This is an optimization exercise on Yosys and OpenROAD, whose aim is small area, a short achievable clock period and few clock cycles per item, not a production implementation.
At most, simulation tests tie the RTL to the original design; equivalence was not proved.
The series may have gaps, and a smaller design here may also do less where the tests do not look.
For runs 2 to 7, only the layout was checked, not whether the RTL still works.

File: design/flow/design.v
module sort_32_u8(
    input   clk,
    input   rst_n,
    input   vld_in,
    input   [7:0]   din_0 ,
    input   [7:0]   din_1 ,
    input   [7:0]   din_2 ,
    input   [7:0]   din_3 ,
    input   [7:0]   din_4 ,
    input   [7:0]   din_5 ,
    input   [7:0]   din_6 ,
    input   [7:0]   din_7 ,
    input   [7:0]   din_8 ,
    input   [7:0]   din_9 ,
    input   [7:0]   din_10,
    input   [7:0]   din_11,
    input   [7:0]   din_12,
    input   [7:0]   din_13,
    input   [7:0]   din_14,
    input   [7:0]   din_15,
    input   [7:0]   din_16,
    input   [7:0]   din_17,
    input   [7:0]   din_18,
    input   [7:0]   din_19,
    input   [7:0]   din_20,
    input   [7:0]   din_21,
    input   [7:0]   din_22,
    input   [7:0]   din_23,
    input   [7:0]   din_24,
    input   [7:0]   din_25,
    input   [7:0]   din_26,
    input   [7:0]   din_27,
    input   [7:0]   din_28,
    input   [7:0]   din_29,
    input   [7:0]   din_30,
    input   [7:0]   din_31,
    output  vld_out,
    output  [7:0]   dout_0 ,
    output  [7:0]   dout_1 ,
    output  [7:0]   dout_2 ,
    output  [7:0]   dout_3 ,
    output  [7:0]   dout_4 ,
    output  [7:0]   dout_5 ,
    output  [7:0]   dout_6 ,
    output  [7:0]   dout_7 ,
    output  [7:0]   dout_8 ,
    output  [7:0]   dout_9 ,
    output  [7:0]   dout_10,
    output  [7:0]   dout_11,
    output  [7:0]   dout_12,
    output  [7:0]   dout_13,
    output  [7:0]   dout_14,
    output  [7:0]   dout_15,
    output  [7:0]   dout_16,
    output  [7:0]   dout_17,
    output  [7:0]   dout_18,
    output  [7:0]   dout_19,
    output  [7:0]   dout_20,
    output  [7:0]   dout_21,
    output  [7:0]   dout_22,
    output  [7:0]   dout_23,
    output  [7:0]   dout_24,
    output  [7:0]   dout_25,
    output  [7:0]   dout_26,
    output  [7:0]   dout_27,
    output  [7:0]   dout_28,
    output  [7:0]   dout_29,
    output  [7:0]   dout_30,
    output  [7:0]   dout_31
);
    reg  [7:0]  a   [16:0];
    reg  [7:0]  b   [16:0];
    reg  [7:0]  a_r [16:0];
    reg  [7:0]  b_r [16:0];
    reg  [7:0]  big [16:0];
    reg  [7:0]  lit [16:0];
    reg         oe;
    reg  [3:0]  state_nxt;
    reg  [3:0]  state_cur;
    always @(*) begin
        if(vld_in) begin
            state_nxt = 0;
        end else if(state_cur == 15) begin
            state_nxt = state_cur;
        end else begin
            state_nxt = state_cur + 1;
        end
    end
    always @(posedge clk or negedge rst_n) begin
        if(!rst_n) begin
            state_cur <= 15;
        end
        else begin
            state_cur <= state_nxt;
        end
    end
    always @(posedge clk or negedge rst_n) begin
        if(!rst_n) begin
            oe <= 1'b0;
        end
        else begin
            if(state_nxt == 14) begin
                oe <= 1'b1;
            end else begin
                oe <= 1'b0;
            end
        end
    end
    genvar i;
    generate
        for(i=0;i<16;i=i+1) begin: gen_comparator
            always @(*) begin
                if(a_r[i] > b_r[i]) begin
                    big[i] = a_r[i];
                    lit[i] = b_r[i];
                end
                else begin
                    big[i] = b_r[i];
                    lit[i] = a_r[i];
                end
            end
            always @(posedge clk) begin
                if(state_nxt != 15) begin
                    a_r[i] <= a[i];
                    b_r[i] <= b[i];
                end
            end
        end
    endgenerate
    assign vld_out = oe;
    assign dout_0  = lit[0];  
    assign dout_1  = big[0];  
    assign dout_2  = lit[1];   
    assign dout_3  = big[1];   
    assign dout_4  = lit[2];   
    assign dout_5  = big[2];   
    assign dout_6  = lit[3];   
    assign dout_7  = big[3];   
    assign dout_8  = lit[4];   
    assign dout_9  = big[4];   
    assign dout_10 = lit[5];   
    assign dout_11 = big[5];   
    assign dout_12 = lit[6];   
    assign dout_13 = big[6];   
    assign dout_14 = lit[7];   
    assign dout_15 = big[7];   
    assign dout_16 = lit[8];
    assign dout_17 = big[8];
    assign dout_18 = lit[9];
    assign dout_19 = big[9];
    assign dout_20 = lit[10];
    assign dout_21 = big[10];
    assign dout_22 = lit[11];
    assign dout_23 = big[11];
    assign dout_24 = lit[12];
    assign dout_25 = big[12];
    assign dout_26 = lit[13];
    assign dout_27 = big[13];
    assign dout_28 = lit[14];
    assign dout_29 = big[14];
    assign dout_30 = lit[15];
    assign dout_31 = big[15];
    integer k;
    always @(*) begin
        for(k=0;k<17;k=k+1) begin
            a[k] = 8'd0;
            b[k] = 8'd0;
        end
        case(state_nxt)
            4'd0: begin 
                a[0 ] = din_0 ;   b[0 ] = din_16;
                a[1 ] = din_1 ;   b[1 ] = din_17;
                a[2 ] = din_2 ;   b[2 ] = din_18;
                a[3 ] = din_3 ;   b[3 ] = din_19;
                a[4 ] = din_4 ;   b[4 ] = din_20;
                a[5 ] = din_5 ;   b[5 ] = din_21;
                a[6 ] = din_6 ;   b[6 ] = din_22;
                a[7 ] = din_7 ;   b[7 ] = din_23;
                a[8 ] = din_8 ;   b[8 ] = din_24;
                a[9 ] = din_9 ;   b[9 ] = din_25;
                a[10] = din_10;   b[10] = din_26;
                a[11] = din_11;   b[11] = din_27;
                a[12] = din_12;   b[12] = din_28;
                a[13] = din_13;   b[13] = din_29;
                a[14] = din_14;   b[14] = din_30;
                a[15] = din_15;   b[15] = din_31;
            end
            4'd1: begin
                a[0 ] = lit[ 0];   b[0 ] = big[ 1];
                a[1 ] = big[ 0];   b[1 ] = lit[ 1];
                a[2 ] = lit[ 2];   b[2 ] = big[ 3];
                a[3 ] = big[ 2];   b[3 ] = lit[ 3];
                a[4 ] = lit[ 4];   b[4 ] = big[ 5];
                a[5 ] = big[ 4];   b[5 ] = lit[ 5];
                a[6 ] = lit[ 6];   b[6 ] = big[ 7];
                a[7 ] = big[ 6];   b[7 ] = lit[ 7];
                a[8 ] = lit[ 8];   b[8 ] = big[ 9];
                a[9 ] = big[ 8];   b[9 ] = lit[ 9];
                a[10] = lit[10];   b[10] = big[11];
                a[11] = big[10];   b[11] = lit[11];
                a[12] = lit[12];   b[12] = big[13];
                a[13] = big[12];   b[13] = lit[13];
                a[14] = lit[14];   b[14] = big[15];
                a[15] = big[14];   b[15] = lit[15];
            end
            4'd2: begin
                a[0 ] = lit[ 0];   b[0 ] = lit[ 1];
                a[1 ] = big[ 0];   b[1 ] = big[ 1];
                a[2 ] = big[ 2];   b[2 ] = big[ 3];
                a[3 ] = lit[ 2];   b[3 ] = lit[ 3];
                a[4 ] = lit[ 4];   b[4 ] = lit[ 5];
                a[5 ] = big[ 4];   b[5 ] = big[ 5];
                a[6 ] = big[ 6];   b[6 ] = big[ 7];
                a[7 ] = lit[ 6];   b[7 ] = lit[ 7];
                a[8 ] = lit[ 8];   b[8 ] = lit[ 9];
                a[9 ] = big[ 8];   b[9 ] = big[ 9];
                a[10] = big[10];   b[10] = big[11];
                a[11] = lit[10];   b[11] = lit[11];
                a[12] = lit[12];   b[12] = lit[13];
                a[13] = big[12];   b[13] = big[13];
                a[14] = big[14];   b[14] = big[15];
                a[15] = lit[14];   b[15] = lit[15];
            end
            4'd3: begin
                a[0 ] = lit[ 0];   b[0 ] = big[ 2];
                a[1 ] = big[ 0];   b[1 ] = lit[ 2];
                a[2 ] = lit[ 1];   b[2 ] = big[ 3];
                a[3 ] = big[ 1];   b[3 ] = lit[ 3];
                a[4 ] = lit[ 4];   b[4 ] = big[ 6];
                a[5 ] = big[ 4];   b[5 ] = lit[ 6];
                a[6 ] = lit[ 5];   b[6 ] = big[ 7];
                a[7 ] = big[ 5];   b[7 ] = lit[ 7];
                a[8 ] = lit[ 8];   b[8 ] = big[10];
                a[9 ] = big[ 8];   b[9 ] = lit[10];
                a[10] = lit[ 9];   b[10] = big[11];
                a[11] = big[ 9];   b[11] = lit[11];
                a[12] = lit[12];   b[12] = big[14];
                a[13] = big[12];   b[13] = lit[14];
                a[14] = lit[13];   b[14] = big[15];
                a[15] = big[13];   b[15] = lit[15];
            end
            4'd4: begin
                a[0 ] = lit[ 0];   b[0 ] = lit[ 2];
                a[1 ] = lit[ 1];   b[1 ] = lit[ 3];
                a[2 ] = big[ 0];   b[2 ] = big[ 2];
                a[3 ] = big[ 1];   b[3 ] = big[ 3];
                a[4 ] = big[ 4];   b[4 ] = big[ 6];
                a[5 ] = big[ 5];   b[5 ] = big[ 7];
                a[6 ] = lit[ 4];   b[6 ] = lit[ 6];
                a[7 ] = lit[ 5];   b[7 ] = lit[ 7];
                a[8 ] = lit[ 8];   b[8 ] = lit[10];
                a[9 ] = lit[ 9];   b[9 ] = lit[11];
                a[10] = big[ 8];   b[10] = big[10];
                a[11] = big[ 9];   b[11] = big[11];
                a[12] = big[12];   b[12] = big[14];
                a[13] = big[13];   b[13] = big[15];
                a[14] = lit[12];   b[14] = lit[14];
                a[15] = lit[13];   b[15] = lit[15];
            end
            4'd5: begin
                a[0 ] = lit[ 0];   b[0 ] = lit[ 1];
                a[1 ] = big[ 0];   b[1 ] = big[ 1];
                a[2 ] = lit[ 2];   b[2 ] = lit[ 3];
                a[3 ] = big[ 2];   b[3 ] = big[ 3];
                a[4 ] = big[ 4];   b[4 ] = big[ 5];
                a[5 ] = lit[ 4];   b[5 ] = lit[ 5];
                a[6 ] = big[ 6];   b[6 ] = big[ 7];
                a[7 ] = lit[ 6];   b[7 ] = lit[ 7];
                a[8 ] = lit[ 8];   b[8 ] = lit[ 9];
                a[9 ] = big[ 8];   b[9 ] = big[ 9];
                a[10] = lit[10];   b[10] = lit[11];
                a[11] = big[10];   b[11] = big[11];
                a[12] = big[12];   b[12] = big[13];
                a[13] = lit[12];   b[13] = lit[13];
                a[14] = big[14];   b[14] = big[15];
                a[15] = lit[14];   b[15] = lit[15];
            end
            4'd6: begin
                a[0 ] = lit[ 0];   b[0 ] = big[ 4];
                a[1 ] = big[ 0];   b[1 ] = lit[ 4];
                a[2 ] = lit[ 1];   b[2 ] = big[ 5];
                a[3 ] = big[ 1];   b[3 ] = lit[ 5];
                a[4 ] = lit[ 2];   b[4 ] = big[ 6];
                a[5 ] = big[ 2];   b[5 ] = lit[ 6];
                a[6 ] = lit[ 3];   b[6 ] = big[ 7];
                a[7 ] = big[ 3];   b[7 ] = lit[ 7];
                a[8 ] = lit[ 8];   b[8 ] = big[12];
                a[9 ] = big[ 8];   b[9 ] = lit[12];
                a[10] = lit[ 9];   b[10] = big[13];
                a[11] = big[ 9];   b[11] = lit[13];
                a[12] = lit[10];   b[12] = big[14];
                a[13] = big[10];   b[13] = lit[14];
                a[14] = lit[11];   b[14] = big[15];
                a[15] = big[11];   b[15] = lit[15];
            end
            4'd7: begin
                a[0 ] = lit[ 0];   b[0 ] = lit[ 4];
                a[1 ] = lit[ 1];   b[1 ] = lit[ 5];
                a[2 ] = lit[ 2];   b[2 ] = lit[ 6];
                a[3 ] = lit[ 3];   b[3 ] = lit[ 7];
                a[4 ] = big[ 0];   b[4 ] = big[ 4];
                a[5 ] = big[ 1];   b[5 ] = big[ 5];
                a[6 ] = big[ 2];   b[6 ] = big[ 6];
                a[7 ] = big[ 3];   b[7 ] = big[ 7];
                a[8 ] = big[ 8];   b[8 ] = big[12];
                a[9 ] = big[ 9];   b[9 ] = big[13];
                a[10] = big[10];   b[10] = big[14];
                a[11] = big[11];   b[11] = big[15];
                a[12] = lit[ 8];   b[12] = lit[12];
                a[13] = lit[ 9];   b[13] = lit[13];
                a[14] = lit[10];   b[14] = lit[14];
                a[15] = lit[11];   b[15] = lit[15];
            end
            4'd8: begin
                a[0 ] = lit[ 0];   b[0 ] = lit[ 2];
                a[1 ] = lit[ 1];   b[1 ] = lit[ 3];
                a[2 ] = big[ 0];   b[2 ] = big[ 2];
                a[3 ] = big[ 1];   b[3 ] = big[ 3];
                a[4 ] = lit[ 4];   b[4 ] = lit[ 6];
                a[5 ] = lit[ 5];   b[5 ] = lit[ 7];
                a[6 ] = big[ 4];   b[6 ] = big[ 6];
                a[7 ] = big[ 5];   b[7 ] = big[ 7];
                a[8 ] = big[ 8];   b[8 ] = big[10];
                a[9 ] = big[ 9];   b[9 ] = big[11];
                a[10] = lit[ 8];   b[10] = lit[10];
                a[11] = lit[ 9];   b[11] = lit[11];
                a[12] = big[12];   b[12] = big[14];
                a[13] = big[13];   b[13] = big[15];
                a[14] = lit[12];   b[14] = lit[14];
                a[15] = lit[13];   b[15] = lit[15];   
            end
            4'd9: begin
                a[0 ] = lit[ 0];   b[0 ] = lit[ 1];
                a[1 ] = big[ 0];   b[1 ] = big[ 1];
                a[2 ] = lit[ 2];   b[2 ] = lit[ 3];
                a[3 ] = big[ 2];   b[3 ] = big[ 3];
                a[4 ] = lit[ 4];   b[4 ] = lit[ 5];
                a[5 ] = big[ 4];   b[5 ] = big[ 5];
                a[6 ] = lit[ 6];   b[6 ] = lit[ 7];
                a[7 ] = big[ 6];   b[7 ] = big[ 7];
                a[8 ] = big[ 8];   b[8 ] = big[ 9];
                a[9 ] = lit[ 8];   b[9 ] = lit[ 9];
                a[10] = big[10];   b[10] = big[11];
                a[11] = lit[10];   b[11] = lit[11];
                a[12] = big[12];   b[12] = big[13];
                a[13] = lit[12];   b[13] = lit[13];
                a[14] = big[14];   b[14] = big[15];
                a[15] = lit[14];   b[15] = lit[15];            
            end
            4'd10: begin
                a[0 ] = lit[ 0];   b[0 ] = big[ 8];
                a[1 ] = big[ 0];   b[1 ] = lit[ 8];
                a[2 ] = lit[ 1];   b[2 ] = big[ 9];
                a[3 ] = big[ 1];   b[3 ] = lit[ 9];
                a[4 ] = lit[ 2];   b[4 ] = big[10];
                a[5 ] = big[ 2];   b[5 ] = lit[10];
                a[6 ] = lit[ 3];   b[6 ] = big[11];
                a[7 ] = big[ 3];   b[7 ] = lit[11];
                a[8 ] = lit[ 4];   b[8 ] = big[12];
                a[9 ] = big[ 4];   b[9 ] = lit[12];
                a[10] = lit[ 5];   b[10] = big[13];
                a[11] = big[ 5];   b[11] = lit[13];
                a[12] = lit[ 6];   b[12] = big[14];
                a[13] = big[ 6];   b[13] = lit[14];
                a[14] = lit[ 7];   b[14] = big[15];
                a[15] = big[ 7];   b[15] = lit[15];                    
            end
            4'd11: begin
                a[0 ] = lit[ 0];   b[0 ] = lit[ 8];
                a[1 ] = lit[ 1];   b[1 ] = lit[ 9];
                a[2 ] = lit[ 2];   b[2 ] = lit[10];
                a[3 ] = lit[ 3];   b[3 ] = lit[11];
                a[4 ] = lit[ 4];   b[4 ] = lit[12];
                a[5 ] = lit[ 5];   b[5 ] = lit[13];
                a[6 ] = lit[ 6];   b[6 ] = lit[14];
                a[7 ] = lit[ 7];   b[7 ] = lit[15];
                a[8 ] = big[ 0];   b[8 ] = big[ 8];
                a[9 ] = big[ 1];   b[9 ] = big[ 9];
                a[10] = big[ 2];   b[10] = big[10];
                a[11] = big[ 3];   b[11] = big[11];
                a[12] = big[ 4];   b[12] = big[12];
                a[13] = big[ 5];   b[13] = big[13];
                a[14] = big[ 6];   b[14] = big[14];
                a[15] = big[ 7];   b[15] = big[15];                
            end
            4'd12: begin
                a[0 ] = lit[ 0];   b[0 ] = lit[ 4];
                a[1 ] = lit[ 1];   b[1 ] = lit[ 5];
                a[2 ] = lit[ 2];   b[2 ] = lit[ 6];
                a[3 ] = lit[ 3];   b[3 ] = lit[ 7];
                a[4 ] = big[ 0];   b[4 ] = big[ 4];
                a[5 ] = big[ 1];   b[5 ] = big[ 5];
                a[6 ] = big[ 2];   b[6 ] = big[ 6];
                a[7 ] = big[ 3];   b[7 ] = big[ 7];
                a[8 ] = lit[ 8];   b[8 ] = lit[12];
                a[9 ] = lit[ 9];   b[9 ] = lit[13];
                a[10] = lit[10];   b[10] = lit[14];
                a[11] = lit[11];   b[11] = lit[15];
                a[12] = big[ 8];   b[12] = big[12];
                a[13] = big[ 9];   b[13] = big[13];
                a[14] = big[10];   b[14] = big[14];
                a[15] = big[11];   b[15] = big[15];                
            end
            4'd13: begin
                a[0 ] = lit[ 0];   b[0 ] = lit[ 2];
                a[1 ] = lit[ 1];   b[1 ] = lit[ 3];
                a[2 ] = big[ 0];   b[2 ] = big[ 2];
                a[3 ] = big[ 1];   b[3 ] = big[ 3];
                a[4 ] = lit[ 4];   b[4 ] = lit[ 6];
                a[5 ] = lit[ 5];   b[5 ] = lit[ 7];
                a[6 ] = big[ 4];   b[6 ] = big[ 6];
                a[7 ] = big[ 5];   b[7 ] = big[ 7];
                a[8 ] = lit[ 8];   b[8 ] = lit[10];
                a[9 ] = lit[ 9];   b[9 ] = lit[11];
                a[10] = big[ 8];   b[10] = big[10];
                a[11] = big[ 9];   b[11] = big[11];
                a[12] = lit[12];   b[12] = lit[14];
                a[13] = lit[13];   b[13] = lit[15];
                a[14] = big[12];   b[14] = big[14];
                a[15] = big[13];   b[15] = big[15];                   
            end
            4'd14: begin
                a[0 ] = lit[ 0];   b[0 ] = lit[ 1];
                a[1 ] = big[ 0];   b[1 ] = big[ 1];
                a[2 ] = lit[ 2];   b[2 ] = lit[ 3];
                a[3 ] = big[ 2];   b[3 ] = big[ 3];
                a[4 ] = lit[ 4];   b[4 ] = lit[ 5];
                a[5 ] = big[ 4];   b[5 ] = big[ 5];
                a[6 ] = lit[ 6];   b[6 ] = lit[ 7];
                a[7 ] = big[ 6];   b[7 ] = big[ 7];
                a[8 ] = lit[ 8];   b[8 ] = lit[ 9];
                a[9 ] = big[ 8];   b[9 ] = big[ 9];
                a[10] = lit[10];   b[10] = lit[11];
                a[11] = big[10];   b[11] = big[11];
                a[12] = lit[12];   b[12] = lit[13];
                a[13] = big[12];   b[13] = big[13];
                a[14] = lit[14];   b[14] = lit[15];
                a[15] = big[14];   b[15] = big[15];                 
            end
        endcase
    end
endmodule
File: design/flow/run.sh
#!/bin/bash
# synth_recipe.tcl (not shown) runs the flow's synth.tcl, then flattens the netlist and writes it again
# the make line also repeats each setting of config.mk as NAME=value (left out here)
make -C /OpenROAD-flow-scripts/flow DESIGN_CONFIG=/design/flow/config.mk WORK_HOME=/design/flow/orfs CLKGATE_MAP_FILE= SYNTH_SCRIPT=/design/flow/synth_recipe.tcl finish
File: design/flow/config.mk
export PLATFORM = sky130hd
export DESIGN_NAME = sort_32_u8
export DESIGN_NICKNAME = sort_32_u8
export VERILOG_FILES = /design/flow/design.v
export SDC_FILE = /design/flow/constraint.sdc
export NUM_CORES = 8
export LEC_CHECK = 0
export CAP_MARGIN = 20
export CORE_MARGIN = 2
export CORE_UTILIZATION = 25
export PLACE_DENSITY = 0.35
export SLEW_MARGIN = 20
File: design/flow/constraint.sdc
create_clock -name core_clock -period 5.5 [get_ports {clk}]
set_input_delay 1.1000 -clock core_clock [delete_from_list [all_inputs] [get_ports {clk}]]
set_output_delay 1.1000 -clock core_clock [all_outputs]
set_load 0.01 [all_outputs]
Figure 1. Metal 1 (run 1).
Bar = 100 microns.
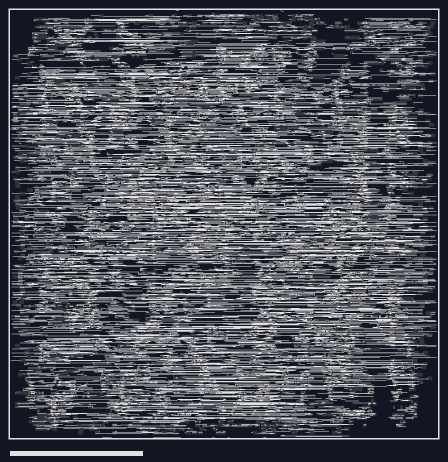
share of all routed wire: 37%
main direction: horizontal

Figure 2. Metal 2 (run 1).
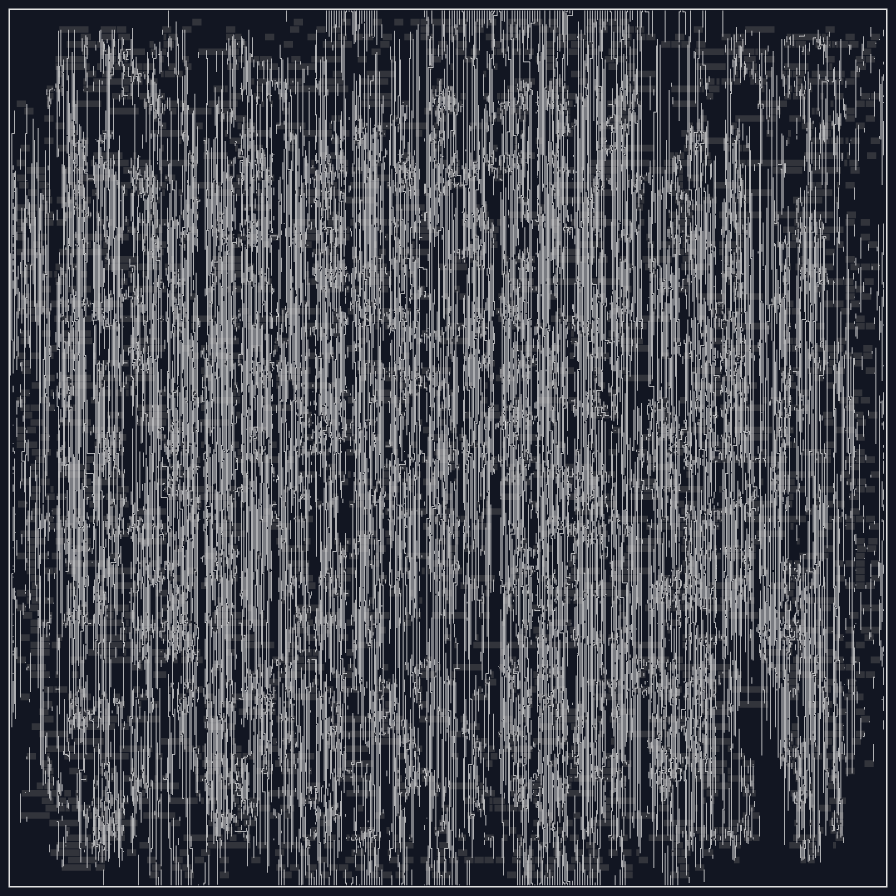
main direction: vertical
wire length on this layer: 97.5 mm
nets with wire on the layer: 3477
vias: 33900
WL final: 226 mm
GR Layer Usage met2: 65.0%

Figure 3. Met3 routing (run 1).
Bar = 100 microns.
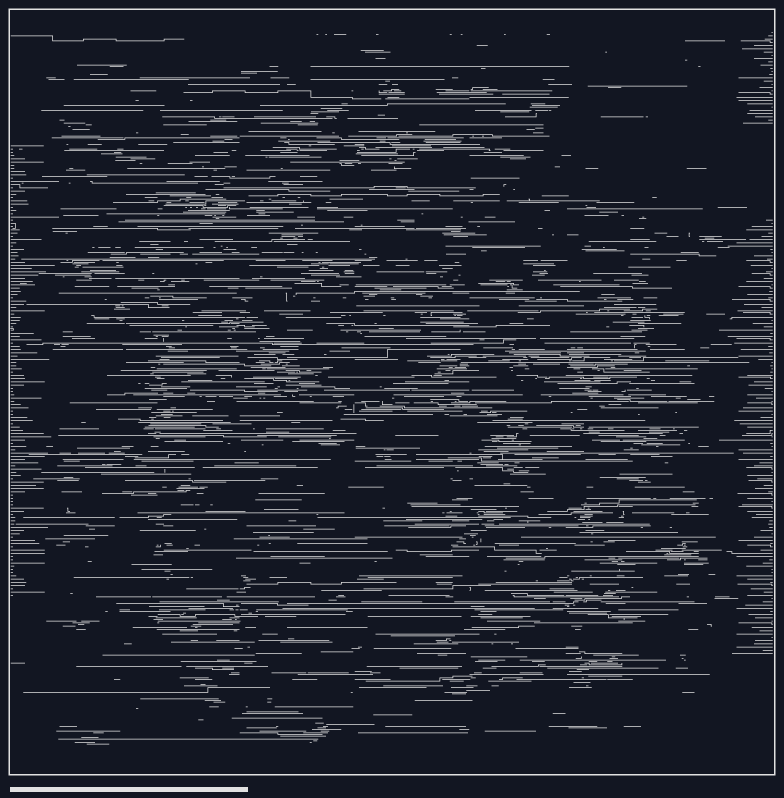
wire length on this layer: 24.2 mm
main direction: horizontal

==> impl_metrics.json, run 1 <==
{
  "drtIter0Drc": 6889,
  "synth_flop_cell": "edfxtp_1",
  "cts_hold_buf": 0,
  "cp_slowest_cell": "mux2i_1",
  "rows": 116,
  "synth_top_family_by_area": "compound AO/OA/AOI/OAI gates",
  "crit_cells": 8,
  "grt_pass1_vias": 32400,
  "setup.worst_path.start_class": "register",
  "holdWs_ns": 0.634,
  "hold_path_class": "register to register",
  "synth-compound-area-share_pct": 34.0,
  "relSlewSlack_pct": 19.2,
  "worstSkewPairLatency_ns": 0.62,
  "async_flop_share_pct": 1.92,
  "min_delay_worst_endpoint": "b_r[11][6]$_DFFE_PP_",
  "htreeDepth": 2,
  "final_hold_viol_count": 0,
  "synthSimpleGateAreaFrac_pct": 17.2,
  "start_util_pct": 25.2,
  "r2r_setup_slack_ns": 0.54,
  "gr-usage-all-layers_pct": 42.0,
  "cts_resized": 0,
  "tightest_slew_ns": 1.20,
  "status": "no timing/DRC/antenna violations",
  "drv_slew": 0,
  "path_max_fanout": 16,
  "critPathArrivalTime_ns": 4.17,
  "layout_common_cells": "clkdlybuf4s50_1, nand2_1, nand3_1",
  "dr.pass1.iters": 14,
  "area_growth_pct": 37.2,
  "max_freq_mhz": 190,
  "required_ns": 4.40,
  "syn_avg_cell_area_sq_um": 8.56,
  "slowest_delay_ns": 0.89,
  "cts_tree": "done",
  "crit_path_end_kind": "primary output",
  "rsz0062_at_grt": "false",
  "antenna_found_initial": 24,
  "place_ws_ns": -0.000747,
  "clock_sinks": 261,
  "path_clk_slew_ns": 0.06,
  "grt_pass1_wl_mm": 296,
  "r2r_start": "state_cur[0]$_DFF_PN1_",
  "synthXorXnorAreaFrac_pct": 0.139,
  "post-cts-setup-buffers": 0,
  "synth.distinct_cells": 85,
  "post-route-period-util_pct": 95.8,
  "layout_setup_ws_ns": 0.230,
  "root_buffer": "clkbuf_16",
  "synth_area_sq_um": 25200,
  "syn_inst": 2941,
  "grt_start_max_net_pins": 111,
  "cp_cell_sequence": "ha_1 > nor2b_1 > o211ai_1 > a21oi_1 > o21ai_2 > mux2i_1 > inv_1 > clkdlybuf4s50_1",
  "fin_crit_ns": 5.27,
  "cts-buffers-inserted": 39,
  "synth_edf_count": 256,
  "drv_cap": 0,
  "worstSetupPathType": "register to primary output",
  "ys_ff_latch": 261,
  "hold_path_depth": 2,
  "yosysTopAreaCellShare_pct": 30.5,
  "startpoint": "a_r[15][1]$_DFFE_PP_",
  "viasPerCell": 6.92,
  "yosys.area_share.adder_pct": 6.41,
  "die_x_microns": 321,
  "ys_seq_area_share_pct": 31.1,
  "max-clock-path-buffers": 3,
  "dp_hpwl_mm": 174,
  "yosys.area.top_type": "edfxtp_1",
  "nets": 3948,
  "hold_start": "b_r[15][6]$_DFFE_PP_",
  "core_area_sq_um": 100000,
  "setup_violations": 0,
  "die_h_microns": 321,
  "crit_buf_inv": 2,
  "drc": 0,
  "io_pins": 516,
  "crit_end": "dout_31[4]",
  "dieArea_sq_um": 103000,
  "finClkSkew_ns": 0.0343,
  "final_common_cell": "clkdlybuf4s50_1",
  "synthTopCellsByArea": "edfxtp_1, a222oi_1, ha_1",
  "wl_per_cell_microns": 46.3,
  "grt_overflow": 0,
  "cp_top_family": "compound AO/OA/AOI/OAI gates",
  "worst_r2r_path_depth": 9,
  "tns_ns": 0,
  "yosys_warnings": 7,
  "synth.area.mux_share_pct": 5.00,
  "port_buffers": 515,
  "place_congestion": 1.01
}
Testbench counts for the RTL of run 1, summed over its fixed seeds: cycles 14,400, items 960.
[run 1: cell type report]
| type | count | area, sq um |
|---|---|---|
| inverter | 187 | 704 |
| multi-input combinational | 2294 | 15900 |
| timing repair buffer | 777 | 7220 |
| fill | 10500 | 65500 |
| clock inverter | 18 | 161 |
| antenna | 8 | 20.0 |
| sequential | 261 | 7820 |
| tap | 1298 | 1620 |
| clock buffer | 50 | 1060 |
[run 1: synth_stat cells (16+ instances only)]
| master | instances |
|---|---|
| nand2_1 | 325 |
| nand3_1 | 259 |
| edfxtp_1 | 256 |
| a222oi_1 | 253 |
| a21oi_1 | 216 |
| a22oi_1 | 183 |
| inv_1 | 183 |
| o21ai_0 | 176 |
| ha_1 | 129 |
| clkbuf_1 | 119 |
| nand4_1 | 83 |
| mux2_2 | 79 |
| buf_2 | 66 |
| o21ai_1 | 65 |
| o211ai_1 | 60 |
| nor2_1 | 59 |
| a2111oi_0 | 42 |
| a221oi_1 | 34 |
| and2_1 | 32 |
| mux2i_1 | 31 |
| a2bb2oi_1 | 26 |
| nor2b_1 | 25 |
| a211oi_1 | 17 |
| o2111ai_1 | 17 |
| o221ai_1 | 17 |
| or2_2 | 16 |
[run 1: kinds of logic (layout without fill, tap and decap cells)]
| logic type | Yosys count | after routing |
|---|---|---|
| AO/OA/AOI/OAI | 1168 | 1168 |
| XOR/XNOR | 4 | 4 |
| adder cells (fa/ha/maj) | 129 | 129 |
| buffers and inverters | 386 | 1032 |
| flip-flops | 261 | 261 |
| multiplexers | 113 | 113 |
| other | 0 | 8 |
| AND/OR/NAND/NOR | 880 | 880 |
[run 1: layer usage]
metal | routed length, microns | up-vias | GRT usage, %
li1 | - | 13300 | -
met1 | 84800 | 16700 | 51.2
met2 | 97500 | 3029 | 65.0
met3 | 24200 | 788 | 10.2
met4 | 19700 | 16 | 29.7
met5 | 102 | - | 0
[run 1: tightest hold or removal path, cell delays in order (launching register included)]
cell and delay [ns]:
edfxtp_1 0.37, a22oi_1 0.09, nand4_1 0.07
[run 1: state kept, by name, summed over array words and instances (netlist names)]
name       count
oe             1
b_r          128
a_r          128
state_cur      4
[run 1: stage by stage]
step | instances | util, % | cell area (sq um)
floorplan | 2941 | - | 25200
CTS | 4884 | 34.5 | 34500
detailed placement | 4816 | 33.3 | 33300
global placement | 4815 | 33.2 | 33200
global route | 4885 | 34.5 | 34500
finish | 4893 | 34.5 | 34500
Figure 4. Signal wires on met4 (run 1).
Bar = 100 microns.
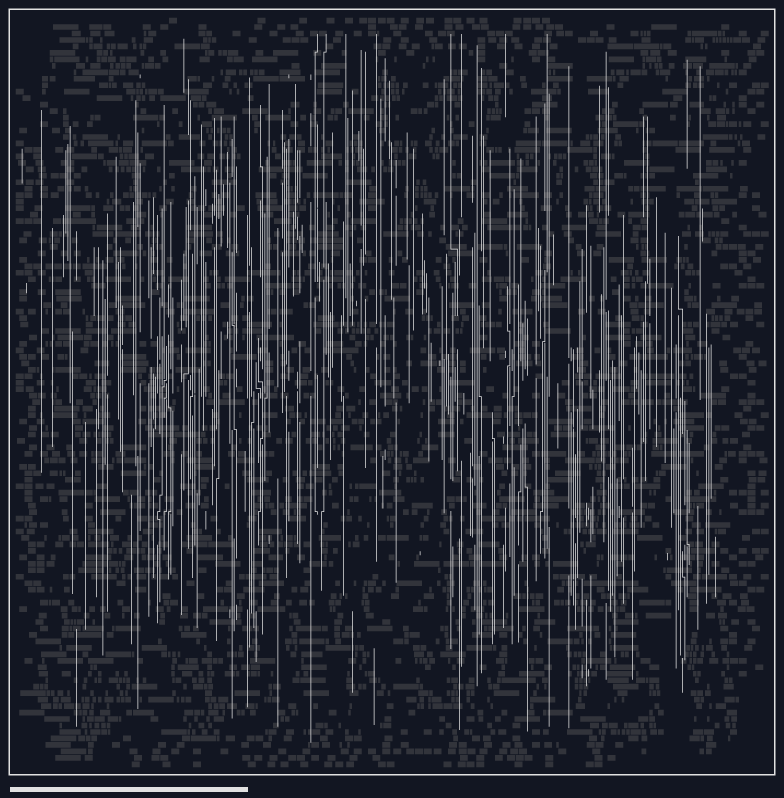

--- run 2 (changed files replaced; the others as in run 1) ---
==> design/flow/design.v <==
module sort_32_u8(
    input clk,
    input rst_n,
    input vld_in,
    input [7:0] din_0,
    input [7:0] din_1,
    input [7:0] din_2,
    input [7:0] din_3,
    input [7:0] din_4,
    input [7:0] din_5,
    input [7:0] din_6,
    input [7:0] din_7,
    input [7:0] din_8,
    input [7:0] din_9,
    input [7:0] din_10,
    input [7:0] din_11,
    input [7:0] din_12,
    input [7:0] din_13,
    input [7:0] din_14,
    input [7:0] din_15,
    input [7:0] din_16,
    input [7:0] din_17,
    input [7:0] din_18,
    input [7:0] din_19,
    input [7:0] din_20,
    input [7:0] din_21,
    input [7:0] din_22,
    input [7:0] din_23,
    input [7:0] din_24,
    input [7:0] din_25,
    input [7:0] din_26,
    input [7:0] din_27,
    input [7:0] din_28,
    input [7:0] din_29,
    input [7:0] din_30,
    input [7:0] din_31,
    output vld_out,
    output [7:0] dout_0,
    output [7:0] dout_1,
    output [7:0] dout_2,
    output [7:0] dout_3,
    output [7:0] dout_4,
    output [7:0] dout_5,
    output [7:0] dout_6,
    output [7:0] dout_7,
    output [7:0] dout_8,
    output [7:0] dout_9,
    output [7:0] dout_10,
    output [7:0] dout_11,
    output [7:0] dout_12,
    output [7:0] dout_13,
    output [7:0] dout_14,
    output [7:0] dout_15,
    output [7:0] dout_16,
    output [7:0] dout_17,
    output [7:0] dout_18,
    output [7:0] dout_19,
    output [7:0] dout_20,
    output [7:0] dout_21,
    output [7:0] dout_22,
    output [7:0] dout_23,
    output [7:0] dout_24,
    output [7:0] dout_25,
    output [7:0] dout_26,
    output [7:0] dout_27,
    output [7:0] dout_28,
    output [7:0] dout_29,
    output [7:0] dout_30,
    output [7:0] dout_31
);
    reg [3:0] cnt;
    reg busy;
    reg [7:0] r [0:31];
    always @(posedge clk or negedge rst_n) begin
        if (!rst_n) begin
            cnt <= 0;
            busy <= 1'b0;
        end else if (vld_in) begin
            cnt <= 1;
            busy <= 1'b1;
        end else if (busy) begin
            cnt <= cnt + 1'b1;
            if (cnt == 11) busy <= 1'b0;
        end
    end
    assign vld_out = busy && (cnt == 11);
    wire [3:0] cs = vld_in ? 4'd0 : cnt;
    reg [15:0] en0, mn0;
    reg [15:0] en1, mn1;
    always @(*) begin
        en0 = 16'd0; mn0 = 16'd0;
        case (cnt)
            4'd1: begin en0 = 16'hffff; mn0 = 16'h00ff; end
            4'd3: begin en0 = 16'hffff; mn0 = 16'h00ff; end
            4'd5: begin en0 = 16'hffff; mn0 = 16'h00ff; end
            4'd6: begin en0 = 16'hffff; mn0 = 16'h3333; end
            4'd7: begin en0 = 16'hffff; mn0 = 16'h00ff; end
            4'd8: begin en0 = 16'hffff; mn0 = 16'h3333; end
            4'd9: begin en0 = 16'hffff; mn0 = 16'hffff; end
            4'd10: begin en0 = 16'hffff; mn0 = 16'hffff; end
            4'd11: begin en0 = 16'hffff; mn0 = 16'hffff; end
            default: ;
        endcase
    end
    always @(*) begin
        en1 = 16'd0; mn1 = 16'd0;
        case (cnt)
            4'd3: begin en1 = 16'hffff; mn1 = 16'h00ff; end
            4'd5: begin en1 = 16'hffff; mn1 = 16'h00ff; end
            4'd7: begin en1 = 16'hffff; mn1 = 16'h00ff; end
            4'd8: begin en1 = 16'hffff; mn1 = 16'h3333; end
            4'd9: begin en1 = 16'hffff; mn1 = 16'hffff; end
            4'd10: begin en1 = 16'hffff; mn1 = 16'hffff; end
            default: ;
        endcase
    end
    wire [7:0] din [0:31];
    assign din[0] = din_0;
    assign din[1] = din_1;
    assign din[2] = din_2;
    assign din[3] = din_3;
    assign din[4] = din_4;
    assign din[5] = din_5;
    assign din[6] = din_6;
    assign din[7] = din_7;
    assign din[8] = din_8;
    assign din[9] = din_9;
    assign din[10] = din_10;
    assign din[11] = din_11;
    assign din[12] = din_12;
    assign din[13] = din_13;
    assign din[14] = din_14;
    assign din[15] = din_15;
    assign din[16] = din_16;
    assign din[17] = din_17;
    assign din[18] = din_18;
    assign din[19] = din_19;
    assign din[20] = din_20;
    assign din[21] = din_21;
    assign din[22] = din_22;
    assign din[23] = din_23;
    assign din[24] = din_24;
    assign din[25] = din_25;
    assign din[26] = din_26;
    assign din[27] = din_27;
    assign din[28] = din_28;
    assign din[29] = din_29;
    assign din[30] = din_30;
    assign din[31] = din_31;
    wire [7:0] v0 [0:31];
    wire [7:0] v1 [0:31];
    wire [7:0] v2 [0:31];
    wire [7:0] w0 [0:31];
    wire [7:0] w1 [0:31];
    genvar i;
    generate for (i = 0; i < 32; i = i + 1) begin : g_in
        assign v0[i] = r[i];
    end endgenerate
    assign w0[0] = v0[0];
    assign w0[1] = v0[4];
    assign w0[2] = v0[8];
    assign w0[3] = v0[12];
    assign w0[4] = v0[16];
    assign w0[5] = v0[20];
    assign w0[6] = v0[24];
    assign w0[7] = v0[28];
    assign w0[8] = v0[2];
    assign w0[9] = v0[6];
    assign w0[10] = v0[10];
    assign w0[11] = v0[14];
    assign w0[12] = v0[18];
    assign w0[13] = v0[22];
    assign w0[14] = v0[26];
    assign w0[15] = v0[30];
    assign w0[16] = v0[1];
    assign w0[17] = v0[5];
    assign w0[18] = v0[9];
    assign w0[19] = v0[13];
    assign w0[20] = v0[17];
    assign w0[21] = v0[21];
    assign w0[22] = v0[25];
    assign w0[23] = v0[29];
    assign w0[24] = v0[3];
    assign w0[25] = v0[7];
    assign w0[26] = v0[11];
    assign w0[27] = v0[15];
    assign w0[28] = v0[19];
    assign w0[29] = v0[23];
    assign w0[30] = v0[27];
    assign w0[31] = v0[31];
    generate for (i = 0; i < 16; i = i + 1) begin : g_ce0
        wire [7:0] a = w0[2*i];
        wire [7:0] b = w0[2*i+1];
        wire sw = en0[i] & ((a > b) ~^ mn0[i]);
        wire [7:0] lo = sw ? b : a;
        wire [7:0] hi = sw ? a : b;
        assign v1[2*i]   = lo;
        assign v1[2*i+1] = hi;
    end endgenerate
    assign w1[0] = v1[0];
    assign w1[1] = v1[2];
    assign w1[2] = v1[1];
    assign w1[3] = v1[3];
    assign w1[4] = v1[4];
    assign w1[5] = v1[6];
    assign w1[6] = v1[5];
    assign w1[7] = v1[7];
    assign w1[8] = v1[8];
    assign w1[9] = v1[10];
    assign w1[10] = v1[9];
    assign w1[11] = v1[11];
    assign w1[12] = v1[12];
    assign w1[13] = v1[14];
    assign w1[14] = v1[13];
    assign w1[15] = v1[15];
    assign w1[16] = v1[16];
    assign w1[17] = v1[18];
    assign w1[18] = v1[17];
    assign w1[19] = v1[19];
    assign w1[20] = v1[20];
    assign w1[21] = v1[22];
    assign w1[22] = v1[21];
    assign w1[23] = v1[23];
    assign w1[24] = v1[24];
    assign w1[25] = v1[26];
    assign w1[26] = v1[25];
    assign w1[27] = v1[27];
    assign w1[28] = v1[28];
    assign w1[29] = v1[30];
    assign w1[30] = v1[29];
    assign w1[31] = v1[31];
    generate for (i = 0; i < 16; i = i + 1) begin : g_ce1
        wire [7:0] a = w1[2*i];
        wire [7:0] b = w1[2*i+1];
        wire sw = en1[i] & ((a > b) ~^ mn1[i]);
        wire [7:0] lo = sw ? b : a;
        wire [7:0] hi = sw ? a : b;
        assign v2[2*i]   = lo;
        assign v2[2*i+1] = hi;
    end endgenerate
    integer k;
    always @(posedge clk) begin
        for (k = 0; k < 32; k = k + 1)
            r[k] <= vld_in ? din[k] : v2[k];
    end
    assign dout_0 = v1[0];
    assign dout_1 = v1[1];
    assign dout_2 = v1[16];
    assign dout_3 = v1[17];
    assign dout_4 = v1[8];
    assign dout_5 = v1[9];
    assign dout_6 = v1[24];
    assign dout_7 = v1[25];
    assign dout_8 = v1[4];
    assign dout_9 = v1[5];
    assign dout_10 = v1[20];
    assign dout_11 = v1[21];
    assign dout_12 = v1[12];
    assign dout_13 = v1[13];
    assign dout_14 = v1[28];
    assign dout_15 = v1[29];
    assign dout_16 = v1[2];
    assign dout_17 = v1[3];
    assign dout_18 = v1[18];
    assign dout_19 = v1[19];
    assign dout_20 = v1[10];
    assign dout_21 = v1[11];
    assign dout_22 = v1[26];
    assign dout_23 = v1[27];
    assign dout_24 = v1[6];
    assign dout_25 = v1[7];
    assign dout_26 = v1[22];
    assign dout_27 = v1[23];
    assign dout_28 = v1[14];
    assign dout_29 = v1[15];
    assign dout_30 = v1[30];
    assign dout_31 = v1[31];
endmodule
Figure 5. Signal wires on met4 (run 2).
Bar = 100 microns.
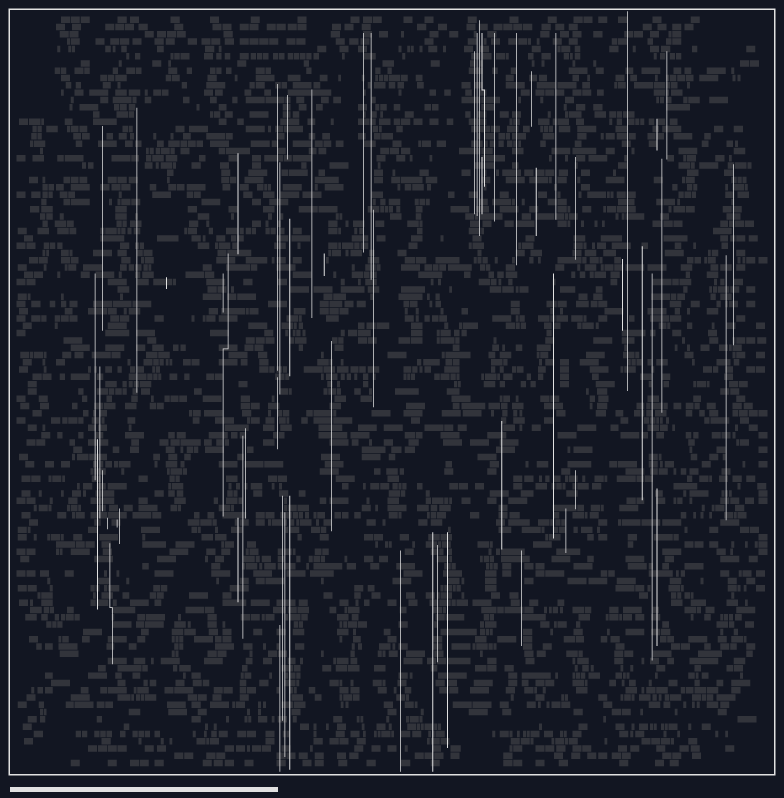
main direction: vertical
longest straight run: 144 microns
share of all routed wire: 3.4%
wire length on this layer: 3680 microns
vias: 20300
WL final: 108 mm

Figure 6. Met3 routing (run 2).
Bar = 100 microns.
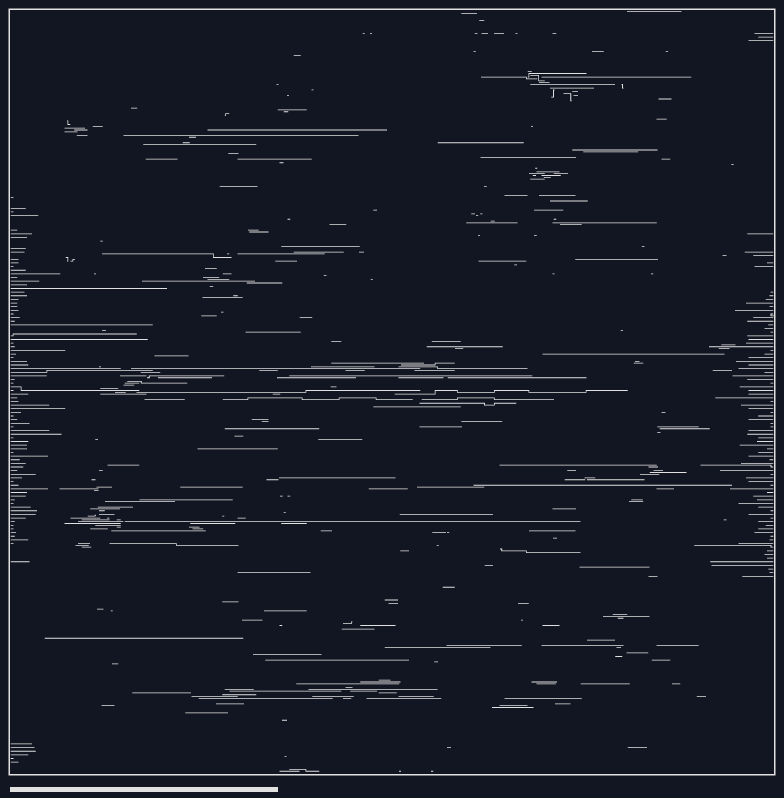
main direction: horizontal
longest straight run: 170 microns
grt met3 use: 3.86%

==> run 2 against run 1 <==
Effect of this change: final cell count is 18% lower; worst hold slack worse by 0.022 ns; die area is 21% lower; largest cell class unchanged.
==> impl_metrics.json, run 2 <==
{
  "max-clock-path-buffers": 3,
  "required_ns": 4.40,
  "io_pins": 516,
  "path_clk_slew_ns": 0.06,
  "holdWs_ns": 0.612,
  "synth_edf_count": 0,
  "place_congestion": 0.939,
  "rsz0062_at_grt": "true",
  "tightest_slew_ns": 1.04,
  "finClkSkew_ns": 0.0283,
  "viasPerCell": 5.05,
  "fin_cells": 4023,
  "postLayoutCoreUtil_pct": 36.6,
  "setup_violations": 0,
  "clock_sinks": 261,
  "cts-buffers-inserted": 36,
  "top_regs": "r (256), cnt (4), busy (1)",
  "worstSkewPairLatency_ns": 0.56,
  "fin_crit_ns": 5.43,
  "dieArea_sq_um": 81300,
  "cp_slowest_cell": "mux2i_1",
  "layout_common_cells": "inv_1, clkdlybuf4s50_1, ha_1",
  "yosys.area.top_type": "dfxtp_1",
  "syn_inst": 2276,
  "port_buffers": 515,
  "setup.worst_path.start_class": "register",
  "placement.cell_area_sq_um": 27300,
  "antenna_found_initial": 5,
  "cp_cell_sequence": "inv_1 > ha_1 > nor2b_4 > a2bb2oi_4 > a211o_4 > mux2i_4 > mux2i_1 > inv_1 > clkdlybuf4s50_1",
  "hold_path_class": "register to register",
  "syn_avg_cell_area_sq_um": 8.68,
  "cts_tree": "done",
  "dp_cells": 3947,
  "async_flop_share_pct": 1.92,
  "critPathArrivalTime_ns": 4.33,
  "slowest_delay_ns": 0.84,
  "stdcell_area_sq_um": 28800,
  "grt_overflow": 0,
  "place_ws_ns": -0.252,
  "grt_pass1_vias": 20700,
  "rows": 103,
  "top_layer": "met5",
  "synth_flop_cell": "dfxtp_1",
  "root_buffer": "clkbuf_16",
  "synth.distinct_cells": 67,
  "relSlewSlack_pct": 30.5,
  "layout_setup_ws_ns": 0.0686,
  "ys_seq_area_share_pct": 26.6,
  "synthTopCellsByArea": "dfxtp_1, ha_1, mux2i_1",
  "nFillCells": 8201,
  "yosys_warnings": 2,
  "start_util_pct": 25.1,
  "cp_top_family": "multiplexers",
  "yosysTopAreaCellShare_pct": 25.9,
  "tns_ns": 0,
  "top_register": "r",
  "drc": 0,
  "gr-usage-all-layers_pct": 25.6,
  "crit_buf_inv": 3,
  "status": "no timing/DRC/antenna violations",
  "area_growth_pct": 45.7,
  "dp_hpwl_mm": 92.6,
  "wl_met1_mm": 47.5,
  "path_max_fanout": 9,
  "core_area_sq_um": 78600,
  "max_freq_mhz": 184,
  "grt_pass1_wl_mm": 150,
  "die_h_microns": 285,
  "dr.pass1.iters": 10,
  "drtIter0Drc": 2251,
  "largest_reg_flops": 256,
  "post-route-period-util_pct": 98.8,
  "wl_met2_mm": 51.1,
  "synth_area_sq_um": 19800,
  "synthTopCellsByCount": "inv_1, ha_1, dfxtp_1",
  "die_x_microns": 285,
  "drv_cap": 0,
  "yosys.cell_count.top_type": "inv_1",
  "worstSetupPathType": "register to primary output",
  "ys_ff_latch": 261,
  "drv_slew": 0,
  "wl_met3_mm": 5.77,
  "htreeDepth": 2,
  "nets": 3461
}
-- run 2: cell types whose count changed after synthesis, moves of 128 or more --
cell,delta
nand3_1,-240
nor2b_1,+128
o21ai_0,-134
inv_1,+351
mux2i_1,+223
edfxtp_1,-256
dfxtp_1,+256
a22oi_1,-182
ha_1,+131
nand2_1,-285
-- run 2: logic make-up (layout without fill, tap and decap cells) --
logic type / after synthesis / in the layout / share of synthesized area (%)
AOI/OAI and AO/OA: 508 / 508 / 20.3
and+or+nand+nor: 343 / 343 / 9.98
xor gates and xnor gates: 7 / 7 / 0.310
other: 0 / 5 / 0
adders and majority gates: 260 / 260 / 16.5
DFF: 261 / 261 / 26.6
muxes: 271 / 271 / 14.2
buffers and inverters: 626 / 1318 / 12.2
-- run 2: layout make-up --
| class | instances | area, sq um | share of cell area (%) |
|---|---|---|---|
| inverters | 535 | 2010 | 6.98 |
| repair buffers | 719 | 6730 | 23.4 |
| clock buffers | 51 | 1060 | 3.68 |
| diodes | 5 | 12.5 | 0.0435 |
| multi-input cells | 1389 | 12200 | 42.3 |
| well taps | 1050 | 1310 | 4.56 |
| clock inverters | 13 | 231 | 0.804 |
| flip-flops and latches | 261 | 5250 | 18.2 |
-- run 2: per-layer routing --
layer / up-vias / global-route usage [%]
met5: - / 0
met4: 2 / 8.51
met3: 135 / 3.86
met2: 721 / 43.1
met1: 9910 / 33.4
li1: 9560 / -
-- run 2: what timing repair did --
item	CTS	global route
resized for setup	7	11
pin swaps	3	1
endpoints found under the setup margin	34	36
hold buffers	0	0
buffers inserted	1	6
-- run 2: path summary, 6_finish.rpt --
check / start / end / slack (ns) / cells past startpoint
max in group asynchronous: rst_n / cnt[2]$_DFFE_PN0P_ / 4.49 / 1
min in group asynchronous: rst_n / cnt[0]$_DFFE_PN0P_ / 0.78 / 1
max: cnt[0]$_DFFE_PN0P_ / dout_18[0] / 0.07 / 9
min: busy$_DFF_PN0_ / cnt[0]$_DFFE_PN0P_ / 0.61 / 2
max reg2reg: cnt[0]$_DFFE_PN0P_ / r[17][7]$_DFF_P_ / 0.16 / 16
min reg2reg: busy$_DFF_PN0_ / cnt[0]$_DFFE_PN0P_ / 0.61 / 2
## Run 3: files that changed since run 2, shown whole
==> design/flow/design.v <==
module sort_32_u8(
    input clk,
    input rst_n,
    input vld_in,
    input [7:0] din_0,
    input [7:0] din_1,
    input [7:0] din_2,
    input [7:0] din_3,
    input [7:0] din_4,
    input [7:0] din_5,
    input [7:0] din_6,
    input [7:0] din_7,
    input [7:0] din_8,
    input [7:0] din_9,
    input [7:0] din_10,
    input [7:0] din_11,
    input [7:0] din_12,
    input [7:0] din_13,
    input [7:0] din_14,
    input [7:0] din_15,
    input [7:0] din_16,
    input [7:0] din_17,
    input [7:0] din_18,
    input [7:0] din_19,
    input [7:0] din_20,
    input [7:0] din_21,
    input [7:0] din_22,
    input [7:0] din_23,
    input [7:0] din_24,
    input [7:0] din_25,
    input [7:0] din_26,
    input [7:0] din_27,
    input [7:0] din_28,
    input [7:0] din_29,
    input [7:0] din_30,
    input [7:0] din_31,
    output vld_out,
    output [7:0] dout_0,
    output [7:0] dout_1,
    output [7:0] dout_2,
    output [7:0] dout_3,
    output [7:0] dout_4,
    output [7:0] dout_5,
    output [7:0] dout_6,
    output [7:0] dout_7,
    output [7:0] dout_8,
    output [7:0] dout_9,
    output [7:0] dout_10,
    output [7:0] dout_11,
    output [7:0] dout_12,
    output [7:0] dout_13,
    output [7:0] dout_14,
    output [7:0] dout_15,
    output [7:0] dout_16,
    output [7:0] dout_17,
    output [7:0] dout_18,
    output [7:0] dout_19,
    output [7:0] dout_20,
    output [7:0] dout_21,
    output [7:0] dout_22,
    output [7:0] dout_23,
    output [7:0] dout_24,
    output [7:0] dout_25,
    output [7:0] dout_26,
    output [7:0] dout_27,
    output [7:0] dout_28,
    output [7:0] dout_29,
    output [7:0] dout_30,
    output [7:0] dout_31
);
    function gt8(input [7:0] a, input [7:0] b);
        reg [7:0] g1, e1; reg [3:0] g2, e2; reg [1:0] g3, e3; integer i;
        begin
            g1 = a & ~b; e1 = ~(a ^ b);
            for (i = 0; i < 4; i = i + 1) begin
                g2[i] = g1[2*i+1] | (e1[2*i+1] & g1[2*i]);
                e2[i] = e1[2*i+1] & e1[2*i];
            end
            for (i = 0; i < 2; i = i + 1) begin
                g3[i] = g2[2*i+1] | (e2[2*i+1] & g2[2*i]);
                e3[i] = e2[2*i+1] & e2[2*i];
            end
            gt8 = g3[1] | (e3[1] & g3[0]);
        end
    endfunction
    reg [2:0] cnt;
    reg busy;
    reg [7:0] r [0:31];
    always @(posedge clk or negedge rst_n) begin
        if (!rst_n) begin
            cnt <= 0;
            busy <= 1'b0;
        end else if (vld_in) begin
            cnt <= 1;
            busy <= 1'b1;
        end else if (busy) begin
            cnt <= cnt + 1'b1;
            if (cnt == 5) busy <= 1'b0;
        end
    end
    assign vld_out = busy && (cnt == 5);
    wire [2:0] cs = vld_in ? 3'd0 : cnt;
    reg [15:0] en0, mn0;
    reg [15:0] en1, mn1;
    reg [15:0] en2, mn2;
    reg [15:0] en3, mn3;
    reg [15:0] en4, mn4;
    always @(*) begin
        en0 = 16'd0; mn0 = 16'd0;
        case (cnt)
            3'd4: begin en0 = 16'hffff; mn0 = 16'hffff; end
            default: ;
        endcase
    end
    always @(*) begin
        en1 = 16'd0; mn1 = 16'd0;
        case (cnt)
            3'd3: begin en1 = 16'hffff; mn1 = 16'h00ff; end
            3'd4: begin en1 = 16'hffff; mn1 = 16'hffff; end
            default: ;
        endcase
    end
    always @(*) begin
        en2 = 16'd0; mn2 = 16'd0;
        case (cnt)
            3'd2: begin en2 = 16'hffff; mn2 = 16'h0f0f; end
            3'd3: begin en2 = 16'hffff; mn2 = 16'h00ff; end
            3'd4: begin en2 = 16'hffff; mn2 = 16'hffff; end
            default: ;
        endcase
    end
    always @(*) begin
        en3 = 16'd0; mn3 = 16'd0;
        case (cnt)
            3'd1: begin en3 = 16'hffff; mn3 = 16'h3333; end
            3'd2: begin en3 = 16'hffff; mn3 = 16'h0f0f; end
            3'd3: begin en3 = 16'hffff; mn3 = 16'h00ff; end
            3'd4: begin en3 = 16'hffff; mn3 = 16'hffff; end
            default: ;
        endcase
    end
    always @(*) begin
        en4 = 16'd0; mn4 = 16'd0;
        case (cs)
            3'd0: begin en4 = 16'hffff; mn4 = 16'h5555; end
            3'd1: begin en4 = 16'hffff; mn4 = 16'h3333; end
            3'd2: begin en4 = 16'hffff; mn4 = 16'h0f0f; end
            3'd3: begin en4 = 16'hffff; mn4 = 16'h00ff; end
            3'd4: begin en4 = 16'hffff; mn4 = 16'hffff; end
            default: ;
        endcase
    end
    wire [7:0] din [0:31];
    assign din[0] = din_0;
    assign din[1] = din_1;
    assign din[2] = din_2;
    assign din[3] = din_3;
    assign din[4] = din_4;
    assign din[5] = din_5;
    assign din[6] = din_6;
    assign din[7] = din_7;
    assign din[8] = din_8;
    assign din[9] = din_9;
    assign din[10] = din_10;
    assign din[11] = din_11;
    assign din[12] = din_12;
    assign din[13] = din_13;
    assign din[14] = din_14;
    assign din[15] = din_15;
    assign din[16] = din_16;
    assign din[17] = din_17;
    assign din[18] = din_18;
    assign din[19] = din_19;
    assign din[20] = din_20;
    assign din[21] = din_21;
    assign din[22] = din_22;
    assign din[23] = din_23;
    assign din[24] = din_24;
    assign din[25] = din_25;
    assign din[26] = din_26;
    assign din[27] = din_27;
    assign din[28] = din_28;
    assign din[29] = din_29;
    assign din[30] = din_30;
    assign din[31] = din_31;
    wire [7:0] v0 [0:31];
    wire [7:0] v1 [0:31];
    wire [7:0] v2 [0:31];
    wire [7:0] v3 [0:31];
    wire [7:0] v4 [0:31];
    wire [7:0] v5 [0:31];
    genvar i;
    generate for (i = 0; i < 32; i = i + 1) begin : g_in
        assign v0[i] = r[i];
    end endgenerate
    generate for (i = 0; i < 16; i = i + 1) begin : g_ce0
        localparam integer X0 = ((i >> 4) << 5) | (i & 15);
        localparam integer X1 = X0 + 16;
        wire [7:0] a = v0[X0];
        wire [7:0] b = v0[X1];
        wire sw = en0[i] & (gt8(a, b) ~^ mn0[i]);
        assign v1[X0] = sw ? b : a;
        assign v1[X1] = sw ? a : b;
    end endgenerate
    generate for (i = 0; i < 16; i = i + 1) begin : g_ce1
        localparam integer X0 = ((i >> 3) << 4) | (i & 7);
        localparam integer X1 = X0 + 8;
        wire [7:0] a = v1[X0];
        wire [7:0] b = v1[X1];
        wire sw = en1[i] & (gt8(a, b) ~^ mn1[i]);
        assign v2[X0] = sw ? b : a;
        assign v2[X1] = sw ? a : b;
    end endgenerate
    generate for (i = 0; i < 16; i = i + 1) begin : g_ce2
        localparam integer X0 = ((i >> 2) << 3) | (i & 3);
        localparam integer X1 = X0 + 4;
        wire [7:0] a = v2[X0];
        wire [7:0] b = v2[X1];
        wire sw = en2[i] & (gt8(a, b) ~^ mn2[i]);
        assign v3[X0] = sw ? b : a;
        assign v3[X1] = sw ? a : b;
    end endgenerate
    generate for (i = 0; i < 16; i = i + 1) begin : g_ce3
        localparam integer X0 = ((i >> 1) << 2) | (i & 1);
        localparam integer X1 = X0 + 2;
        wire [7:0] a = v3[X0];
        wire [7:0] b = v3[X1];
        wire sw = en3[i] & (gt8(a, b) ~^ mn3[i]);
        assign v4[X0] = vld_in ? din[X0] : (sw ? b : a);
        assign v4[X1] = vld_in ? din[X1] : (sw ? a : b);
    end endgenerate
    generate for (i = 0; i < 16; i = i + 1) begin : g_ce4
        localparam integer X0 = ((i >> 0) << 1) | (i & 0);
        localparam integer X1 = X0 + 1;
        wire [7:0] a = v4[X0];
        wire [7:0] b = v4[X1];
        wire sw = en4[i] & (gt8(a, b) ~^ mn4[i]);
        assign v5[X0] = sw ? b : a;
        assign v5[X1] = sw ? a : b;
    end endgenerate
    always @(posedge clk) begin
        r[0] <= v5[0];
        r[1] <= v5[1];
        r[2] <= v5[2];
        r[3] <= v5[3];
        r[4] <= v5[4];
        r[5] <= v5[5];
        r[6] <= v5[6];
        r[7] <= v5[7];
        r[8] <= v5[8];
        r[9] <= v5[9];
        r[10] <= v5[10];
        r[11] <= v5[11];
        r[12] <= v5[12];
        r[13] <= v5[13];
        r[14] <= v5[14];
        r[15] <= v5[15];
        r[16] <= v5[16];
        r[17] <= v5[17];
        r[18] <= v5[18];
        r[19] <= v5[19];
        r[20] <= v5[20];
        r[21] <= v5[21];
        r[22] <= v5[22];
        r[23] <= v5[23];
        r[24] <= v5[24];
        r[25] <= v5[25];
        r[26] <= v5[26];
        r[27] <= v5[27];
        r[28] <= v5[28];
        r[29] <= v5[29];
        r[30] <= v5[30];
        r[31] <= v5[31];
    end
    assign dout_0 = r[0];
    assign dout_1 = r[1];
    assign dout_2 = r[2];
    assign dout_3 = r[3];
    assign dout_4 = r[4];
    assign dout_5 = r[5];
    assign dout_6 = r[6];
    assign dout_7 = r[7];
    assign dout_8 = r[8];
    assign dout_9 = r[9];
    assign dout_10 = r[10];
    assign dout_11 = r[11];
    assign dout_12 = r[12];
    assign dout_13 = r[13];
    assign dout_14 = r[14];
    assign dout_15 = r[15];
    assign dout_16 = r[16];
    assign dout_17 = r[17];
    assign dout_18 = r[18];
    assign dout_19 = r[19];
    assign dout_20 = r[20];
    assign dout_21 = r[21];
    assign dout_22 = r[22];
    assign dout_23 = r[23];
    assign dout_24 = r[24];
    assign dout_25 = r[25];
    assign dout_26 = r[26];
    assign dout_27 = r[27];
    assign dout_28 = r[28];
    assign dout_29 = r[29];
    assign dout_30 = r[30];
    assign dout_31 = r[31];
endmodule
==> design/flow/config.mk <==
export PLATFORM = sky130hd
export DESIGN_NAME = sort_32_u8
export DESIGN_NICKNAME = sort_32_u8
export VERILOG_FILES = /design/flow/design.v
export SDC_FILE = /design/flow/constraint.sdc
export NUM_CORES = 8
export LEC_CHECK = 0
export CAP_MARGIN = 20
export CORE_MARGIN = 2
export CORE_UTILIZATION = 50
export PLACE_DENSITY = 0.6
export SLEW_MARGIN = 20
==> run 3 against run 2 <==
Effect of this change: the flow now stops in global routing; synthesized area increased by 100%; synthesized cell count up 130%.
==> impl_metrics.json, run 3 <==
{
  "yosys_warnings": 2,
  "synth.distinct_cells": 114,
  "start_util_pct": 50.3,
  "root_buffer": "clkbuf_16",
  "async_flop_share_pct": 1.54,
  "io_pins": 516,
  "port_buffers": 515,
  "yosysTopAreaCellShare_pct": 19.2,
  "synth_flop_cell": "dfxtp_1",
  "synth_area_sq_um": 39500,
  "dp_hpwl_mm": 204,
  "synth_edf_count": 0,
  "ys_seq_area_share_pct": 13.2,
  "ys_ff_latch": 260,
  "cts_hold_buf": 0,
  "yosys.cell_count.top_type": "mux2i_1",
  "place_ws_ns": -6.18,
  "grt_overflow": 1282,
  "grt_start_max_net_pins": 82,
  "error": "[ERROR GRT-0116] Global routing finished with congestion. Check the congestion regions in the DRC Viewer.",
  "dp_cells": 8827,
  "placement.cell_area_sq_um": 63700,
  "cts-buffers-inserted": 35,
  "status": "stopped before the end",
  "clock_sinks": 260,
  "place_congestion": 1.20,
  "synthTopCellsByArea": "mux2i_1, ha_1, dfxtp_1",
  "gr-usage-all-layers_pct": 87.8,
  "die_x_microns": 285,
  "yosys.area.top_type": "mux2i_1",
  "syn_inst": 5172,
  "grt_pass1_vias": 76700,
  "syn_avg_cell_area_sq_um": 7.64,
  "htreeDepth": 2,
  "synthTopCellsByCount": "mux2i_1, inv_1, ha_1",
  "die_h_microns": 285,
  "grt_pass1_wl_mm": 553,
  "rows": 103,
  "haltStage": "global routing",
  "max-clock-path-buffers": 3
}
run 3: how the worst max path moves through the flow:
stage / slack, ns / to / startpoint
4_1_cts: -4.54 / r[29][1]$_DFF_P_ / r[16][5]$_DFF_P_
3_5_place_dp: -6.18 / r[29][1]$_DFF_P_ / r[16][4]$_DFF_P_
3_3_place_gp: -5.89 / r[29][1]$_DFF_P_ / r[16][6]$_DFF_P_
2_1_floorplan: -4.59 / r[28][5]$_DFF_P_ / cnt[1]$_DFFE_PN0P_
run 3: repair_timing:
item / in CTS
setup endpoints to repair: 256
pin swaps: 251
cloned: 17
resized for setup: 1145
setup buffers: 369
run 3: layer usage:
metal | GRT overflow | global-route usage [%]
met1 | 24 | 85.3
met2 | 790 | 101
met3 | 29 | 77.2
met4 | 437 | 91.0
met5 | 2 | 49.4
run 3: cell families after synthesis:
kind of cell             Yosys count  share of synthesized area, %
AO/OA/AOI/OAI                   1370                          22.0
AND/OR/NAND/NOR                 1198                          13.6
multiplexers                     992                          26.0
buffers and inverters            804                          7.97
adder cells (fa/ha/maj)          539                          17.0
flip-flops                       260                          13.2
XOR/XNOR                           9                         0.199
--- run 4 (changed files replaced; the others as in run 3) ---
==> design/flow/design.v <==
module sort_32_u8(
    input clk,
    input rst_n,
    input vld_in,
    input [7:0] din_0,
    input [7:0] din_1,
    input [7:0] din_2,
    input [7:0] din_3,
    input [7:0] din_4,
    input [7:0] din_5,
    input [7:0] din_6,
    input [7:0] din_7,
    input [7:0] din_8,
    input [7:0] din_9,
    input [7:0] din_10,
    input [7:0] din_11,
    input [7:0] din_12,
    input [7:0] din_13,
    input [7:0] din_14,
    input [7:0] din_15,
    input [7:0] din_16,
    input [7:0] din_17,
    input [7:0] din_18,
    input [7:0] din_19,
    input [7:0] din_20,
    input [7:0] din_21,
    input [7:0] din_22,
    input [7:0] din_23,
    input [7:0] din_24,
    input [7:0] din_25,
    input [7:0] din_26,
    input [7:0] din_27,
    input [7:0] din_28,
    input [7:0] din_29,
    input [7:0] din_30,
    input [7:0] din_31,
    output vld_out,
    output [7:0] dout_0,
    output [7:0] dout_1,
    output [7:0] dout_2,
    output [7:0] dout_3,
    output [7:0] dout_4,
    output [7:0] dout_5,
    output [7:0] dout_6,
    output [7:0] dout_7,
    output [7:0] dout_8,
    output [7:0] dout_9,
    output [7:0] dout_10,
    output [7:0] dout_11,
    output [7:0] dout_12,
    output [7:0] dout_13,
    output [7:0] dout_14,
    output [7:0] dout_15,
    output [7:0] dout_16,
    output [7:0] dout_17,
    output [7:0] dout_18,
    output [7:0] dout_19,
    output [7:0] dout_20,
    output [7:0] dout_21,
    output [7:0] dout_22,
    output [7:0] dout_23,
    output [7:0] dout_24,
    output [7:0] dout_25,
    output [7:0] dout_26,
    output [7:0] dout_27,
    output [7:0] dout_28,
    output [7:0] dout_29,
    output [7:0] dout_30,
    output [7:0] dout_31
);
    function gt8(input [7:0] a, input [7:0] b);
        reg [7:0] g1, e1; reg [3:0] g2, e2; reg [1:0] g3, e3; integer i;
        begin
            g1 = a & ~b; e1 = ~(a ^ b);
            for (i = 0; i < 4; i = i + 1) begin
                g2[i] = g1[2*i+1] | (e1[2*i+1] & g1[2*i]);
                e2[i] = e1[2*i+1] & e1[2*i];
            end
            for (i = 0; i < 2; i = i + 1) begin
                g3[i] = g2[2*i+1] | (e2[2*i+1] & g2[2*i]);
                e3[i] = e2[2*i+1] & e2[2*i];
            end
            gt8 = g3[1] | (e3[1] & g3[0]);
        end
    endfunction
    reg [3:0] cnt;
    reg busy, vld_r;
    wire [3:0] cnt_nx = vld_in ? 4'd1 : cnt + 1'b1;
    wire busy_nx = vld_in | (busy & (cnt != 11));
    always @(posedge clk or negedge rst_n) begin
        if (!rst_n) begin
            cnt <= 0;
            busy <= 1'b0;
            vld_r <= 1'b0;
        end else begin
            if (vld_in | busy) cnt <= cnt_nx;
            busy <= busy_nx;
            vld_r <= busy_nx & (cnt_nx == 11);
        end
    end
    assign vld_out = vld_r;
    reg en0_r; reg [4:0] ds0_r;
    reg en0_t; reg [4:0] ds0_t;
    always @(*) begin
        en0_t = 1'b0; ds0_t = 5'd0;
        case (cnt_nx)
            4'd3: begin en0_t = 1'b1; ds0_t = 5'd4; end
            4'd5: begin en0_t = 1'b1; ds0_t = 5'd4; end
            4'd7: begin en0_t = 1'b1; ds0_t = 5'd4; end
            4'd8: begin en0_t = 1'b1; ds0_t = 5'd1; end
            4'd9: begin en0_t = 1'b1; ds0_t = 5'd0; end
            4'd10: begin en0_t = 1'b1; ds0_t = 5'd0; end
            default: ;
        endcase
    end
    always @(posedge clk) begin
        en0_r <= en0_t;
        ds0_r <= ds0_t;
    end
    wire en0 = en0_r;
    wire [4:0] ds0 = ds0_r;
    reg en1_r; reg [4:0] ds1_r;
    reg en1_t; reg [4:0] ds1_t;
    always @(*) begin
        en1_t = 1'b0; ds1_t = 5'd0;
        case (cnt_nx)
            4'd2: begin en1_t = 1'b1; ds1_t = 5'd2; end
            4'd4: begin en1_t = 1'b1; ds1_t = 5'd2; end
            4'd5: begin en1_t = 1'b1; ds1_t = 5'd4; end
            4'd6: begin en1_t = 1'b1; ds1_t = 5'd2; end
            4'd7: begin en1_t = 1'b1; ds1_t = 5'd4; end
            4'd8: begin en1_t = 1'b1; ds1_t = 5'd0; end
            4'd9: begin en1_t = 1'b1; ds1_t = 5'd0; end
            4'd10: begin en1_t = 1'b1; ds1_t = 5'd0; end
            default: ;
        endcase
    end
    always @(posedge clk) begin
        en1_r <= en1_t;
        ds1_r <= ds1_t;
    end
    wire en1 = vld_in ? 1'b1 : en1_r;
    wire [4:0] ds1 = vld_in ? 5'd2 : ds1_r;
    wire [7:0] din [0:31];
    assign din[0] = din_0;
    assign din[1] = din_1;
    assign din[2] = din_2;
    assign din[3] = din_3;
    assign din[4] = din_4;
    assign din[5] = din_5;
    assign din[6] = din_6;
    assign din[7] = din_7;
    assign din[8] = din_8;
    assign din[9] = din_9;
    assign din[10] = din_10;
    assign din[11] = din_11;
    assign din[12] = din_12;
    assign din[13] = din_13;
    assign din[14] = din_14;
    assign din[15] = din_15;
    assign din[16] = din_16;
    assign din[17] = din_17;
    assign din[18] = din_18;
    assign din[19] = din_19;
    assign din[20] = din_20;
    assign din[21] = din_21;
    assign din[22] = din_22;
    assign din[23] = din_23;
    assign din[24] = din_24;
    assign din[25] = din_25;
    assign din[26] = din_26;
    assign din[27] = din_27;
    assign din[28] = din_28;
    assign din[29] = din_29;
    assign din[30] = din_30;
    assign din[31] = din_31;
    wire [7:0] v0 [0:31];
    wire [7:0] v1 [0:31];
    wire [7:0] v2 [0:31];
    genvar i;
    generate for (i = 0; i < 32; i = i + 1) begin : g_in
        assign v0[i] = r[i];
    end endgenerate
    generate for (i = 0; i < 16; i = i + 1) begin : g_ce0
        localparam [4:0] X0 = ((i >> 1) << 2) | (i & 1);
        localparam [4:0] X1 = X0 + 2;
        wire [7:0] a = v0[X0];
        wire [7:0] b = v0[X1];
        wire desc = |(ds0 & X0);
        wire sw = en0 & (gt8(a, b) ^ desc);
        assign v1[X0] = vld_in ? din[X0] : (sw ? b : a);
        assign v1[X1] = vld_in ? din[X1] : (sw ? a : b);
    end endgenerate
    generate for (i = 0; i < 16; i = i + 1) begin : g_ce1
        localparam [4:0] X0 = ((i >> 0) << 1) | (i & 0);
        localparam [4:0] X1 = X0 + 1;
        wire [7:0] a = v1[X0];
        wire [7:0] b = v1[X1];
        wire desc = |(ds1 & X0);
        wire sw = en1 & (gt8(a, b) ^ desc);
        assign v2[X0] = sw ? b : a;
        assign v2[X1] = sw ? a : b;
    end endgenerate
    reg [7:0] r [0:31];
    always @(posedge clk) begin
        r[0] <= v2[0];
        r[1] <= v2[4];
        r[2] <= v2[8];
        r[3] <= v2[12];
        r[4] <= v2[2];
        r[5] <= v2[6];
        r[6] <= v2[10];
        r[7] <= v2[14];
        r[8] <= v2[16];
        r[9] <= v2[20];
        r[10] <= v2[24];
        r[11] <= v2[28];
        r[12] <= v2[18];
        r[13] <= v2[22];
        r[14] <= v2[26];
        r[15] <= v2[30];
        r[16] <= v2[1];
        r[17] <= v2[5];
        r[18] <= v2[9];
        r[19] <= v2[13];
        r[20] <= v2[3];
        r[21] <= v2[7];
        r[22] <= v2[11];
        r[23] <= v2[15];
        r[24] <= v2[17];
        r[25] <= v2[21];
        r[26] <= v2[25];
        r[27] <= v2[29];
        r[28] <= v2[19];
        r[29] <= v2[23];
        r[30] <= v2[27];
        r[31] <= v2[31];
    end
    assign dout_0 = r[0];
    assign dout_1 = r[16];
    assign dout_2 = r[4];
    assign dout_3 = r[20];
    assign dout_4 = r[8];
    assign dout_5 = r[24];
    assign dout_6 = r[12];
    assign dout_7 = r[28];
    assign dout_8 = r[1];
    assign dout_9 = r[17];
    assign dout_10 = r[5];
    assign dout_11 = r[21];
    assign dout_12 = r[9];
    assign dout_13 = r[25];
    assign dout_14 = r[13];
    assign dout_15 = r[29];
    assign dout_16 = r[2];
    assign dout_17 = r[18];
    assign dout_18 = r[6];
    assign dout_19 = r[22];
    assign dout_20 = r[10];
    assign dout_21 = r[26];
    assign dout_22 = r[14];
    assign dout_23 = r[30];
    assign dout_24 = r[3];
    assign dout_25 = r[19];
    assign dout_26 = r[7];
    assign dout_27 = r[23];
    assign dout_28 = r[11];
    assign dout_29 = r[27];
    assign dout_30 = r[15];
    assign dout_31 = r[31];
endmodule
==> design/flow/config.mk <==
export PLATFORM = sky130hd
export DESIGN_NAME = sort_32_u8
export DESIGN_NICKNAME = sort_32_u8
export VERILOG_FILES = /design/flow/design.v
export SDC_FILE = /design/flow/constraint.sdc
export NUM_CORES = 8
export LEC_CHECK = 0
export CAP_MARGIN = 20
export CORE_MARGIN = 2
export CORE_UTILIZATION = 45
export PLACE_DENSITY = 0.55
export SLEW_MARGIN = 20
Figure 7. Clock tree branches (run 4).
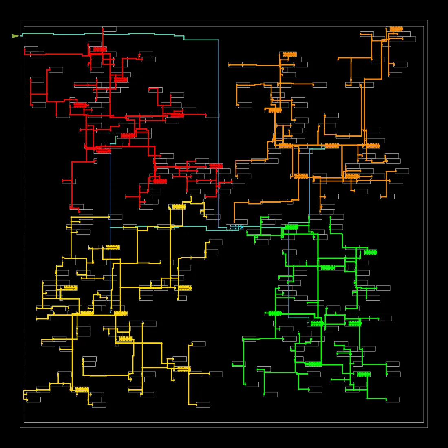
H-tree levels: 2
Root Buffer: clkbuf_16

Figure 8. Metal 1 (run 4).
Bar = 50 microns.
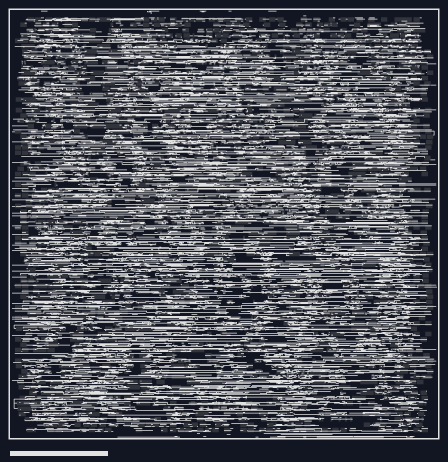
share of all routed wire: 42%
wire length on this layer: 38.6 mm
nets with wire on the layer: 3239
main direction: horizontal

==> run 4 against run 3 <==
Effect of this change: synthesized cell count is 51% lower; synthesized area is 48% lower; the run now finishes clean.
==> impl_metrics.json, run 4 <==
{
  "status": "no timing/DRC/antenna violations",
  "synth_edf_count": 0,
  "synth_top_family_by_area": "multiplexers",
  "setup.worst_path.start_class": "register",
  "finClkSkew_ns": 0.0205,
  "use_met3_pct": 6.15,
  "synth_area_sq_um": 20700,
  "dp_cells": 3595,
  "critPathArrivalTime_ns": 5.63,
  "relSlewSlack_pct": 32.6,
  "path_common_cell": "inv_1",
  "tightest_slew_ns": 1.01,
  "synth-compound-area-share_pct": 16.6,
  "antenna_found_initial": 4,
  "worstSetupPathType": "register to register",
  "path_max_fanout": 14,
  "drc": 0,
  "worstSkewPairLatency_ns": 0.56,
  "fin_cells": 3660,
  "hold_path_depth": 2,
  "async_flop_share_pct": 2.24,
  "drv_cap": 0,
  "cts_hold_buf": 0,
  "finalWirelength_mm": 91.4,
  "grt_start_max_net_pins": 129,
  "grt_pass1_vias": 20400,
  "worst_r2r_path_depth": 16,
  "wl_met1_mm": 38.6,
  "post-route-period-util_pct": 94.8,
  "fin_crit_ns": 5.21,
  "synth.area.mux_share_pct": 22.4,
  "crit_buf_inv": 4,
  "grt_overflow": 0,
  "synthTopCellsByArea": "dfxtp_1, ha_1, mux2i_1",
  "required_ns": 5.92,
  "wl_met2_mm": 41.3,
  "ys_seq_area_share_pct": 26.1,
  "cts_tree": "done",
  "synthSimpleGateAreaFrac_pct": 13.8,
  "final_common_cell": "clkdlybuf4s50_1",
  "cp_slowest_cell": "inv_1",
  "diodes": 0,
  "top_regs": "r (256), cnt (4)",
  "top_register": "r",
  "yosys.area.top_type": "dfxtp_1",
  "wl_per_cell_microns": 25.0,
  "num_vias": 21100,
  "grt-busiest-layer": "met2",
  "drv_slew": 0,
  "hold_path_class": "register to register",
  "layout_common_cells": "clkdlybuf4s50_1, nand2_1, dfxtp_1",
  "synthTopCellsByCount": "nand2_1, dfxtp_1, o21ai_0",
  "drtIter0Drc": 1988,
  "core_area_sq_um": 45400,
  "die_h_microns": 218,
  "largest_reg_flops": 256,
  "yosys_warnings": 2,
  "gr-usage-all-layers_pct": 36.9,
  "clock_sinks": 268,
  "viasPerCell": 5.76,
  "die_x_microns": 218,
  "crit_path_end_kind": "register",
  "slowest_delay_ns": 0.73,
  "yosys.cell_count.top_type": "nand2_1",
  "start_util_pct": 45.6,
  "tns_ns": 0,
  "top_layer": "met5",
  "max_freq_mhz": 192,
  "yosysTopAreaCellShare_pct": 25.4,
  "synthXorXnorAreaFrac_pct": 0.424,
  "io_pins": 516,
  "ant_nets": 0,
  "nFillCells": 4027,
  "yosys.area_share.adder_pct": 13.6,
  "nets": 3519,
  "grt_use_met1_pct": 48.5,
  "grt_pass1_wl_mm": 130,
  "ys_ff_latch": 268,
  "synth.distinct_cells": 82,
  "hold_start": "busy$_DFF_PN0_",
  "dp_hpwl_mm": 75.0,
  "cp_cell_sequence": "inv_1 > nor4_1 > a31oi_1 > nand3_1 > mux2i_1 > o21ai_0 > inv_1 > ha_1 > nand3_1 > nor2_1 > inv_1 > a2111oi_0 > a211oi_2 > nor2_1 > buf_4 > mux2_2",
  "r2r_start": "en0_r$_DFF_P_",
  "rows": 78,
  "syn_inst": 2511,
  "rsz0062_at_grt": "false",
  "syn_avg_cell_area_sq_um": 8.24,
  "cts-buffers-inserted": 34,
  "grtUsageMet2_pct": 59.8,
  "path_clk_slew_ns": 0.06,
  "wl_met3_mm": 7.43,
  "place_congestion": 1.01,
  "area_growth_pct": 35.6,
  "layout-drive-gt1-share_pct": 11.9,
  "r2r_end": "r[14][6]$_DFF_P_",
  "min_delay_worst_endpoint": "busy$_DFF_PN0_",
  "dr.pass1.iters": 6,
  "setup_violations": 0,
  "placement.cell_area_sq_um": 26800,
  "final_hold_viol_count": 0,
  "cp_top_family": "compound AO/OA/AOI/OAI gates",
  "max-clock-path-buffers": 3,
  "stdcell_area_sq_um": 28000,
  "dieArea_sq_um": 47700,
  "r2r_setup_slack_ns": 0.29,
  "port_buffers": 515,
  "synth_flop_cell": "dfxtp_1"
}
## run 4: cell types whose count changed after synthesis, moves of 173 or more
cell / change
mux2i_1: -527
inv_1: -333
ha_1: -311
a21oi_1: -276
nor2_1: -222
nand2_1: -173
## run 4: cell families after synthesis
| kind of cell | count (synthesis) |
|---|---|
| AO/OA/AOI/OAI | 580 |
| XOR/XNOR | 10 |
| adder cells (fa/ha/maj) | 225 |
| buffers and inverters | 370 |
| flip-flops | 268 |
| multiplexers | 435 |
| AND/OR/NAND/NOR | 623 |
## run 4: final cells by class
| cell class | count | area (sq um) | area share (%) |
|---|---|---|---|
| multi-input cells | 1873 | 13800 | 49.4 |
| repair buffers | 607 | 5900 | 21.0 |
| flip-flops and latches | 268 | 5400 | 19.2 |
| clock buffers | 48 | 1060 | 3.77 |
| inverters | 251 | 942 | 3.36 |
| well taps | 600 | 751 | 2.68 |
| clock inverters | 13 | 151 | 0.540 |
## run 4: worst max-delay path by stage
stage / slack, ns / from / cells past startpoint / end
floorplan: 0.08 / vld_in / 21 / r[22][0]$_DFF_P_
global placement: 0.34 / r[11][6]$_DFF_P_ / 19 / r[22][5]$_DFF_P_
detailed placement: 0.13 / r[11][7]$_DFF_P_ / 19 / r[22][5]$_DFF_P_
CTS: 0.10 / r[11][6]$_DFF_P_ / 19 / r[6][0]$_DFF_P_
global route: 0.05 / r[19][7]$_DFF_P_ / 17 / r[24][0]$_DFF_P_
finish: 0.29 / en0_r$_DFF_P_ / 16 / r[14][6]$_DFF_P_
## run 4: tightest hold or removal path, stage by stage (launching register included)
cell	delay, ns
dfrtp_1	0.43
nand2_1	0.07
nand2_1	0.08
## run 4: through the flow
stage               setup slack [ns]  util, %  hold slack [ns]
finish                         0.287     61.8            0.623
global route                  0.0467     61.8            0.657
CTS                            0.104     61.7            0.626
detailed placement             0.130     59.0            0.599
global placement               0.342     59.0            0.587
floorplan                     0.0850        -            0.551
## run 4: what timing repair did
action	4_1_cts	5_1_grt
endpoints found under the setup margin	0	29
buffers inserted	0	4
gates resized for setup	0	4
Figure 9. Metal 2 (run 4).
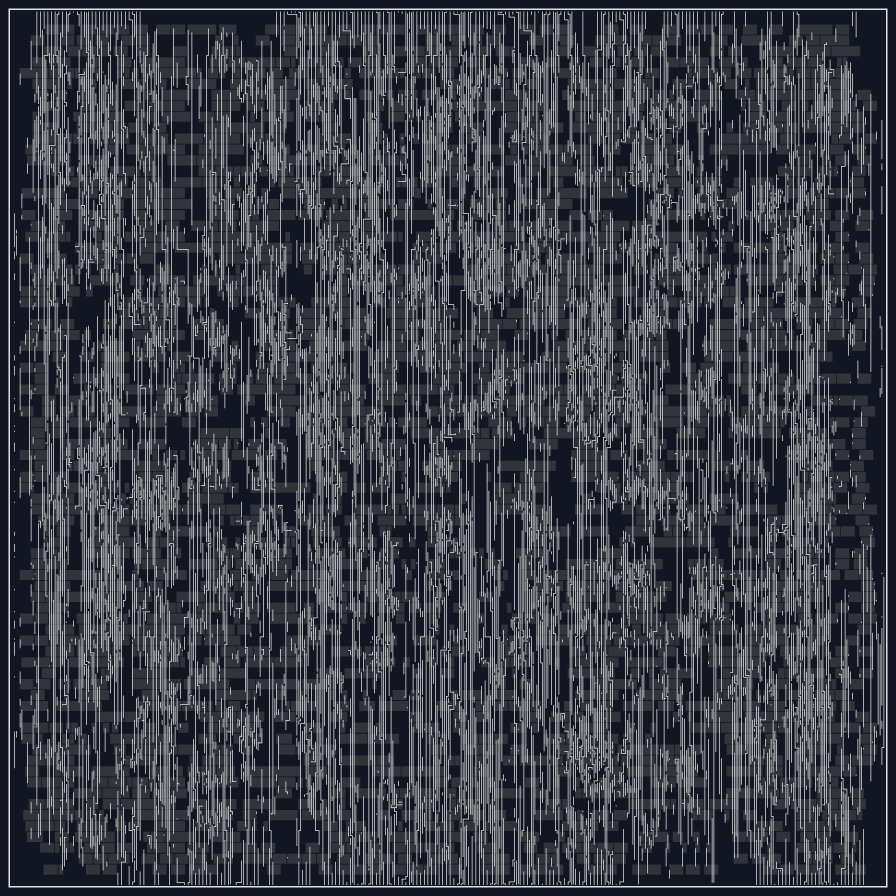

==> run 5: changes to the inputs <==
--- a/design/flow/design.v
+++ b/design/flow/design.v
@@ -70,17 +70,2 @@
 );
-    function gt8(input [7:0] a, input [7:0] b);
-        reg [7:0] g1, e1; reg [3:0] g2, e2; reg [1:0] g3, e3; integer i;
-        begin
-            g1 = a & ~b; e1 = ~(a ^ b);
-            for (i = 0; i < 4; i = i + 1) begin
-                g2[i] = g1[2*i+1] | (e1[2*i+1] & g1[2*i]);
-                e2[i] = e1[2*i+1] & e1[2*i];
-            end
-            for (i = 0; i < 2; i = i + 1) begin
-                g3[i] = g2[2*i+1] | (e2[2*i+1] & g2[2*i]);
-                e3[i] = e2[2*i+1] & e2[2*i];
-            end
-            gt8 = g3[1] | (e3[1] & g3[0]);
-        end
-    endfunction
     reg [3:0] cnt;
@@ -101,13 +86,13 @@
     assign vld_out = vld_r;
-    reg en0_r; reg [4:0] ds0_r;
-    reg en0_t; reg [4:0] ds0_t;
+    reg en0_r, fl0_r; reg [4:0] ds0_r;
+    reg en0_t, fl0_t; reg [4:0] ds0_t;
     always @(*) begin
-        en0_t = 1'b0; ds0_t = 5'd0;
+        en0_t = 1'b0; fl0_t = 1'b0; ds0_t = 5'd0;
         case (cnt_nx)
-            4'd3: begin en0_t = 1'b1; ds0_t = 5'd4; end
-            4'd5: begin en0_t = 1'b1; ds0_t = 5'd4; end
-            4'd7: begin en0_t = 1'b1; ds0_t = 5'd4; end
-            4'd8: begin en0_t = 1'b1; ds0_t = 5'd1; end
-            4'd9: begin en0_t = 1'b1; ds0_t = 5'd0; end
-            4'd10: begin en0_t = 1'b1; ds0_t = 5'd0; end
+            4'd3: begin en0_t = 1'b1; fl0_t = 1'b0; ds0_t = 5'd4; end
+            4'd5: begin en0_t = 1'b1; fl0_t = 1'b0; ds0_t = 5'd4; end
+            4'd7: begin en0_t = 1'b1; fl0_t = 1'b0; ds0_t = 5'd4; end
+            4'd8: begin en0_t = 1'b1; fl0_t = 1'b0; ds0_t = 5'd1; end
+            4'd9: begin en0_t = 1'b1; fl0_t = 1'b0; ds0_t = 5'd0; end
+            4'd10: begin en0_t = 1'b1; fl0_t = 1'b0; ds0_t = 5'd0; end
             default: ;
@@ -117,2 +102,3 @@
         en0_r <= en0_t;
+        fl0_r <= fl0_t;
         ds0_r <= ds0_t;
@@ -120,16 +106,17 @@
     wire en0 = en0_r;
+    wire fl0 = fl0_r;
     wire [4:0] ds0 = ds0_r;
-    reg en1_r; reg [4:0] ds1_r;
-    reg en1_t; reg [4:0] ds1_t;
+    reg en1_r, fl1_r; reg [4:0] ds1_r;
+    reg en1_t, fl1_t; reg [4:0] ds1_t;
     always @(*) begin
-        en1_t = 1'b0; ds1_t = 5'd0;
+        en1_t = 1'b0; fl1_t = 1'b0; ds1_t = 5'd0;
         case (cnt_nx)
-            4'd2: begin en1_t = 1'b1; ds1_t = 5'd2; end
-            4'd4: begin en1_t = 1'b1; ds1_t = 5'd2; end
-            4'd5: begin en1_t = 1'b1; ds1_t = 5'd4; end
-            4'd6: begin en1_t = 1'b1; ds1_t = 5'd2; end
-            4'd7: begin en1_t = 1'b1; ds1_t = 5'd4; end
-            4'd8: begin en1_t = 1'b1; ds1_t = 5'd0; end
-            4'd9: begin en1_t = 1'b1; ds1_t = 5'd0; end
-            4'd10: begin en1_t = 1'b1; ds1_t = 5'd0; end
+            4'd2: begin en1_t = 1'b1; fl1_t = 1'b1; ds1_t = 5'd2; end
+            4'd4: begin en1_t = 1'b1; fl1_t = 1'b1; ds1_t = 5'd2; end
+            4'd5: begin en1_t = 1'b1; fl1_t = 1'b1; ds1_t = 5'd4; end
+            4'd6: begin en1_t = 1'b1; fl1_t = 1'b1; ds1_t = 5'd2; end
+            4'd7: begin en1_t = 1'b1; fl1_t = 1'b1; ds1_t = 5'd4; end
+            4'd8: begin en1_t = 1'b1; fl1_t = 1'b1; ds1_t = 5'd0; end
+            4'd9: begin en1_t = 1'b1; fl1_t = 1'b1; ds1_t = 5'd0; end
+            4'd10: begin en1_t = 1'b1; fl1_t = 1'b1; ds1_t = 5'd0; end
             default: ;
@@ -139,2 +126,3 @@
         en1_r <= en1_t;
+        fl1_r <= fl1_t;
         ds1_r <= ds1_t;
@@ -142,2 +130,3 @@
     wire en1 = vld_in ? 1'b1 : en1_r;
+    wire fl1 = vld_in ? 1'b1 : fl1_r;
     wire [4:0] ds1 = vld_in ? 5'd2 : ds1_r;
@@ -179,2 +168,3 @@
     wire [7:0] v2 [0:31];
+    reg [7:0] r [0:31];
     genvar i;
@@ -186,8 +176,9 @@
         localparam [4:0] X1 = X0 + 2;
-        wire [7:0] a = v0[X0];
-        wire [7:0] b = v0[X1];
-        wire desc = |(ds0 & X0);
-        wire sw = en0 & (gt8(a, b) ^ desc);
-        assign v1[X0] = vld_in ? din[X0] : (sw ? b : a);
-        assign v1[X1] = vld_in ? din[X1] : (sw ? a : b);
+        wire desc = fl0 ^ (|(ds0 & X0));
+        wire s1, s0;
+        ce_ctl3 u_c (.a(v0[X0]), .b(v0[X1]), .en(en0), .desc(desc), .ld(vld_in), .s1(s1), .s0(s0));
+        genvar j;
+        for (j = 0; j < 8; j = j + 1) begin : g_b
+            ce_sel3 u_s (.a(v0[X0][j]), .b(v0[X1][j]), .d0(din[X0][j]), .d1(din[X1][j]), .ld(vld_in), .s1(s1), .s0(s0), .y0(v1[X0][j]), .y1(v1[X1][j]));
+        end
     end endgenerate
@@ -196,10 +187,10 @@
         localparam [4:0] X1 = X0 + 1;
-        wire [7:0] a = v1[X0];
-        wire [7:0] b = v1[X1];
-        wire desc = |(ds1 & X0);
-        wire sw = en1 & (gt8(a, b) ^ desc);
-        assign v2[X0] = sw ? b : a;
-        assign v2[X1] = sw ? a : b;
+        wire desc = fl1 ^ (|(ds1 & X0));
+        wire s1, s0;
+        ce_ctl2 u_c (.a(v1[X0]), .b(v1[X1]), .en(en1), .desc(desc), .s1(s1), .s0(s0));
+        genvar j;
+        for (j = 0; j < 8; j = j + 1) begin : g_b
+            ce_sel2 u_s (.a(v1[X0][j]), .b(v1[X1][j]), .s1(s1), .s0(s0), .y0(v2[X0][j]), .y1(v2[X1][j]));
+        end
     end endgenerate
-    reg [7:0] r [0:31];
     always @(posedge clk) begin
@@ -271 +262,44 @@
 endmodule
+module ce_ctl2(input [7:0] a, input [7:0] b, input en, input desc, output s1, output s0);
+    reg [7:0] g1, e1; reg [3:0] g2, e2; reg [1:0] g3, e3; reg gt; integer i;
+    always @(*) begin
+        g1 = a & ~b; e1 = ~(a ^ b);
+        for (i = 0; i < 4; i = i + 1) begin
+            g2[i] = g1[2*i+1] | (e1[2*i+1] & g1[2*i]);
+            e2[i] = e1[2*i+1] & e1[2*i];
+        end
+        for (i = 0; i < 2; i = i + 1) begin
+            g3[i] = g2[2*i+1] | (e2[2*i+1] & g2[2*i]);
+            e3[i] = e2[2*i+1] & e2[2*i];
+        end
+        gt = g3[1] | (e3[1] & g3[0]);
+    end
+    assign s1 = en & (gt ^ desc);
+    assign s0 = ~s1;
+endmodule
+module ce_ctl3(input [7:0] a, input [7:0] b, input en, input desc, input ld, output s1, output s0);
+    reg [7:0] g1, e1; reg [3:0] g2, e2; reg [1:0] g3, e3; reg gt; integer i;
+    always @(*) begin
+        g1 = a & ~b; e1 = ~(a ^ b);
+        for (i = 0; i < 4; i = i + 1) begin
+            g2[i] = g1[2*i+1] | (e1[2*i+1] & g1[2*i]);
+            e2[i] = e1[2*i+1] & e1[2*i];
+        end
+        for (i = 0; i < 2; i = i + 1) begin
+            g3[i] = g2[2*i+1] | (e2[2*i+1] & g2[2*i]);
+            e3[i] = e2[2*i+1] & e2[2*i];
+        end
+        gt = g3[1] | (e3[1] & g3[0]);
+    end
+    wire sw = en & (gt ^ desc);
+    assign s1 = ~ld & sw;
+    assign s0 = ~ld & ~sw;
+endmodule
+module ce_sel2(input a, input b, input s1, input s0, output y0, output y1);
+    assign y0 = ~((s1 & b) | (s0 & a));
+    assign y1 = ~((s1 & a) | (s0 & b));
+endmodule
+module ce_sel3(input a, input b, input d0, input d1, input ld, input s1, input s0, output y0, output y1);
+    assign y0 = ~((ld & d0) | (s1 & b) | (s0 & a));
+    assign y1 = ~((ld & d1) | (s1 & a) | (s0 & b));
+endmodule
--- a/design/flow/config.mk
+++ b/design/flow/config.mk
@@ -7,6 +7,10 @@
 export LEC_CHECK = 0
+export ABC_CLOCK_PERIOD_IN_PS = 3000
 export CAP_MARGIN = 20
 export CORE_MARGIN = 2
-export CORE_UTILIZATION = 45
-export PLACE_DENSITY = 0.55
+export CORE_UTILIZATION = 40
+export PLACE_DENSITY = 0.5
+export SETUP_SLACK_MARGIN = 2.5
 export SLEW_MARGIN = 20
+export SYNTH_HIERARCHICAL = 1
+export SYNTH_MINIMUM_KEEP_SIZE = 0
Figure 10. Metal 2 (run 5).
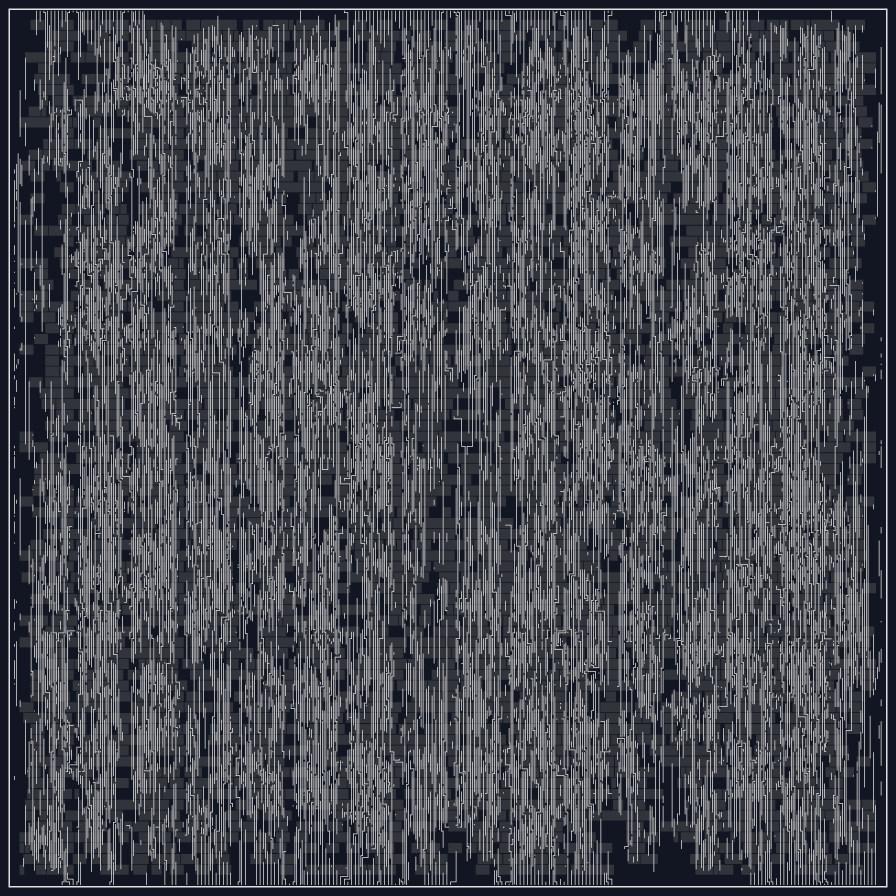
nets with wire on the layer: 3520
wire length on this layer: 50.9 mm
main direction: vertical
longest straight run: 67.1 microns
share of all routed wire: 45%
WL final: 114 mm
GR Layer Usage met2: 68.5%
vias: 25900

==> run 5 against run 4 <==
Effect of this change: non-clock buffer count grew 584; via count rose by 23%.
==> impl_metrics.json, run 5 <==
{
  "status": "no timing/DRC/antenna violations",
  "root_buffer": "clkbuf_16",
  "cts-buffers-inserted": 31,
  "cp_cell_sequence": "buf_12 > or2_4 > or3_4 > mux2i_4 > a211oi_4 > a222oi_1 > inv_1 > ha_4 > nand4_1 > or3b_4 > mux2i_4 > or2_4 > a22oi_2",
  "clock_sinks": 268,
  "synth.distinct_cells": 51,
  "ys_ff_latch": 268,
  "layout_common_cells": "buf_4, clkdlybuf4s50_1, a222oi_1",
  "dr.pass1.iters": 14,
  "synthTopCellsByArea": "dfxtp_1, ha_1, a222oi_1",
  "drv_slew": 0,
  "hold_path_class": "register to register",
  "relSlewSlack_pct": 27.6,
  "fin_crit_ns": 4.11,
  "grt_overflow": 0,
  "worstSetupPathType": "register to register",
  "start_util_pct": 40.3,
  "synth_area_sq_um": 18700,
  "drtIter0Drc": 4999,
  "synth_flop_cell": "dfxtp_1",
  "top_register": "r",
  "port_buffers": 515,
  "cts_tree": "done",
  "grt_pass1_vias": 25000,
  "final_common_cell": "buf_4",
  "yosys.area.top_type": "dfxtp_1",
  "htreeDepth": 1,
  "io_pins": 516,
  "tns_ns": 0,
  "cp_top_family": "simple AND/OR/NAND/NOR gates",
  "critPathArrivalTime_ns": 4.56,
  "seqCellArea_sq_um": 5840,
  "yosys_warnings": 13,
  "post-route-period-util_pct": 74.8,
  "synth_edf_count": 0,
  "grt_pass1_wl_mm": 155,
  "nFillCells": 2780,
  "async_flop_share_pct": 2.24,
  "layout-drive-gt1-share_pct": 51.9,
  "drv_cap": 0,
  "setup.worst_path.start_class": "register",
  "die_h_microns": 220,
  "largest_reg_flops": 256,
  "final_hold_viol_count": 0,
  "viasPerCell": 6.75,
  "setup_violations": 0,
  "max_freq_mhz": 243,
  "ant_nets": 0,
  "syn_avg_cell_area_sq_um": 9.69,
  "finClkSkew_ns": 0.0271,
  "rsz0062_at_grt": "true",
  "syn_inst": 1925,
  "antenna_found_initial": 16,
  "crit_buf_inv": 2,
  "yosysTopAreaCellShare_pct": 28.1,
  "synthTopCellsByCount": "dfxtp_1, inv_1, a222oi_1, a22oi_1, ha_1",
  "area_growth_pct": 98.8,
  "ys_seq_area_share_pct": 28.9,
  "slowest_delay_ns": 0.72,
  "rows": 79,
  "required_ns": 5.95,
  "top_regs": "r (256), cnt (4)",
  "nets": 3689,
  "yosys.cell_count.top_type": "dfxtp_1",
  "drc": 0,
  "path_clk_slew_ns": 0.06,
  "max-clock-path-buffers": 3,
  "crit_path_end_kind": "register",
  "multi_input_area_sq_um": 17400,
  "core_area_sq_um": 46300,
  "cp_slowest_cell": "a222oi_1",
  "dieArea_sq_um": 48400,
  "path_max_fanout": 26,
  "grt_start_max_net_pins": 51,
  "cts_hold_buf": 0,
  "worstSkewPairLatency_ns": 0.62,
  "dp_hpwl_mm": 71.3,
  "tightest_slew_ns": 1.09,
  "place_congestion": 0.984,
  "holdWs_ns": 0.619,
  "die_x_microns": 220
}
Figure 11. Routing congestion map (run 5).
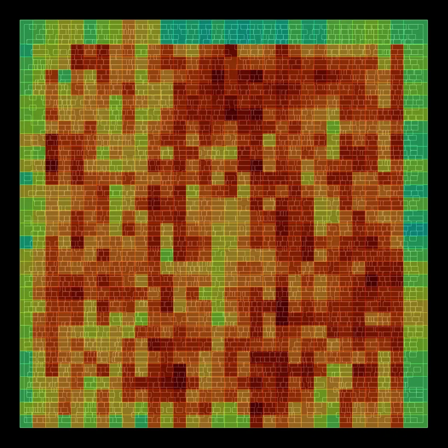
GR Util All Layers: 42.5%
grt met3 use: 11.5%
drt wl/cell: 29.6 microns
global routing usage on met1: 52.0%

run 5: cell type report:
type	instances	share of cell area, %
timing repair buffer	1191	29.9
multi-input combinational	1456	46.8
sequential	268	15.7
clock buffer	42	2.40
antenna	7	0.0472
tap	607	2.05
clock inverter	15	0.401
inverter	257	2.63
run 5: worst paths after layout:
check | startpoint | slack, ns | cells after the start | to
max in group asynchronous | rst_n | 4.56 | 1 | cnt[2]$_DFFE_PN0P_
worst max register to register | ds0[2]$_DFF_P_ | 1.39 | 13 | r[1][0]$_DFF_P_
worst min register to register | busy$_DFF_PN0_ | 0.62 | 2 | cnt[0]$_DFFE_PN0P_
min in group asynchronous | rst_n | 0.73 | 1 | busy$_DFF_PN0_
worst max-delay path | ds0[2]$_DFF_P_ | 1.39 | 13 | r[1][0]$_DFF_P_
worst min-delay path | busy$_DFF_PN0_ | 0.62 | 2 | cnt[0]$_DFFE_PN0P_
run 5: stage by stage:
stage          worst slack, ns  cell area, sq um  utilization (%)  std cells
2_1_floorplan             1.79             19500                -       1948
4_1_cts                   1.56             34700             75.0       3720
3_3_place_gp             0.582             25700             55.5       3092
6_report                  1.39             37100             80.2       3843
3_5_place_dp             0.503             25700             55.5       3092
5_1_grt                   1.30             37100             80.2       3840
run 5: layer usage:
layer  up-vias  part of all wire, %  global-route usage [%]
li1      10700                    -                       -
met2      2045                   45                    68.5
met5         -                0.068                       0
met1     12600                   36                    52.0
met3       539                   12                    11.5
met4        12                  6.9                    21.6
run 5: cells by family after synthesis:
kind of cell | after synthesis | synth area share, %
xor gates and xnor gates | 8 | 0.376
DFF | 268 | 28.9
AOI/OAI and AO/OA | 762 | 34.9
adders and majority gates | 225 | 15.1
muxes | 49 | 2.63
and+or+nand+nor | 351 | 12.8
buffers and inverters | 261 | 5.32
other | 1 | 0.0201
run 5: repair_timing:
action	in CTS	in global routing
cloned	52	4
pin swaps	450	282
gates resized for setup	744	268
endpoints found under the setup margin	256	256
buffers inserted	519	112
Figure 12. Signal wires on met4 (run 5).
Bar = 50 microns.
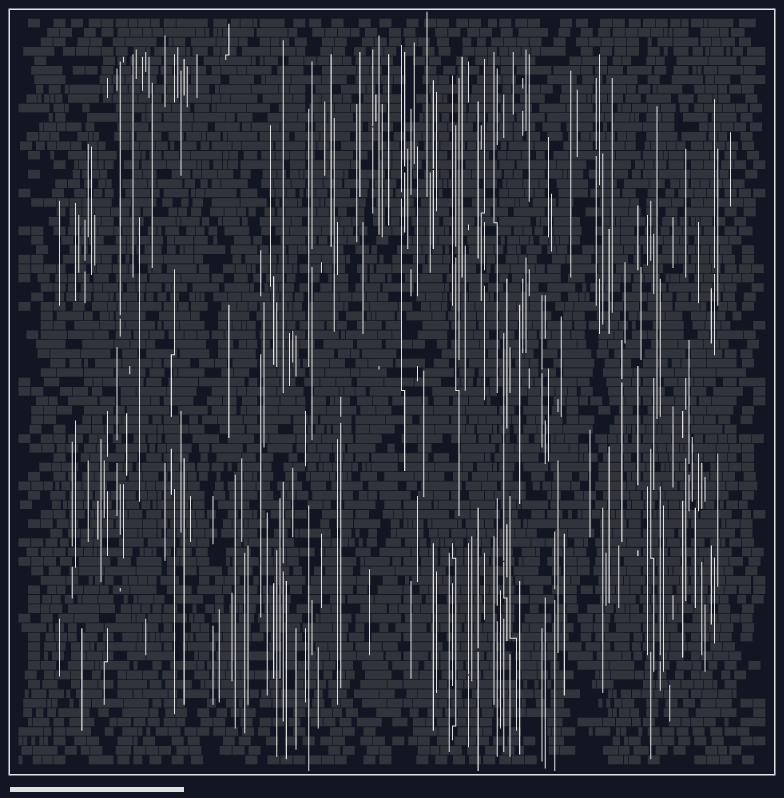

==> run 6: changes to the inputs <==
--- a/design/flow/config.mk
+++ b/design/flow/config.mk
@@ -7,3 +7,2 @@
 export LEC_CHECK = 0
-export ABC_CLOCK_PERIOD_IN_PS = 3000
 export CAP_MARGIN = 20
@@ -12,3 +11,2 @@
 export PLACE_DENSITY = 0.5
-export SETUP_SLACK_MARGIN = 2.5
 export SLEW_MARGIN = 20
Figure 13. Signal wires on met4 (run 6).
Bar = 50 microns.
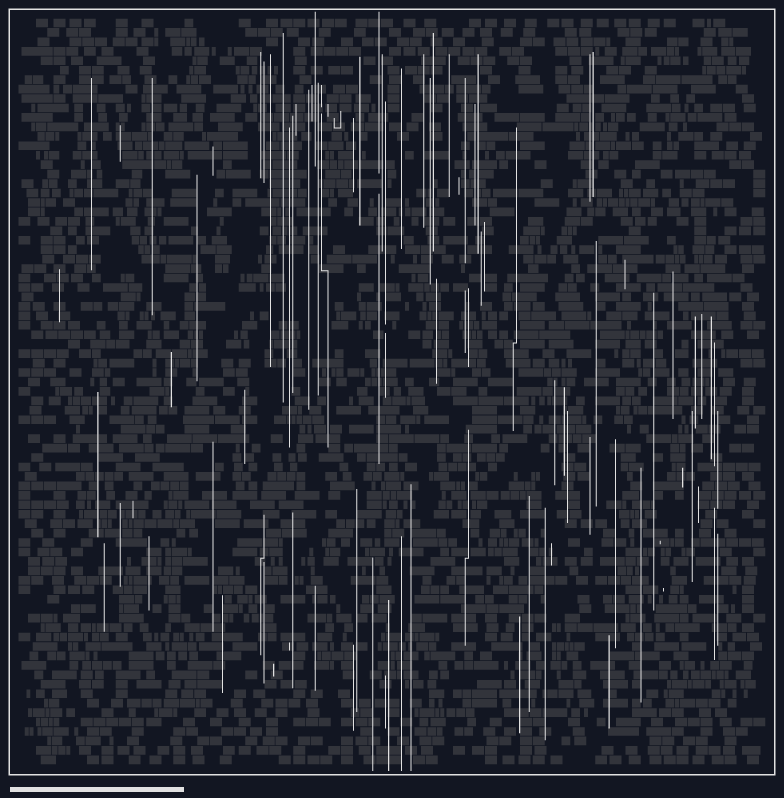
share of all routed wire: 4.3%
longest straight run: 106 microns
main direction: vertical
nets with wire on the layer: 83
WL final: 88.3 mm
vias: 21100

Figure 14. Routing congestion map (run 6).
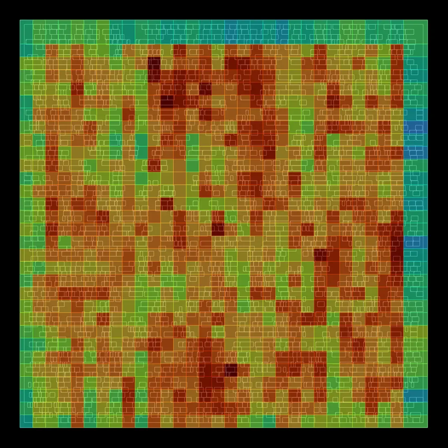
busiest grt layer: met2
grt met3 use: 5.20%
global routing usage on met1: 45.0%
GR Util All Layers: 34.7%
GR Layer Usage met2: 57.4%

==> run 6 against run 5 <==
Effect of this change: non-clock buffer count shrank 594; synthesized cell count is the same; register-to-register slack lost 1.1 ns; final cell count shrank 17%; via count shrank 19%; cell area shrank 29%; largest cell class unchanged; highest routed layer unchanged.
==> impl_metrics.json, run 6 <==
{
  "synthTopCellsByCount": "dfxtp_1, inv_1, a222oi_1, a22oi_1, ha_1",
  "final_common_cell": "clkdlybuf4s50_1",
  "dp_hpwl_mm": 70.9,
  "fin_crit_ns": 5.20,
  "root_buffer": "clkbuf_16",
  "max_freq_mhz": 192,
  "synth.area.mux_share_pct": 2.63,
  "setup.worst_path.start_class": "register",
  "post-cts-setup-buffers": 0,
  "cts_resized": 0,
  "grt_overflow": 0,
  "ant_nets": 0,
  "cts_hold_buf": 0,
  "required_ns": 5.88,
  "synth_edf_count": 0,
  "dp_cells": 3147,
  "slowest_delay_ns": 0.84,
  "yosys_warnings": 13,
  "die_h_microns": 220,
  "post-route-period-util_pct": 94.6,
  "yosys.area.top_type": "dfxtp_1",
  "cts_tree": "done",
  "relSlewSlack_pct": 26.6,
  "yosysTopAreaCellShare_pct": 28.1,
  "fin_cells": 3205,
  "crit_buf_inv": 3,
  "grt_start_max_net_pins": 82,
  "ys_seq_area_share_pct": 28.9,
  "drc": 0,
  "layout_setup_ws_ns": 0.299,
  "top_register": "r",
  "rows": 79,
  "synth_flop_cell": "dfxtp_1",
  "setup_violations": 0,
  "async_flop_share_pct": 2.24,
  "place_ws_ns": 0.132,
  "synth-compound-area-share_pct": 34.9,
  "tns_ns": 0,
  "syn_avg_cell_area_sq_um": 9.69,
  "io_pins": 516,
  "status": "no timing/DRC/antenna violations",
  "synthSimpleGateAreaFrac_pct": 12.8,
  "layout-drive-gt1-share_pct": 8.82,
  "nets": 3056,
  "antenna_found_initial": 5,
  "path_max_fanout": 16,
  "syn_inst": 1925,
  "cts-buffers-inserted": 29,
  "top_regs": "r (256), cnt (4)",
  "crit_path_end_kind": "register",
  "drtIter0Drc": 3468,
  "wl_per_cell_microns": 27.6,
  "worstSkewPairLatency_ns": 0.59,
  "layout_common_cells": "clkdlybuf4s50_1, dfxtp_1, inv_1",
  "yosys.cell_count.top_type": "dfxtp_1",
  "core_area_sq_um": 46300,
  "ys_ff_latch": 268,
  "rsz0062_at_grt": "false",
  "hold_path_class": "register to register",
  "synth.distinct_cells": 51,
  "viasPerCell": 6.58,
  "die_x_microns": 220,
  "yosys.area_share.adder_pct": 15.1,
  "drv_slew": 0,
  "synth_area_sq_um": 18700,
  "port_buffers": 515,
  "htreeDepth": 1,
  "area_growth_pct": 41.1,
  "cp_top_family": "compound AO/OA/AOI/OAI gates",
  "synthTopCellsByArea": "dfxtp_1, ha_1, a222oi_1",
  "synth_top_family_by_area": "compound AO/OA/AOI/OAI gates",
  "finClkSkew_ns": 0.0329,
  "tightest_slew_ns": 1.10,
  "worstSetupPathType": "register to register",
  "max-clock-path-buffers": 3,
  "place_congestion": 0.963,
  "path_clk_slew_ns": 0.07,
  "dr.pass1.iters": 14,
  "dieArea_sq_um": 48400,
  "grt_pass1_wl_mm": 126,
  "largest_reg_flops": 256,
  "final_hold_viol_count": 0,
  "start_util_pct": 40.3,
  "cp_slowest_cell": "a211oi_2",
  "drv_cap": 0,
  "critPathArrivalTime_ns": 5.58,
  "cp_cell_sequence": "inv_1 > ha_1 > or3_4 > o221a_1 > or3b_1 > a211oi_2 > a222oi_1 > buf_4 > inv_1 > ha_1 > a211oi_2 > o21ai_0 > mux2i_1 > or2_1 > a22oi_1",
  "synthXorXnorAreaFrac_pct": 0.376,
  "clock_sinks": 268,
  "grt_pass1_vias": 19700
}
## run 6: changes by cell type in the layout (fill, tap and decap cells not counted), moves of 73 or more
cell	change
dfxtp_4	-94
a22oi_2	-242
dfxtp_2	-73
dfxtp_1	+167
buf_4	-508
a22oi_1	+242
ha_4	-97
ha_1	+120
## run 6: tightest hold or removal path, stage by stage (launching register included)
cell and delay [ns]:
dfrtp_1 0.45, xnor2_1 0.09, nand2b_1 0.07
## run 6: final timing paths
check	startpoint	endpoint	slack [ns]	cells past startpoint
worst max-delay path	r[23][1]$_DFF_P_	r[25][0]$_DFF_P_	0.30	15
worst min-delay path	busy$_DFF_PN0_	cnt[0]$_DFFE_PN0P_	0.64	2
worst max register to register	r[23][1]$_DFF_P_	r[25][0]$_DFF_P_	0.30	15
worst min register to register	busy$_DFF_PN0_	cnt[0]$_DFFE_PN0P_	0.64	2
max in group asynchronous	rst_n	cnt[1]$_DFFE_PN0P_	4.53	1
min in group asynchronous	rst_n	vld_r$_DFF_PN0_	0.77	1
## run 6: through the flow
step                instance area (sq um)  hold slack, ns  util [%]
floorplan                           18700           0.559         -
global placement                    25300           0.605      54.6
detailed placement                  25300           0.617      54.6
CTS                                 26300           0.638      56.8
global route                        26300           0.663      56.9
finish                              26300           0.638      56.9
## run 6: metal layers
metal | up-vias | GRT usage, % | wire (microns)
met4 | 6 | 14.0 | 3830
met5 | - | 0 | 34
li1 | 9410 | - | -
met3 | 204 | 5.20 | 8350
met1 | 10100 | 45.0 | 35100
met2 | 1315 | 57.4 | 41100
## run 6: area by class of cell
cell class,count,area [sq um]
Antenna cell,3,7.51
Multi-Input combinational cell,1419,12400
Clock buffer,36,792
Clock inverter,18,205
Fill cell,4136,19900
Sequential cell,268,5400
Tap cell,607,759
Timing Repair Buffer,597,5800
Inverter,257,965
## run 6: per-module statistics from Yosys (local to each module, per instance)
module      cells inside  flops+latches
ce_ctl2               33              0
ce_ctl3               35              0
ce_sel2                2              0
ce_sel3                2              0
sort_32_u8           325            268
Figure 15. Metal 1 (run 6).
Bar = 50 microns.
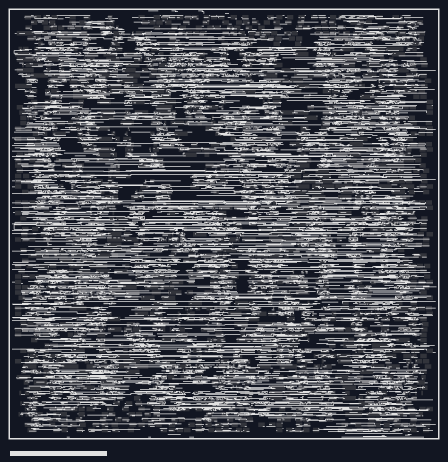

==> run 7: changes to the inputs <==
--- a/design/flow/design.v
+++ b/design/flow/design.v
@@ -177,7 +177,14 @@
         wire desc = fl0 ^ (|(ds0 & X0));
-        wire s1, s0;
-        ce_ctl3 u_c (.a(v0[X0]), .b(v0[X1]), .en(en0), .desc(desc), .ld(vld_in), .s1(s1), .s0(s0));
+        wire pa = en0 & ~desc;    
+        wire pb = en0 & desc;     
+        wire ca1 = ~(pa & ~vld_in), cb1 = ~(pb & ~vld_in);
+        wire ca0 = vld_in | pa, cb0 = vld_in | pb;
+        wire ngt, s1, s0;
+        cmp8 u_c (.a(v0[X0]), .b(v0[X1]), .ngt(ngt));
+        cell_mux2i u_m1 (.s(ngt), .a0(ca1), .a1(cb1), .y(s1));
+        cell_mux2i u_m0 (.s(ngt), .a0(ca0), .a1(cb0), .y(s0));
         genvar j;
         for (j = 0; j < 8; j = j + 1) begin : g_b
-            ce_sel3 u_s (.a(v0[X0][j]), .b(v0[X1][j]), .d0(din[X0][j]), .d1(din[X1][j]), .ld(vld_in), .s1(s1), .s0(s0), .y0(v1[X0][j]), .y1(v1[X1][j]));
+            cell_a222oi u_y0 (.a1(vld_in), .a2(din[X0][j]), .b1(s1), .b2(v0[X1][j]), .c1(s0), .c2(v0[X0][j]), .y(v1[X0][j]));
+            cell_a222oi u_y1 (.a1(vld_in), .a2(din[X1][j]), .b1(s1), .b2(v0[X0][j]), .c1(s0), .c2(v0[X1][j]), .y(v1[X1][j]));
         end
@@ -188,7 +195,14 @@
         wire desc = fl1 ^ (|(ds1 & X0));
-        wire s1, s0;
-        ce_ctl2 u_c (.a(v1[X0]), .b(v1[X1]), .en(en1), .desc(desc), .s1(s1), .s0(s0));
+        wire pa = en1 & ~desc;    
+        wire pb = en1 & desc;     
+        wire ca1 = ~pa, cb1 = ~pb;
+        wire ca0 = pa, cb0 = pb;
+        wire ngt, s1, s0;
+        cmp8 u_c (.a(v1[X0]), .b(v1[X1]), .ngt(ngt));
+        cell_mux2i u_m1 (.s(ngt), .a0(ca1), .a1(cb1), .y(s1));
+        cell_mux2i u_m0 (.s(ngt), .a0(ca0), .a1(cb0), .y(s0));
         genvar j;
         for (j = 0; j < 8; j = j + 1) begin : g_b
-            ce_sel2 u_s (.a(v1[X0][j]), .b(v1[X1][j]), .s1(s1), .s0(s0), .y0(v2[X0][j]), .y1(v2[X1][j]));
+            cell_a22oi u_y0 (.a1(s1), .a2(v1[X1][j]), .b1(s0), .b2(v1[X0][j]), .y(v2[X0][j]));
+            cell_a22oi u_y1 (.a1(s1), .a2(v1[X0][j]), .b1(s0), .b2(v1[X1][j]), .y(v2[X1][j]));
         end
@@ -262,44 +276,27 @@
 endmodule
-module ce_ctl2(input [7:0] a, input [7:0] b, input en, input desc, output s1, output s0);
-    reg [7:0] g1, e1; reg [3:0] g2, e2; reg [1:0] g3, e3; reg gt; integer i;
-    always @(*) begin
-        g1 = a & ~b; e1 = ~(a ^ b);
-        for (i = 0; i < 4; i = i + 1) begin
-            g2[i] = g1[2*i+1] | (e1[2*i+1] & g1[2*i]);
-            e2[i] = e1[2*i+1] & e1[2*i];
-        end
-        for (i = 0; i < 2; i = i + 1) begin
-            g3[i] = g2[2*i+1] | (e2[2*i+1] & g2[2*i]);
-            e3[i] = e2[2*i+1] & e2[2*i];
-        end
-        gt = g3[1] | (e3[1] & g3[0]);
-    end
-    assign s1 = en & (gt ^ desc);
-    assign s0 = ~s1;
-endmodule
-module ce_ctl3(input [7:0] a, input [7:0] b, input en, input desc, input ld, output s1, output s0);
-    reg [7:0] g1, e1; reg [3:0] g2, e2; reg [1:0] g3, e3; reg gt; integer i;
-    always @(*) begin
-        g1 = a & ~b; e1 = ~(a ^ b);
-        for (i = 0; i < 4; i = i + 1) begin
-            g2[i] = g1[2*i+1] | (e1[2*i+1] & g1[2*i]);
-            e2[i] = e1[2*i+1] & e1[2*i];
-        end
-        for (i = 0; i < 2; i = i + 1) begin
-            g3[i] = g2[2*i+1] | (e2[2*i+1] & g2[2*i]);
-            e3[i] = e2[2*i+1] & e2[2*i];
-        end
-        gt = g3[1] | (e3[1] & g3[0]);
-    end
-    wire sw = en & (gt ^ desc);
-    assign s1 = ~ld & sw;
-    assign s0 = ~ld & ~sw;
-endmodule
-module ce_sel2(input a, input b, input s1, input s0, output y0, output y1);
-    assign y0 = ~((s1 & b) | (s0 & a));
-    assign y1 = ~((s1 & a) | (s0 & b));
-endmodule
-module ce_sel3(input a, input b, input d0, input d1, input ld, input s1, input s0, output y0, output y1);
-    assign y0 = ~((ld & d0) | (s1 & b) | (s0 & a));
-    assign y1 = ~((ld & d1) | (s1 & a) | (s0 & b));
+module cmp8(input [7:0] a, input [7:0] b, output ngt);
+    wire [7:0] g, nl;
+    wire [3:0] ng1, l1;
+    wire [1:0] g2, nl2;
+    genvar i;
+    generate for (i = 0; i < 8; i = i + 1) begin : g_b
+        cell_nor2b u_g (.a(b[i]), .bn(a[i]), .y(g[i]));
+        cell_nand2b u_l (.an(a[i]), .b(b[i]), .y(nl[i]));
+    end endgenerate
+    generate for (i = 0; i < 4; i = i + 1) begin : g_1
+        cell_a21oi u_g (.a1(nl[2*i+1]), .a2(g[2*i]), .b1(g[2*i+1]), .y(ng1[i]));
+        cell_o21ai u_l (.a1(g[2*i+1]), .a2(nl[2*i]), .b1(nl[2*i+1]), .y(l1[i]));
+    end endgenerate
+    generate for (i = 0; i < 2; i = i + 1) begin : g_2
+        cell_o21ai u_g (.a1(l1[2*i+1]), .a2(ng1[2*i]), .b1(ng1[2*i+1]), .y(g2[i]));
+        cell_a21oi u_l (.a1(ng1[2*i+1]), .a2(l1[2*i]), .b1(l1[2*i+1]), .y(nl2[i]));
+    end endgenerate
+    cell_a21oi u_3 (.a1(nl2[1]), .a2(g2[0]), .b1(g2[1]), .y(ngt));
 endmodule
+module cell_nor2b(input a, input bn, output y); assign y = ~a & bn; endmodule
+module cell_nand2b(input an, input b, output y); assign y = ~(~an & b); endmodule
+module cell_a21oi(input a1, input a2, input b1, output y); assign y = ~((a1 & a2) | b1); endmodule
+module cell_o21ai(input a1, input a2, input b1, output y); assign y = ~((a1 | a2) & b1); endmodule
+module cell_mux2i(input s, input a0, input a1, output y); assign y = ~(s ? a1 : a0); endmodule
+module cell_a22oi(input a1, input a2, input b1, input b2, output y); assign y = ~((a1 & a2) | (b1 & b2)); endmodule
+module cell_a222oi(input a1, input a2, input b1, input b2, input c1, input c2, output y); assign y = ~((a1 & a2) | (b1 & b2) | (c1 & c2)); endmodule
--- a/design/flow/config.mk
+++ b/design/flow/config.mk
@@ -9,4 +9,4 @@
 export CORE_MARGIN = 2
-export CORE_UTILIZATION = 40
-export PLACE_DENSITY = 0.5
+export CORE_UTILIZATION = 30
+export PLACE_DENSITY = 0.45
 export SLEW_MARGIN = 20
Figure 16. Metal 1 (run 7).
Bar = 100 microns.
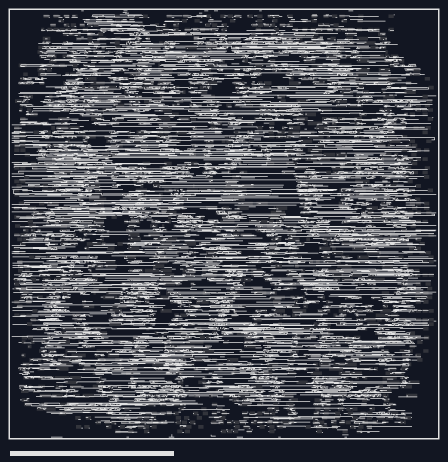
nets with wire on the layer: 2531
longest straight run: 129 microns
main direction: horizontal
wire length on this layer: 43.0 mm
share of all routed wire: 43%
WL final: 100 mm
global routing usage on met1: 37.4%
vias: 19700

Figure 17. Met3 routing (run 7).
Bar = 100 microns.
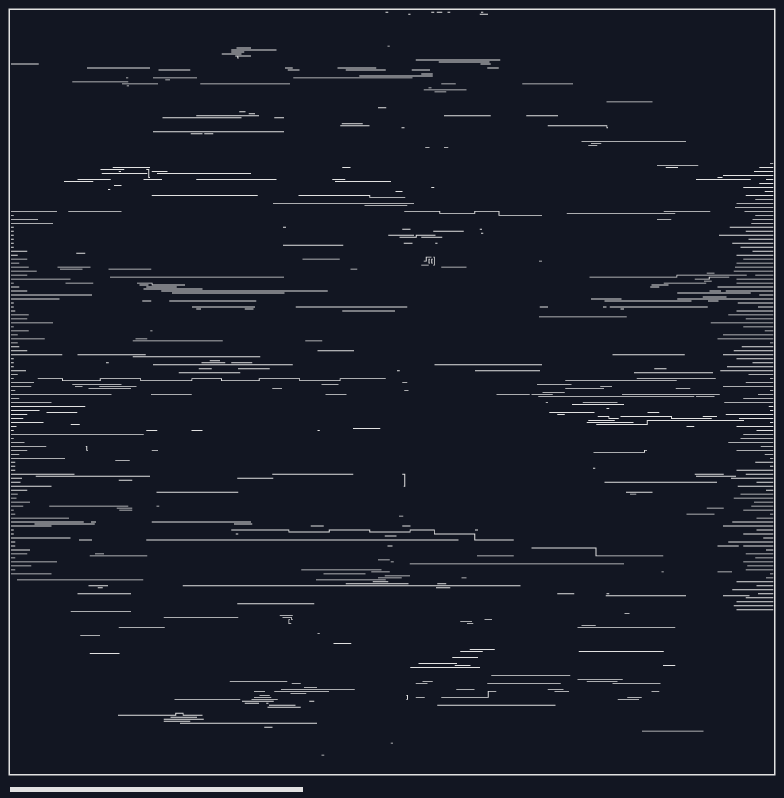
nets with wire on the layer: 439
main direction: horizontal
wire length on this layer: 6230 microns

==> run 7 against run 6 <==
Effect of this change: maximum frequency is 14% higher; critical path depth shrank 1; final cell count up 6.8%; still clean on timing, DRC and antenna; worst hold slack got worse by 0.013 ns; register-to-register slack better by 0.62 ns; die area is 41% higher.
==> impl_metrics.json, run 7 <==
{
  "gr-usage-all-layers_pct": 28.1,
  "worstSkewPairLatency_ns": 0.56,
  "start_util_pct": 30.2,
  "yosys_warnings": 11,
  "cts_hold_buf": 0,
  "root_buffer": "clkbuf_16",
  "area_growth_pct": 46.5,
  "core_area_sq_um": 65500,
  "yosys.cell_count.top_type": "dfxtp_1",
  "drtIter0Drc": 3097,
  "syn_avg_cell_area_sq_um": 11.2,
  "multi_input_area_sq_um": 14500,
  "relSlewSlack_pct": 21.4,
  "drc": 0,
  "top_regs": "r (256), cnt (4)",
  "place_ws_ns": 0.597,
  "tns_ns": 0,
  "top_register": "r",
  "yosys.area.top_type": "dfxtp_1",
  "cts-buffers-inserted": 36,
  "place_congestion": 0.891,
  "status": "no timing/DRC/antenna violations",
  "grt_pass1_vias": 19300,
  "synth.distinct_cells": 46,
  "grt-busiest-layer": "met2",
  "viasPerCell": 5.76,
  "rsz0062_at_grt": "false",
  "crit_path_end_kind": "register",
  "critPathArrivalTime_ns": 4.94,
  "holdWs_ns": 0.624,
  "hold_path_class": "register to register",
  "synth_area_sq_um": 19800,
  "grt_pass1_wl_mm": 140,
  "seqCellArea_sq_um": 5400,
  "setup.worst_path.start_class": "register",
  "postLayoutCoreUtil_pct": 44.3,
  "layout_common_cells": "clkdlybuf4s50_1, dfxtp_1, a222oi_1, nor2b_4, a22oi_2",
  "post-cts-setup-buffers": 0,
  "cts_resized": 0,
  "port_buffers": 515,
  "io_pins": 516,
  "max_freq_mhz": 218,
  "cts_tree": "done",
  "nFillCells": 6174,
  "synth_flop_cell": "dfxtp_1",
  "ant_nets": 0,
  "path_max_fanout": 16,
  "stdcell_area_sq_um": 29000,
  "wl_per_cell_microns": 29.3,
  "clock_sinks": 268,
  "layout_setup_ws_ns": 0.923,
  "ys_seq_area_share_pct": 27.3,
  "yosysTopAreaCellShare_pct": 26.5,
  "rows": 94,
  "largest_reg_flops": 256,
  "grt_overflow": 0,
  "dr.pass1.iters": 9,
  "drv_slew": 0,
  "use_met3_pct": 4.15
}
-- run 7: cell families (layout without fill, tap and decap cells) --
kind of cell	after synthesis	count (layout)	synth area share, %
mux	65	65	3.29
flops	268	268	27.3
simple gates	513	513	25.8
other cells	2	20	0.0379
xor+xnor	4	4	0.177
fa+ha+maj	1	1	0.0632
compound gates	893	893	42.8
buf+inv	24	796	0.575
-- run 7: layer usage --
layer  wire length (microns)  share of wire (%)
met5                      30              0.030
met4                    1950                1.9
met3                    6230                6.2
met2                   48900                 49
met1                   43000                 43
-- run 7: per-module statistics from Yosys (local to each module, per instance), excerpt --
module | flip-flops and latches | cell area, sq um | cells
cell_nor2b | 0 | 13.8 | 1
cell_mux2i | 0 | 10.0 | 1
cell_a222oi | 0 | 10.0 | 1
sort_32_u8 | 268 | 5980 | 362
cell_o21ai | 0 | 5.00 | 1
cell_a22oi | 0 | 12.5 | 1
cell_a21oi | 0 | 8.76 | 1
cell_nand2b | 0 | 6.26 | 1
-- run 7: layout make-up --
type                    instances  share of cell area (%)
clock inverters                26                   0.880
multi-input cells            1488                    50.0
well taps                     864                    3.73
repair buffers                713                    23.2
flip-flops and latches        268                    18.6
inverters                      17                   0.220
diodes                          8                  0.0690
clock buffers                  40                    3.30
-- run 7: path summary, 6_finish.rpt --
check / cells past startpoint / slack [ns] / from / to
min in group asynchronous: 1 / 0.81 / rst_n / vld_r$_DFF_PN0_
hold reg to reg: 2 / 0.62 / busy$_DFF_PN0_ / cnt[0]$_DFFE_PN0P_
hold / removal: 2 / 0.62 / busy$_DFF_PN0_ / cnt[0]$_DFFE_PN0P_
setup / recovery: 14 / 0.92 / r[25][6]$_DFF_P_ / r[14][1]$_DFF_P_
setup reg to reg: 14 / 0.92 / r[25][6]$_DFF_P_ / r[14][1]$_DFF_P_
max in group asynchronous: 1 / 4.43 / rst_n / cnt[2]$_DFFE_PN0P_
-- run 7: critical path, delay by kind of cell (launching register included) --
family / cells / cell delay [ns]
compound gates: 8 / 2.40
buf+inv: 2 / 0.58
mux: 2 / 0.55
flops: 1 / 0.42
simple gates: 2 / 0.41

## what the ideal ports hide
No port has a modelled driver above. Below, the same layouts with a new extraction and two added sets of constraints.
Step 1 assumes that a clkbuf_16 drives the clock port and a buf_2 every other input.
Step 2, shift: input delay + t, output delay - t, t = (earliest + latest rising clock arrival at the registers) / 2. This alone moves slack from input paths to output paths.
Slacks: ideal ports / drivers / drivers and shift; pairs: ideal ports / drivers.
run | t (ns) | setup slack, ns | worst hold slack (ns) | worst register clock-pin slew, ns | pins driven straight from the clock port
run 1 | 0.673 | 0.230 / 0.155 / -0.200 | 0.634 / 0.634 / 0.634 | 0.07 / 0.07 | 1
run 2 | 0.617 | 0.069 / 0.001 / 0.156 | 0.612 / 0.612 / 0.612 | 0.06 / 0.06 | 1
run 4 | 0.610 | 0.287 / 0.287 / 0.287 | 0.623 / 0.623 / 0.623 | 0.07 / 0.07 | 1
run 5 | 0.667 | 1.387 / 1.387 / 0.851 | 0.619 / 0.619 / 0.619 | 0.07 / 0.07 | 1
run 6 | 0.631 | 0.299 / 0.299 / -0.129 | 0.638 / 0.638 / 0.638 | 0.07 / 0.07 | 1
run 7 | 0.611 | 0.923 / 0.923 / 0.492 | 0.624 / 0.624 / 0.624 | 0.07 / 0.07 | 1
With both steps, setup timing fails in run 1 and run 6, where it was met with ideal ports. The setup slack of run 5, which loses most, moves by 0.000 ns with the drivers and by -0.536 ns with both steps.
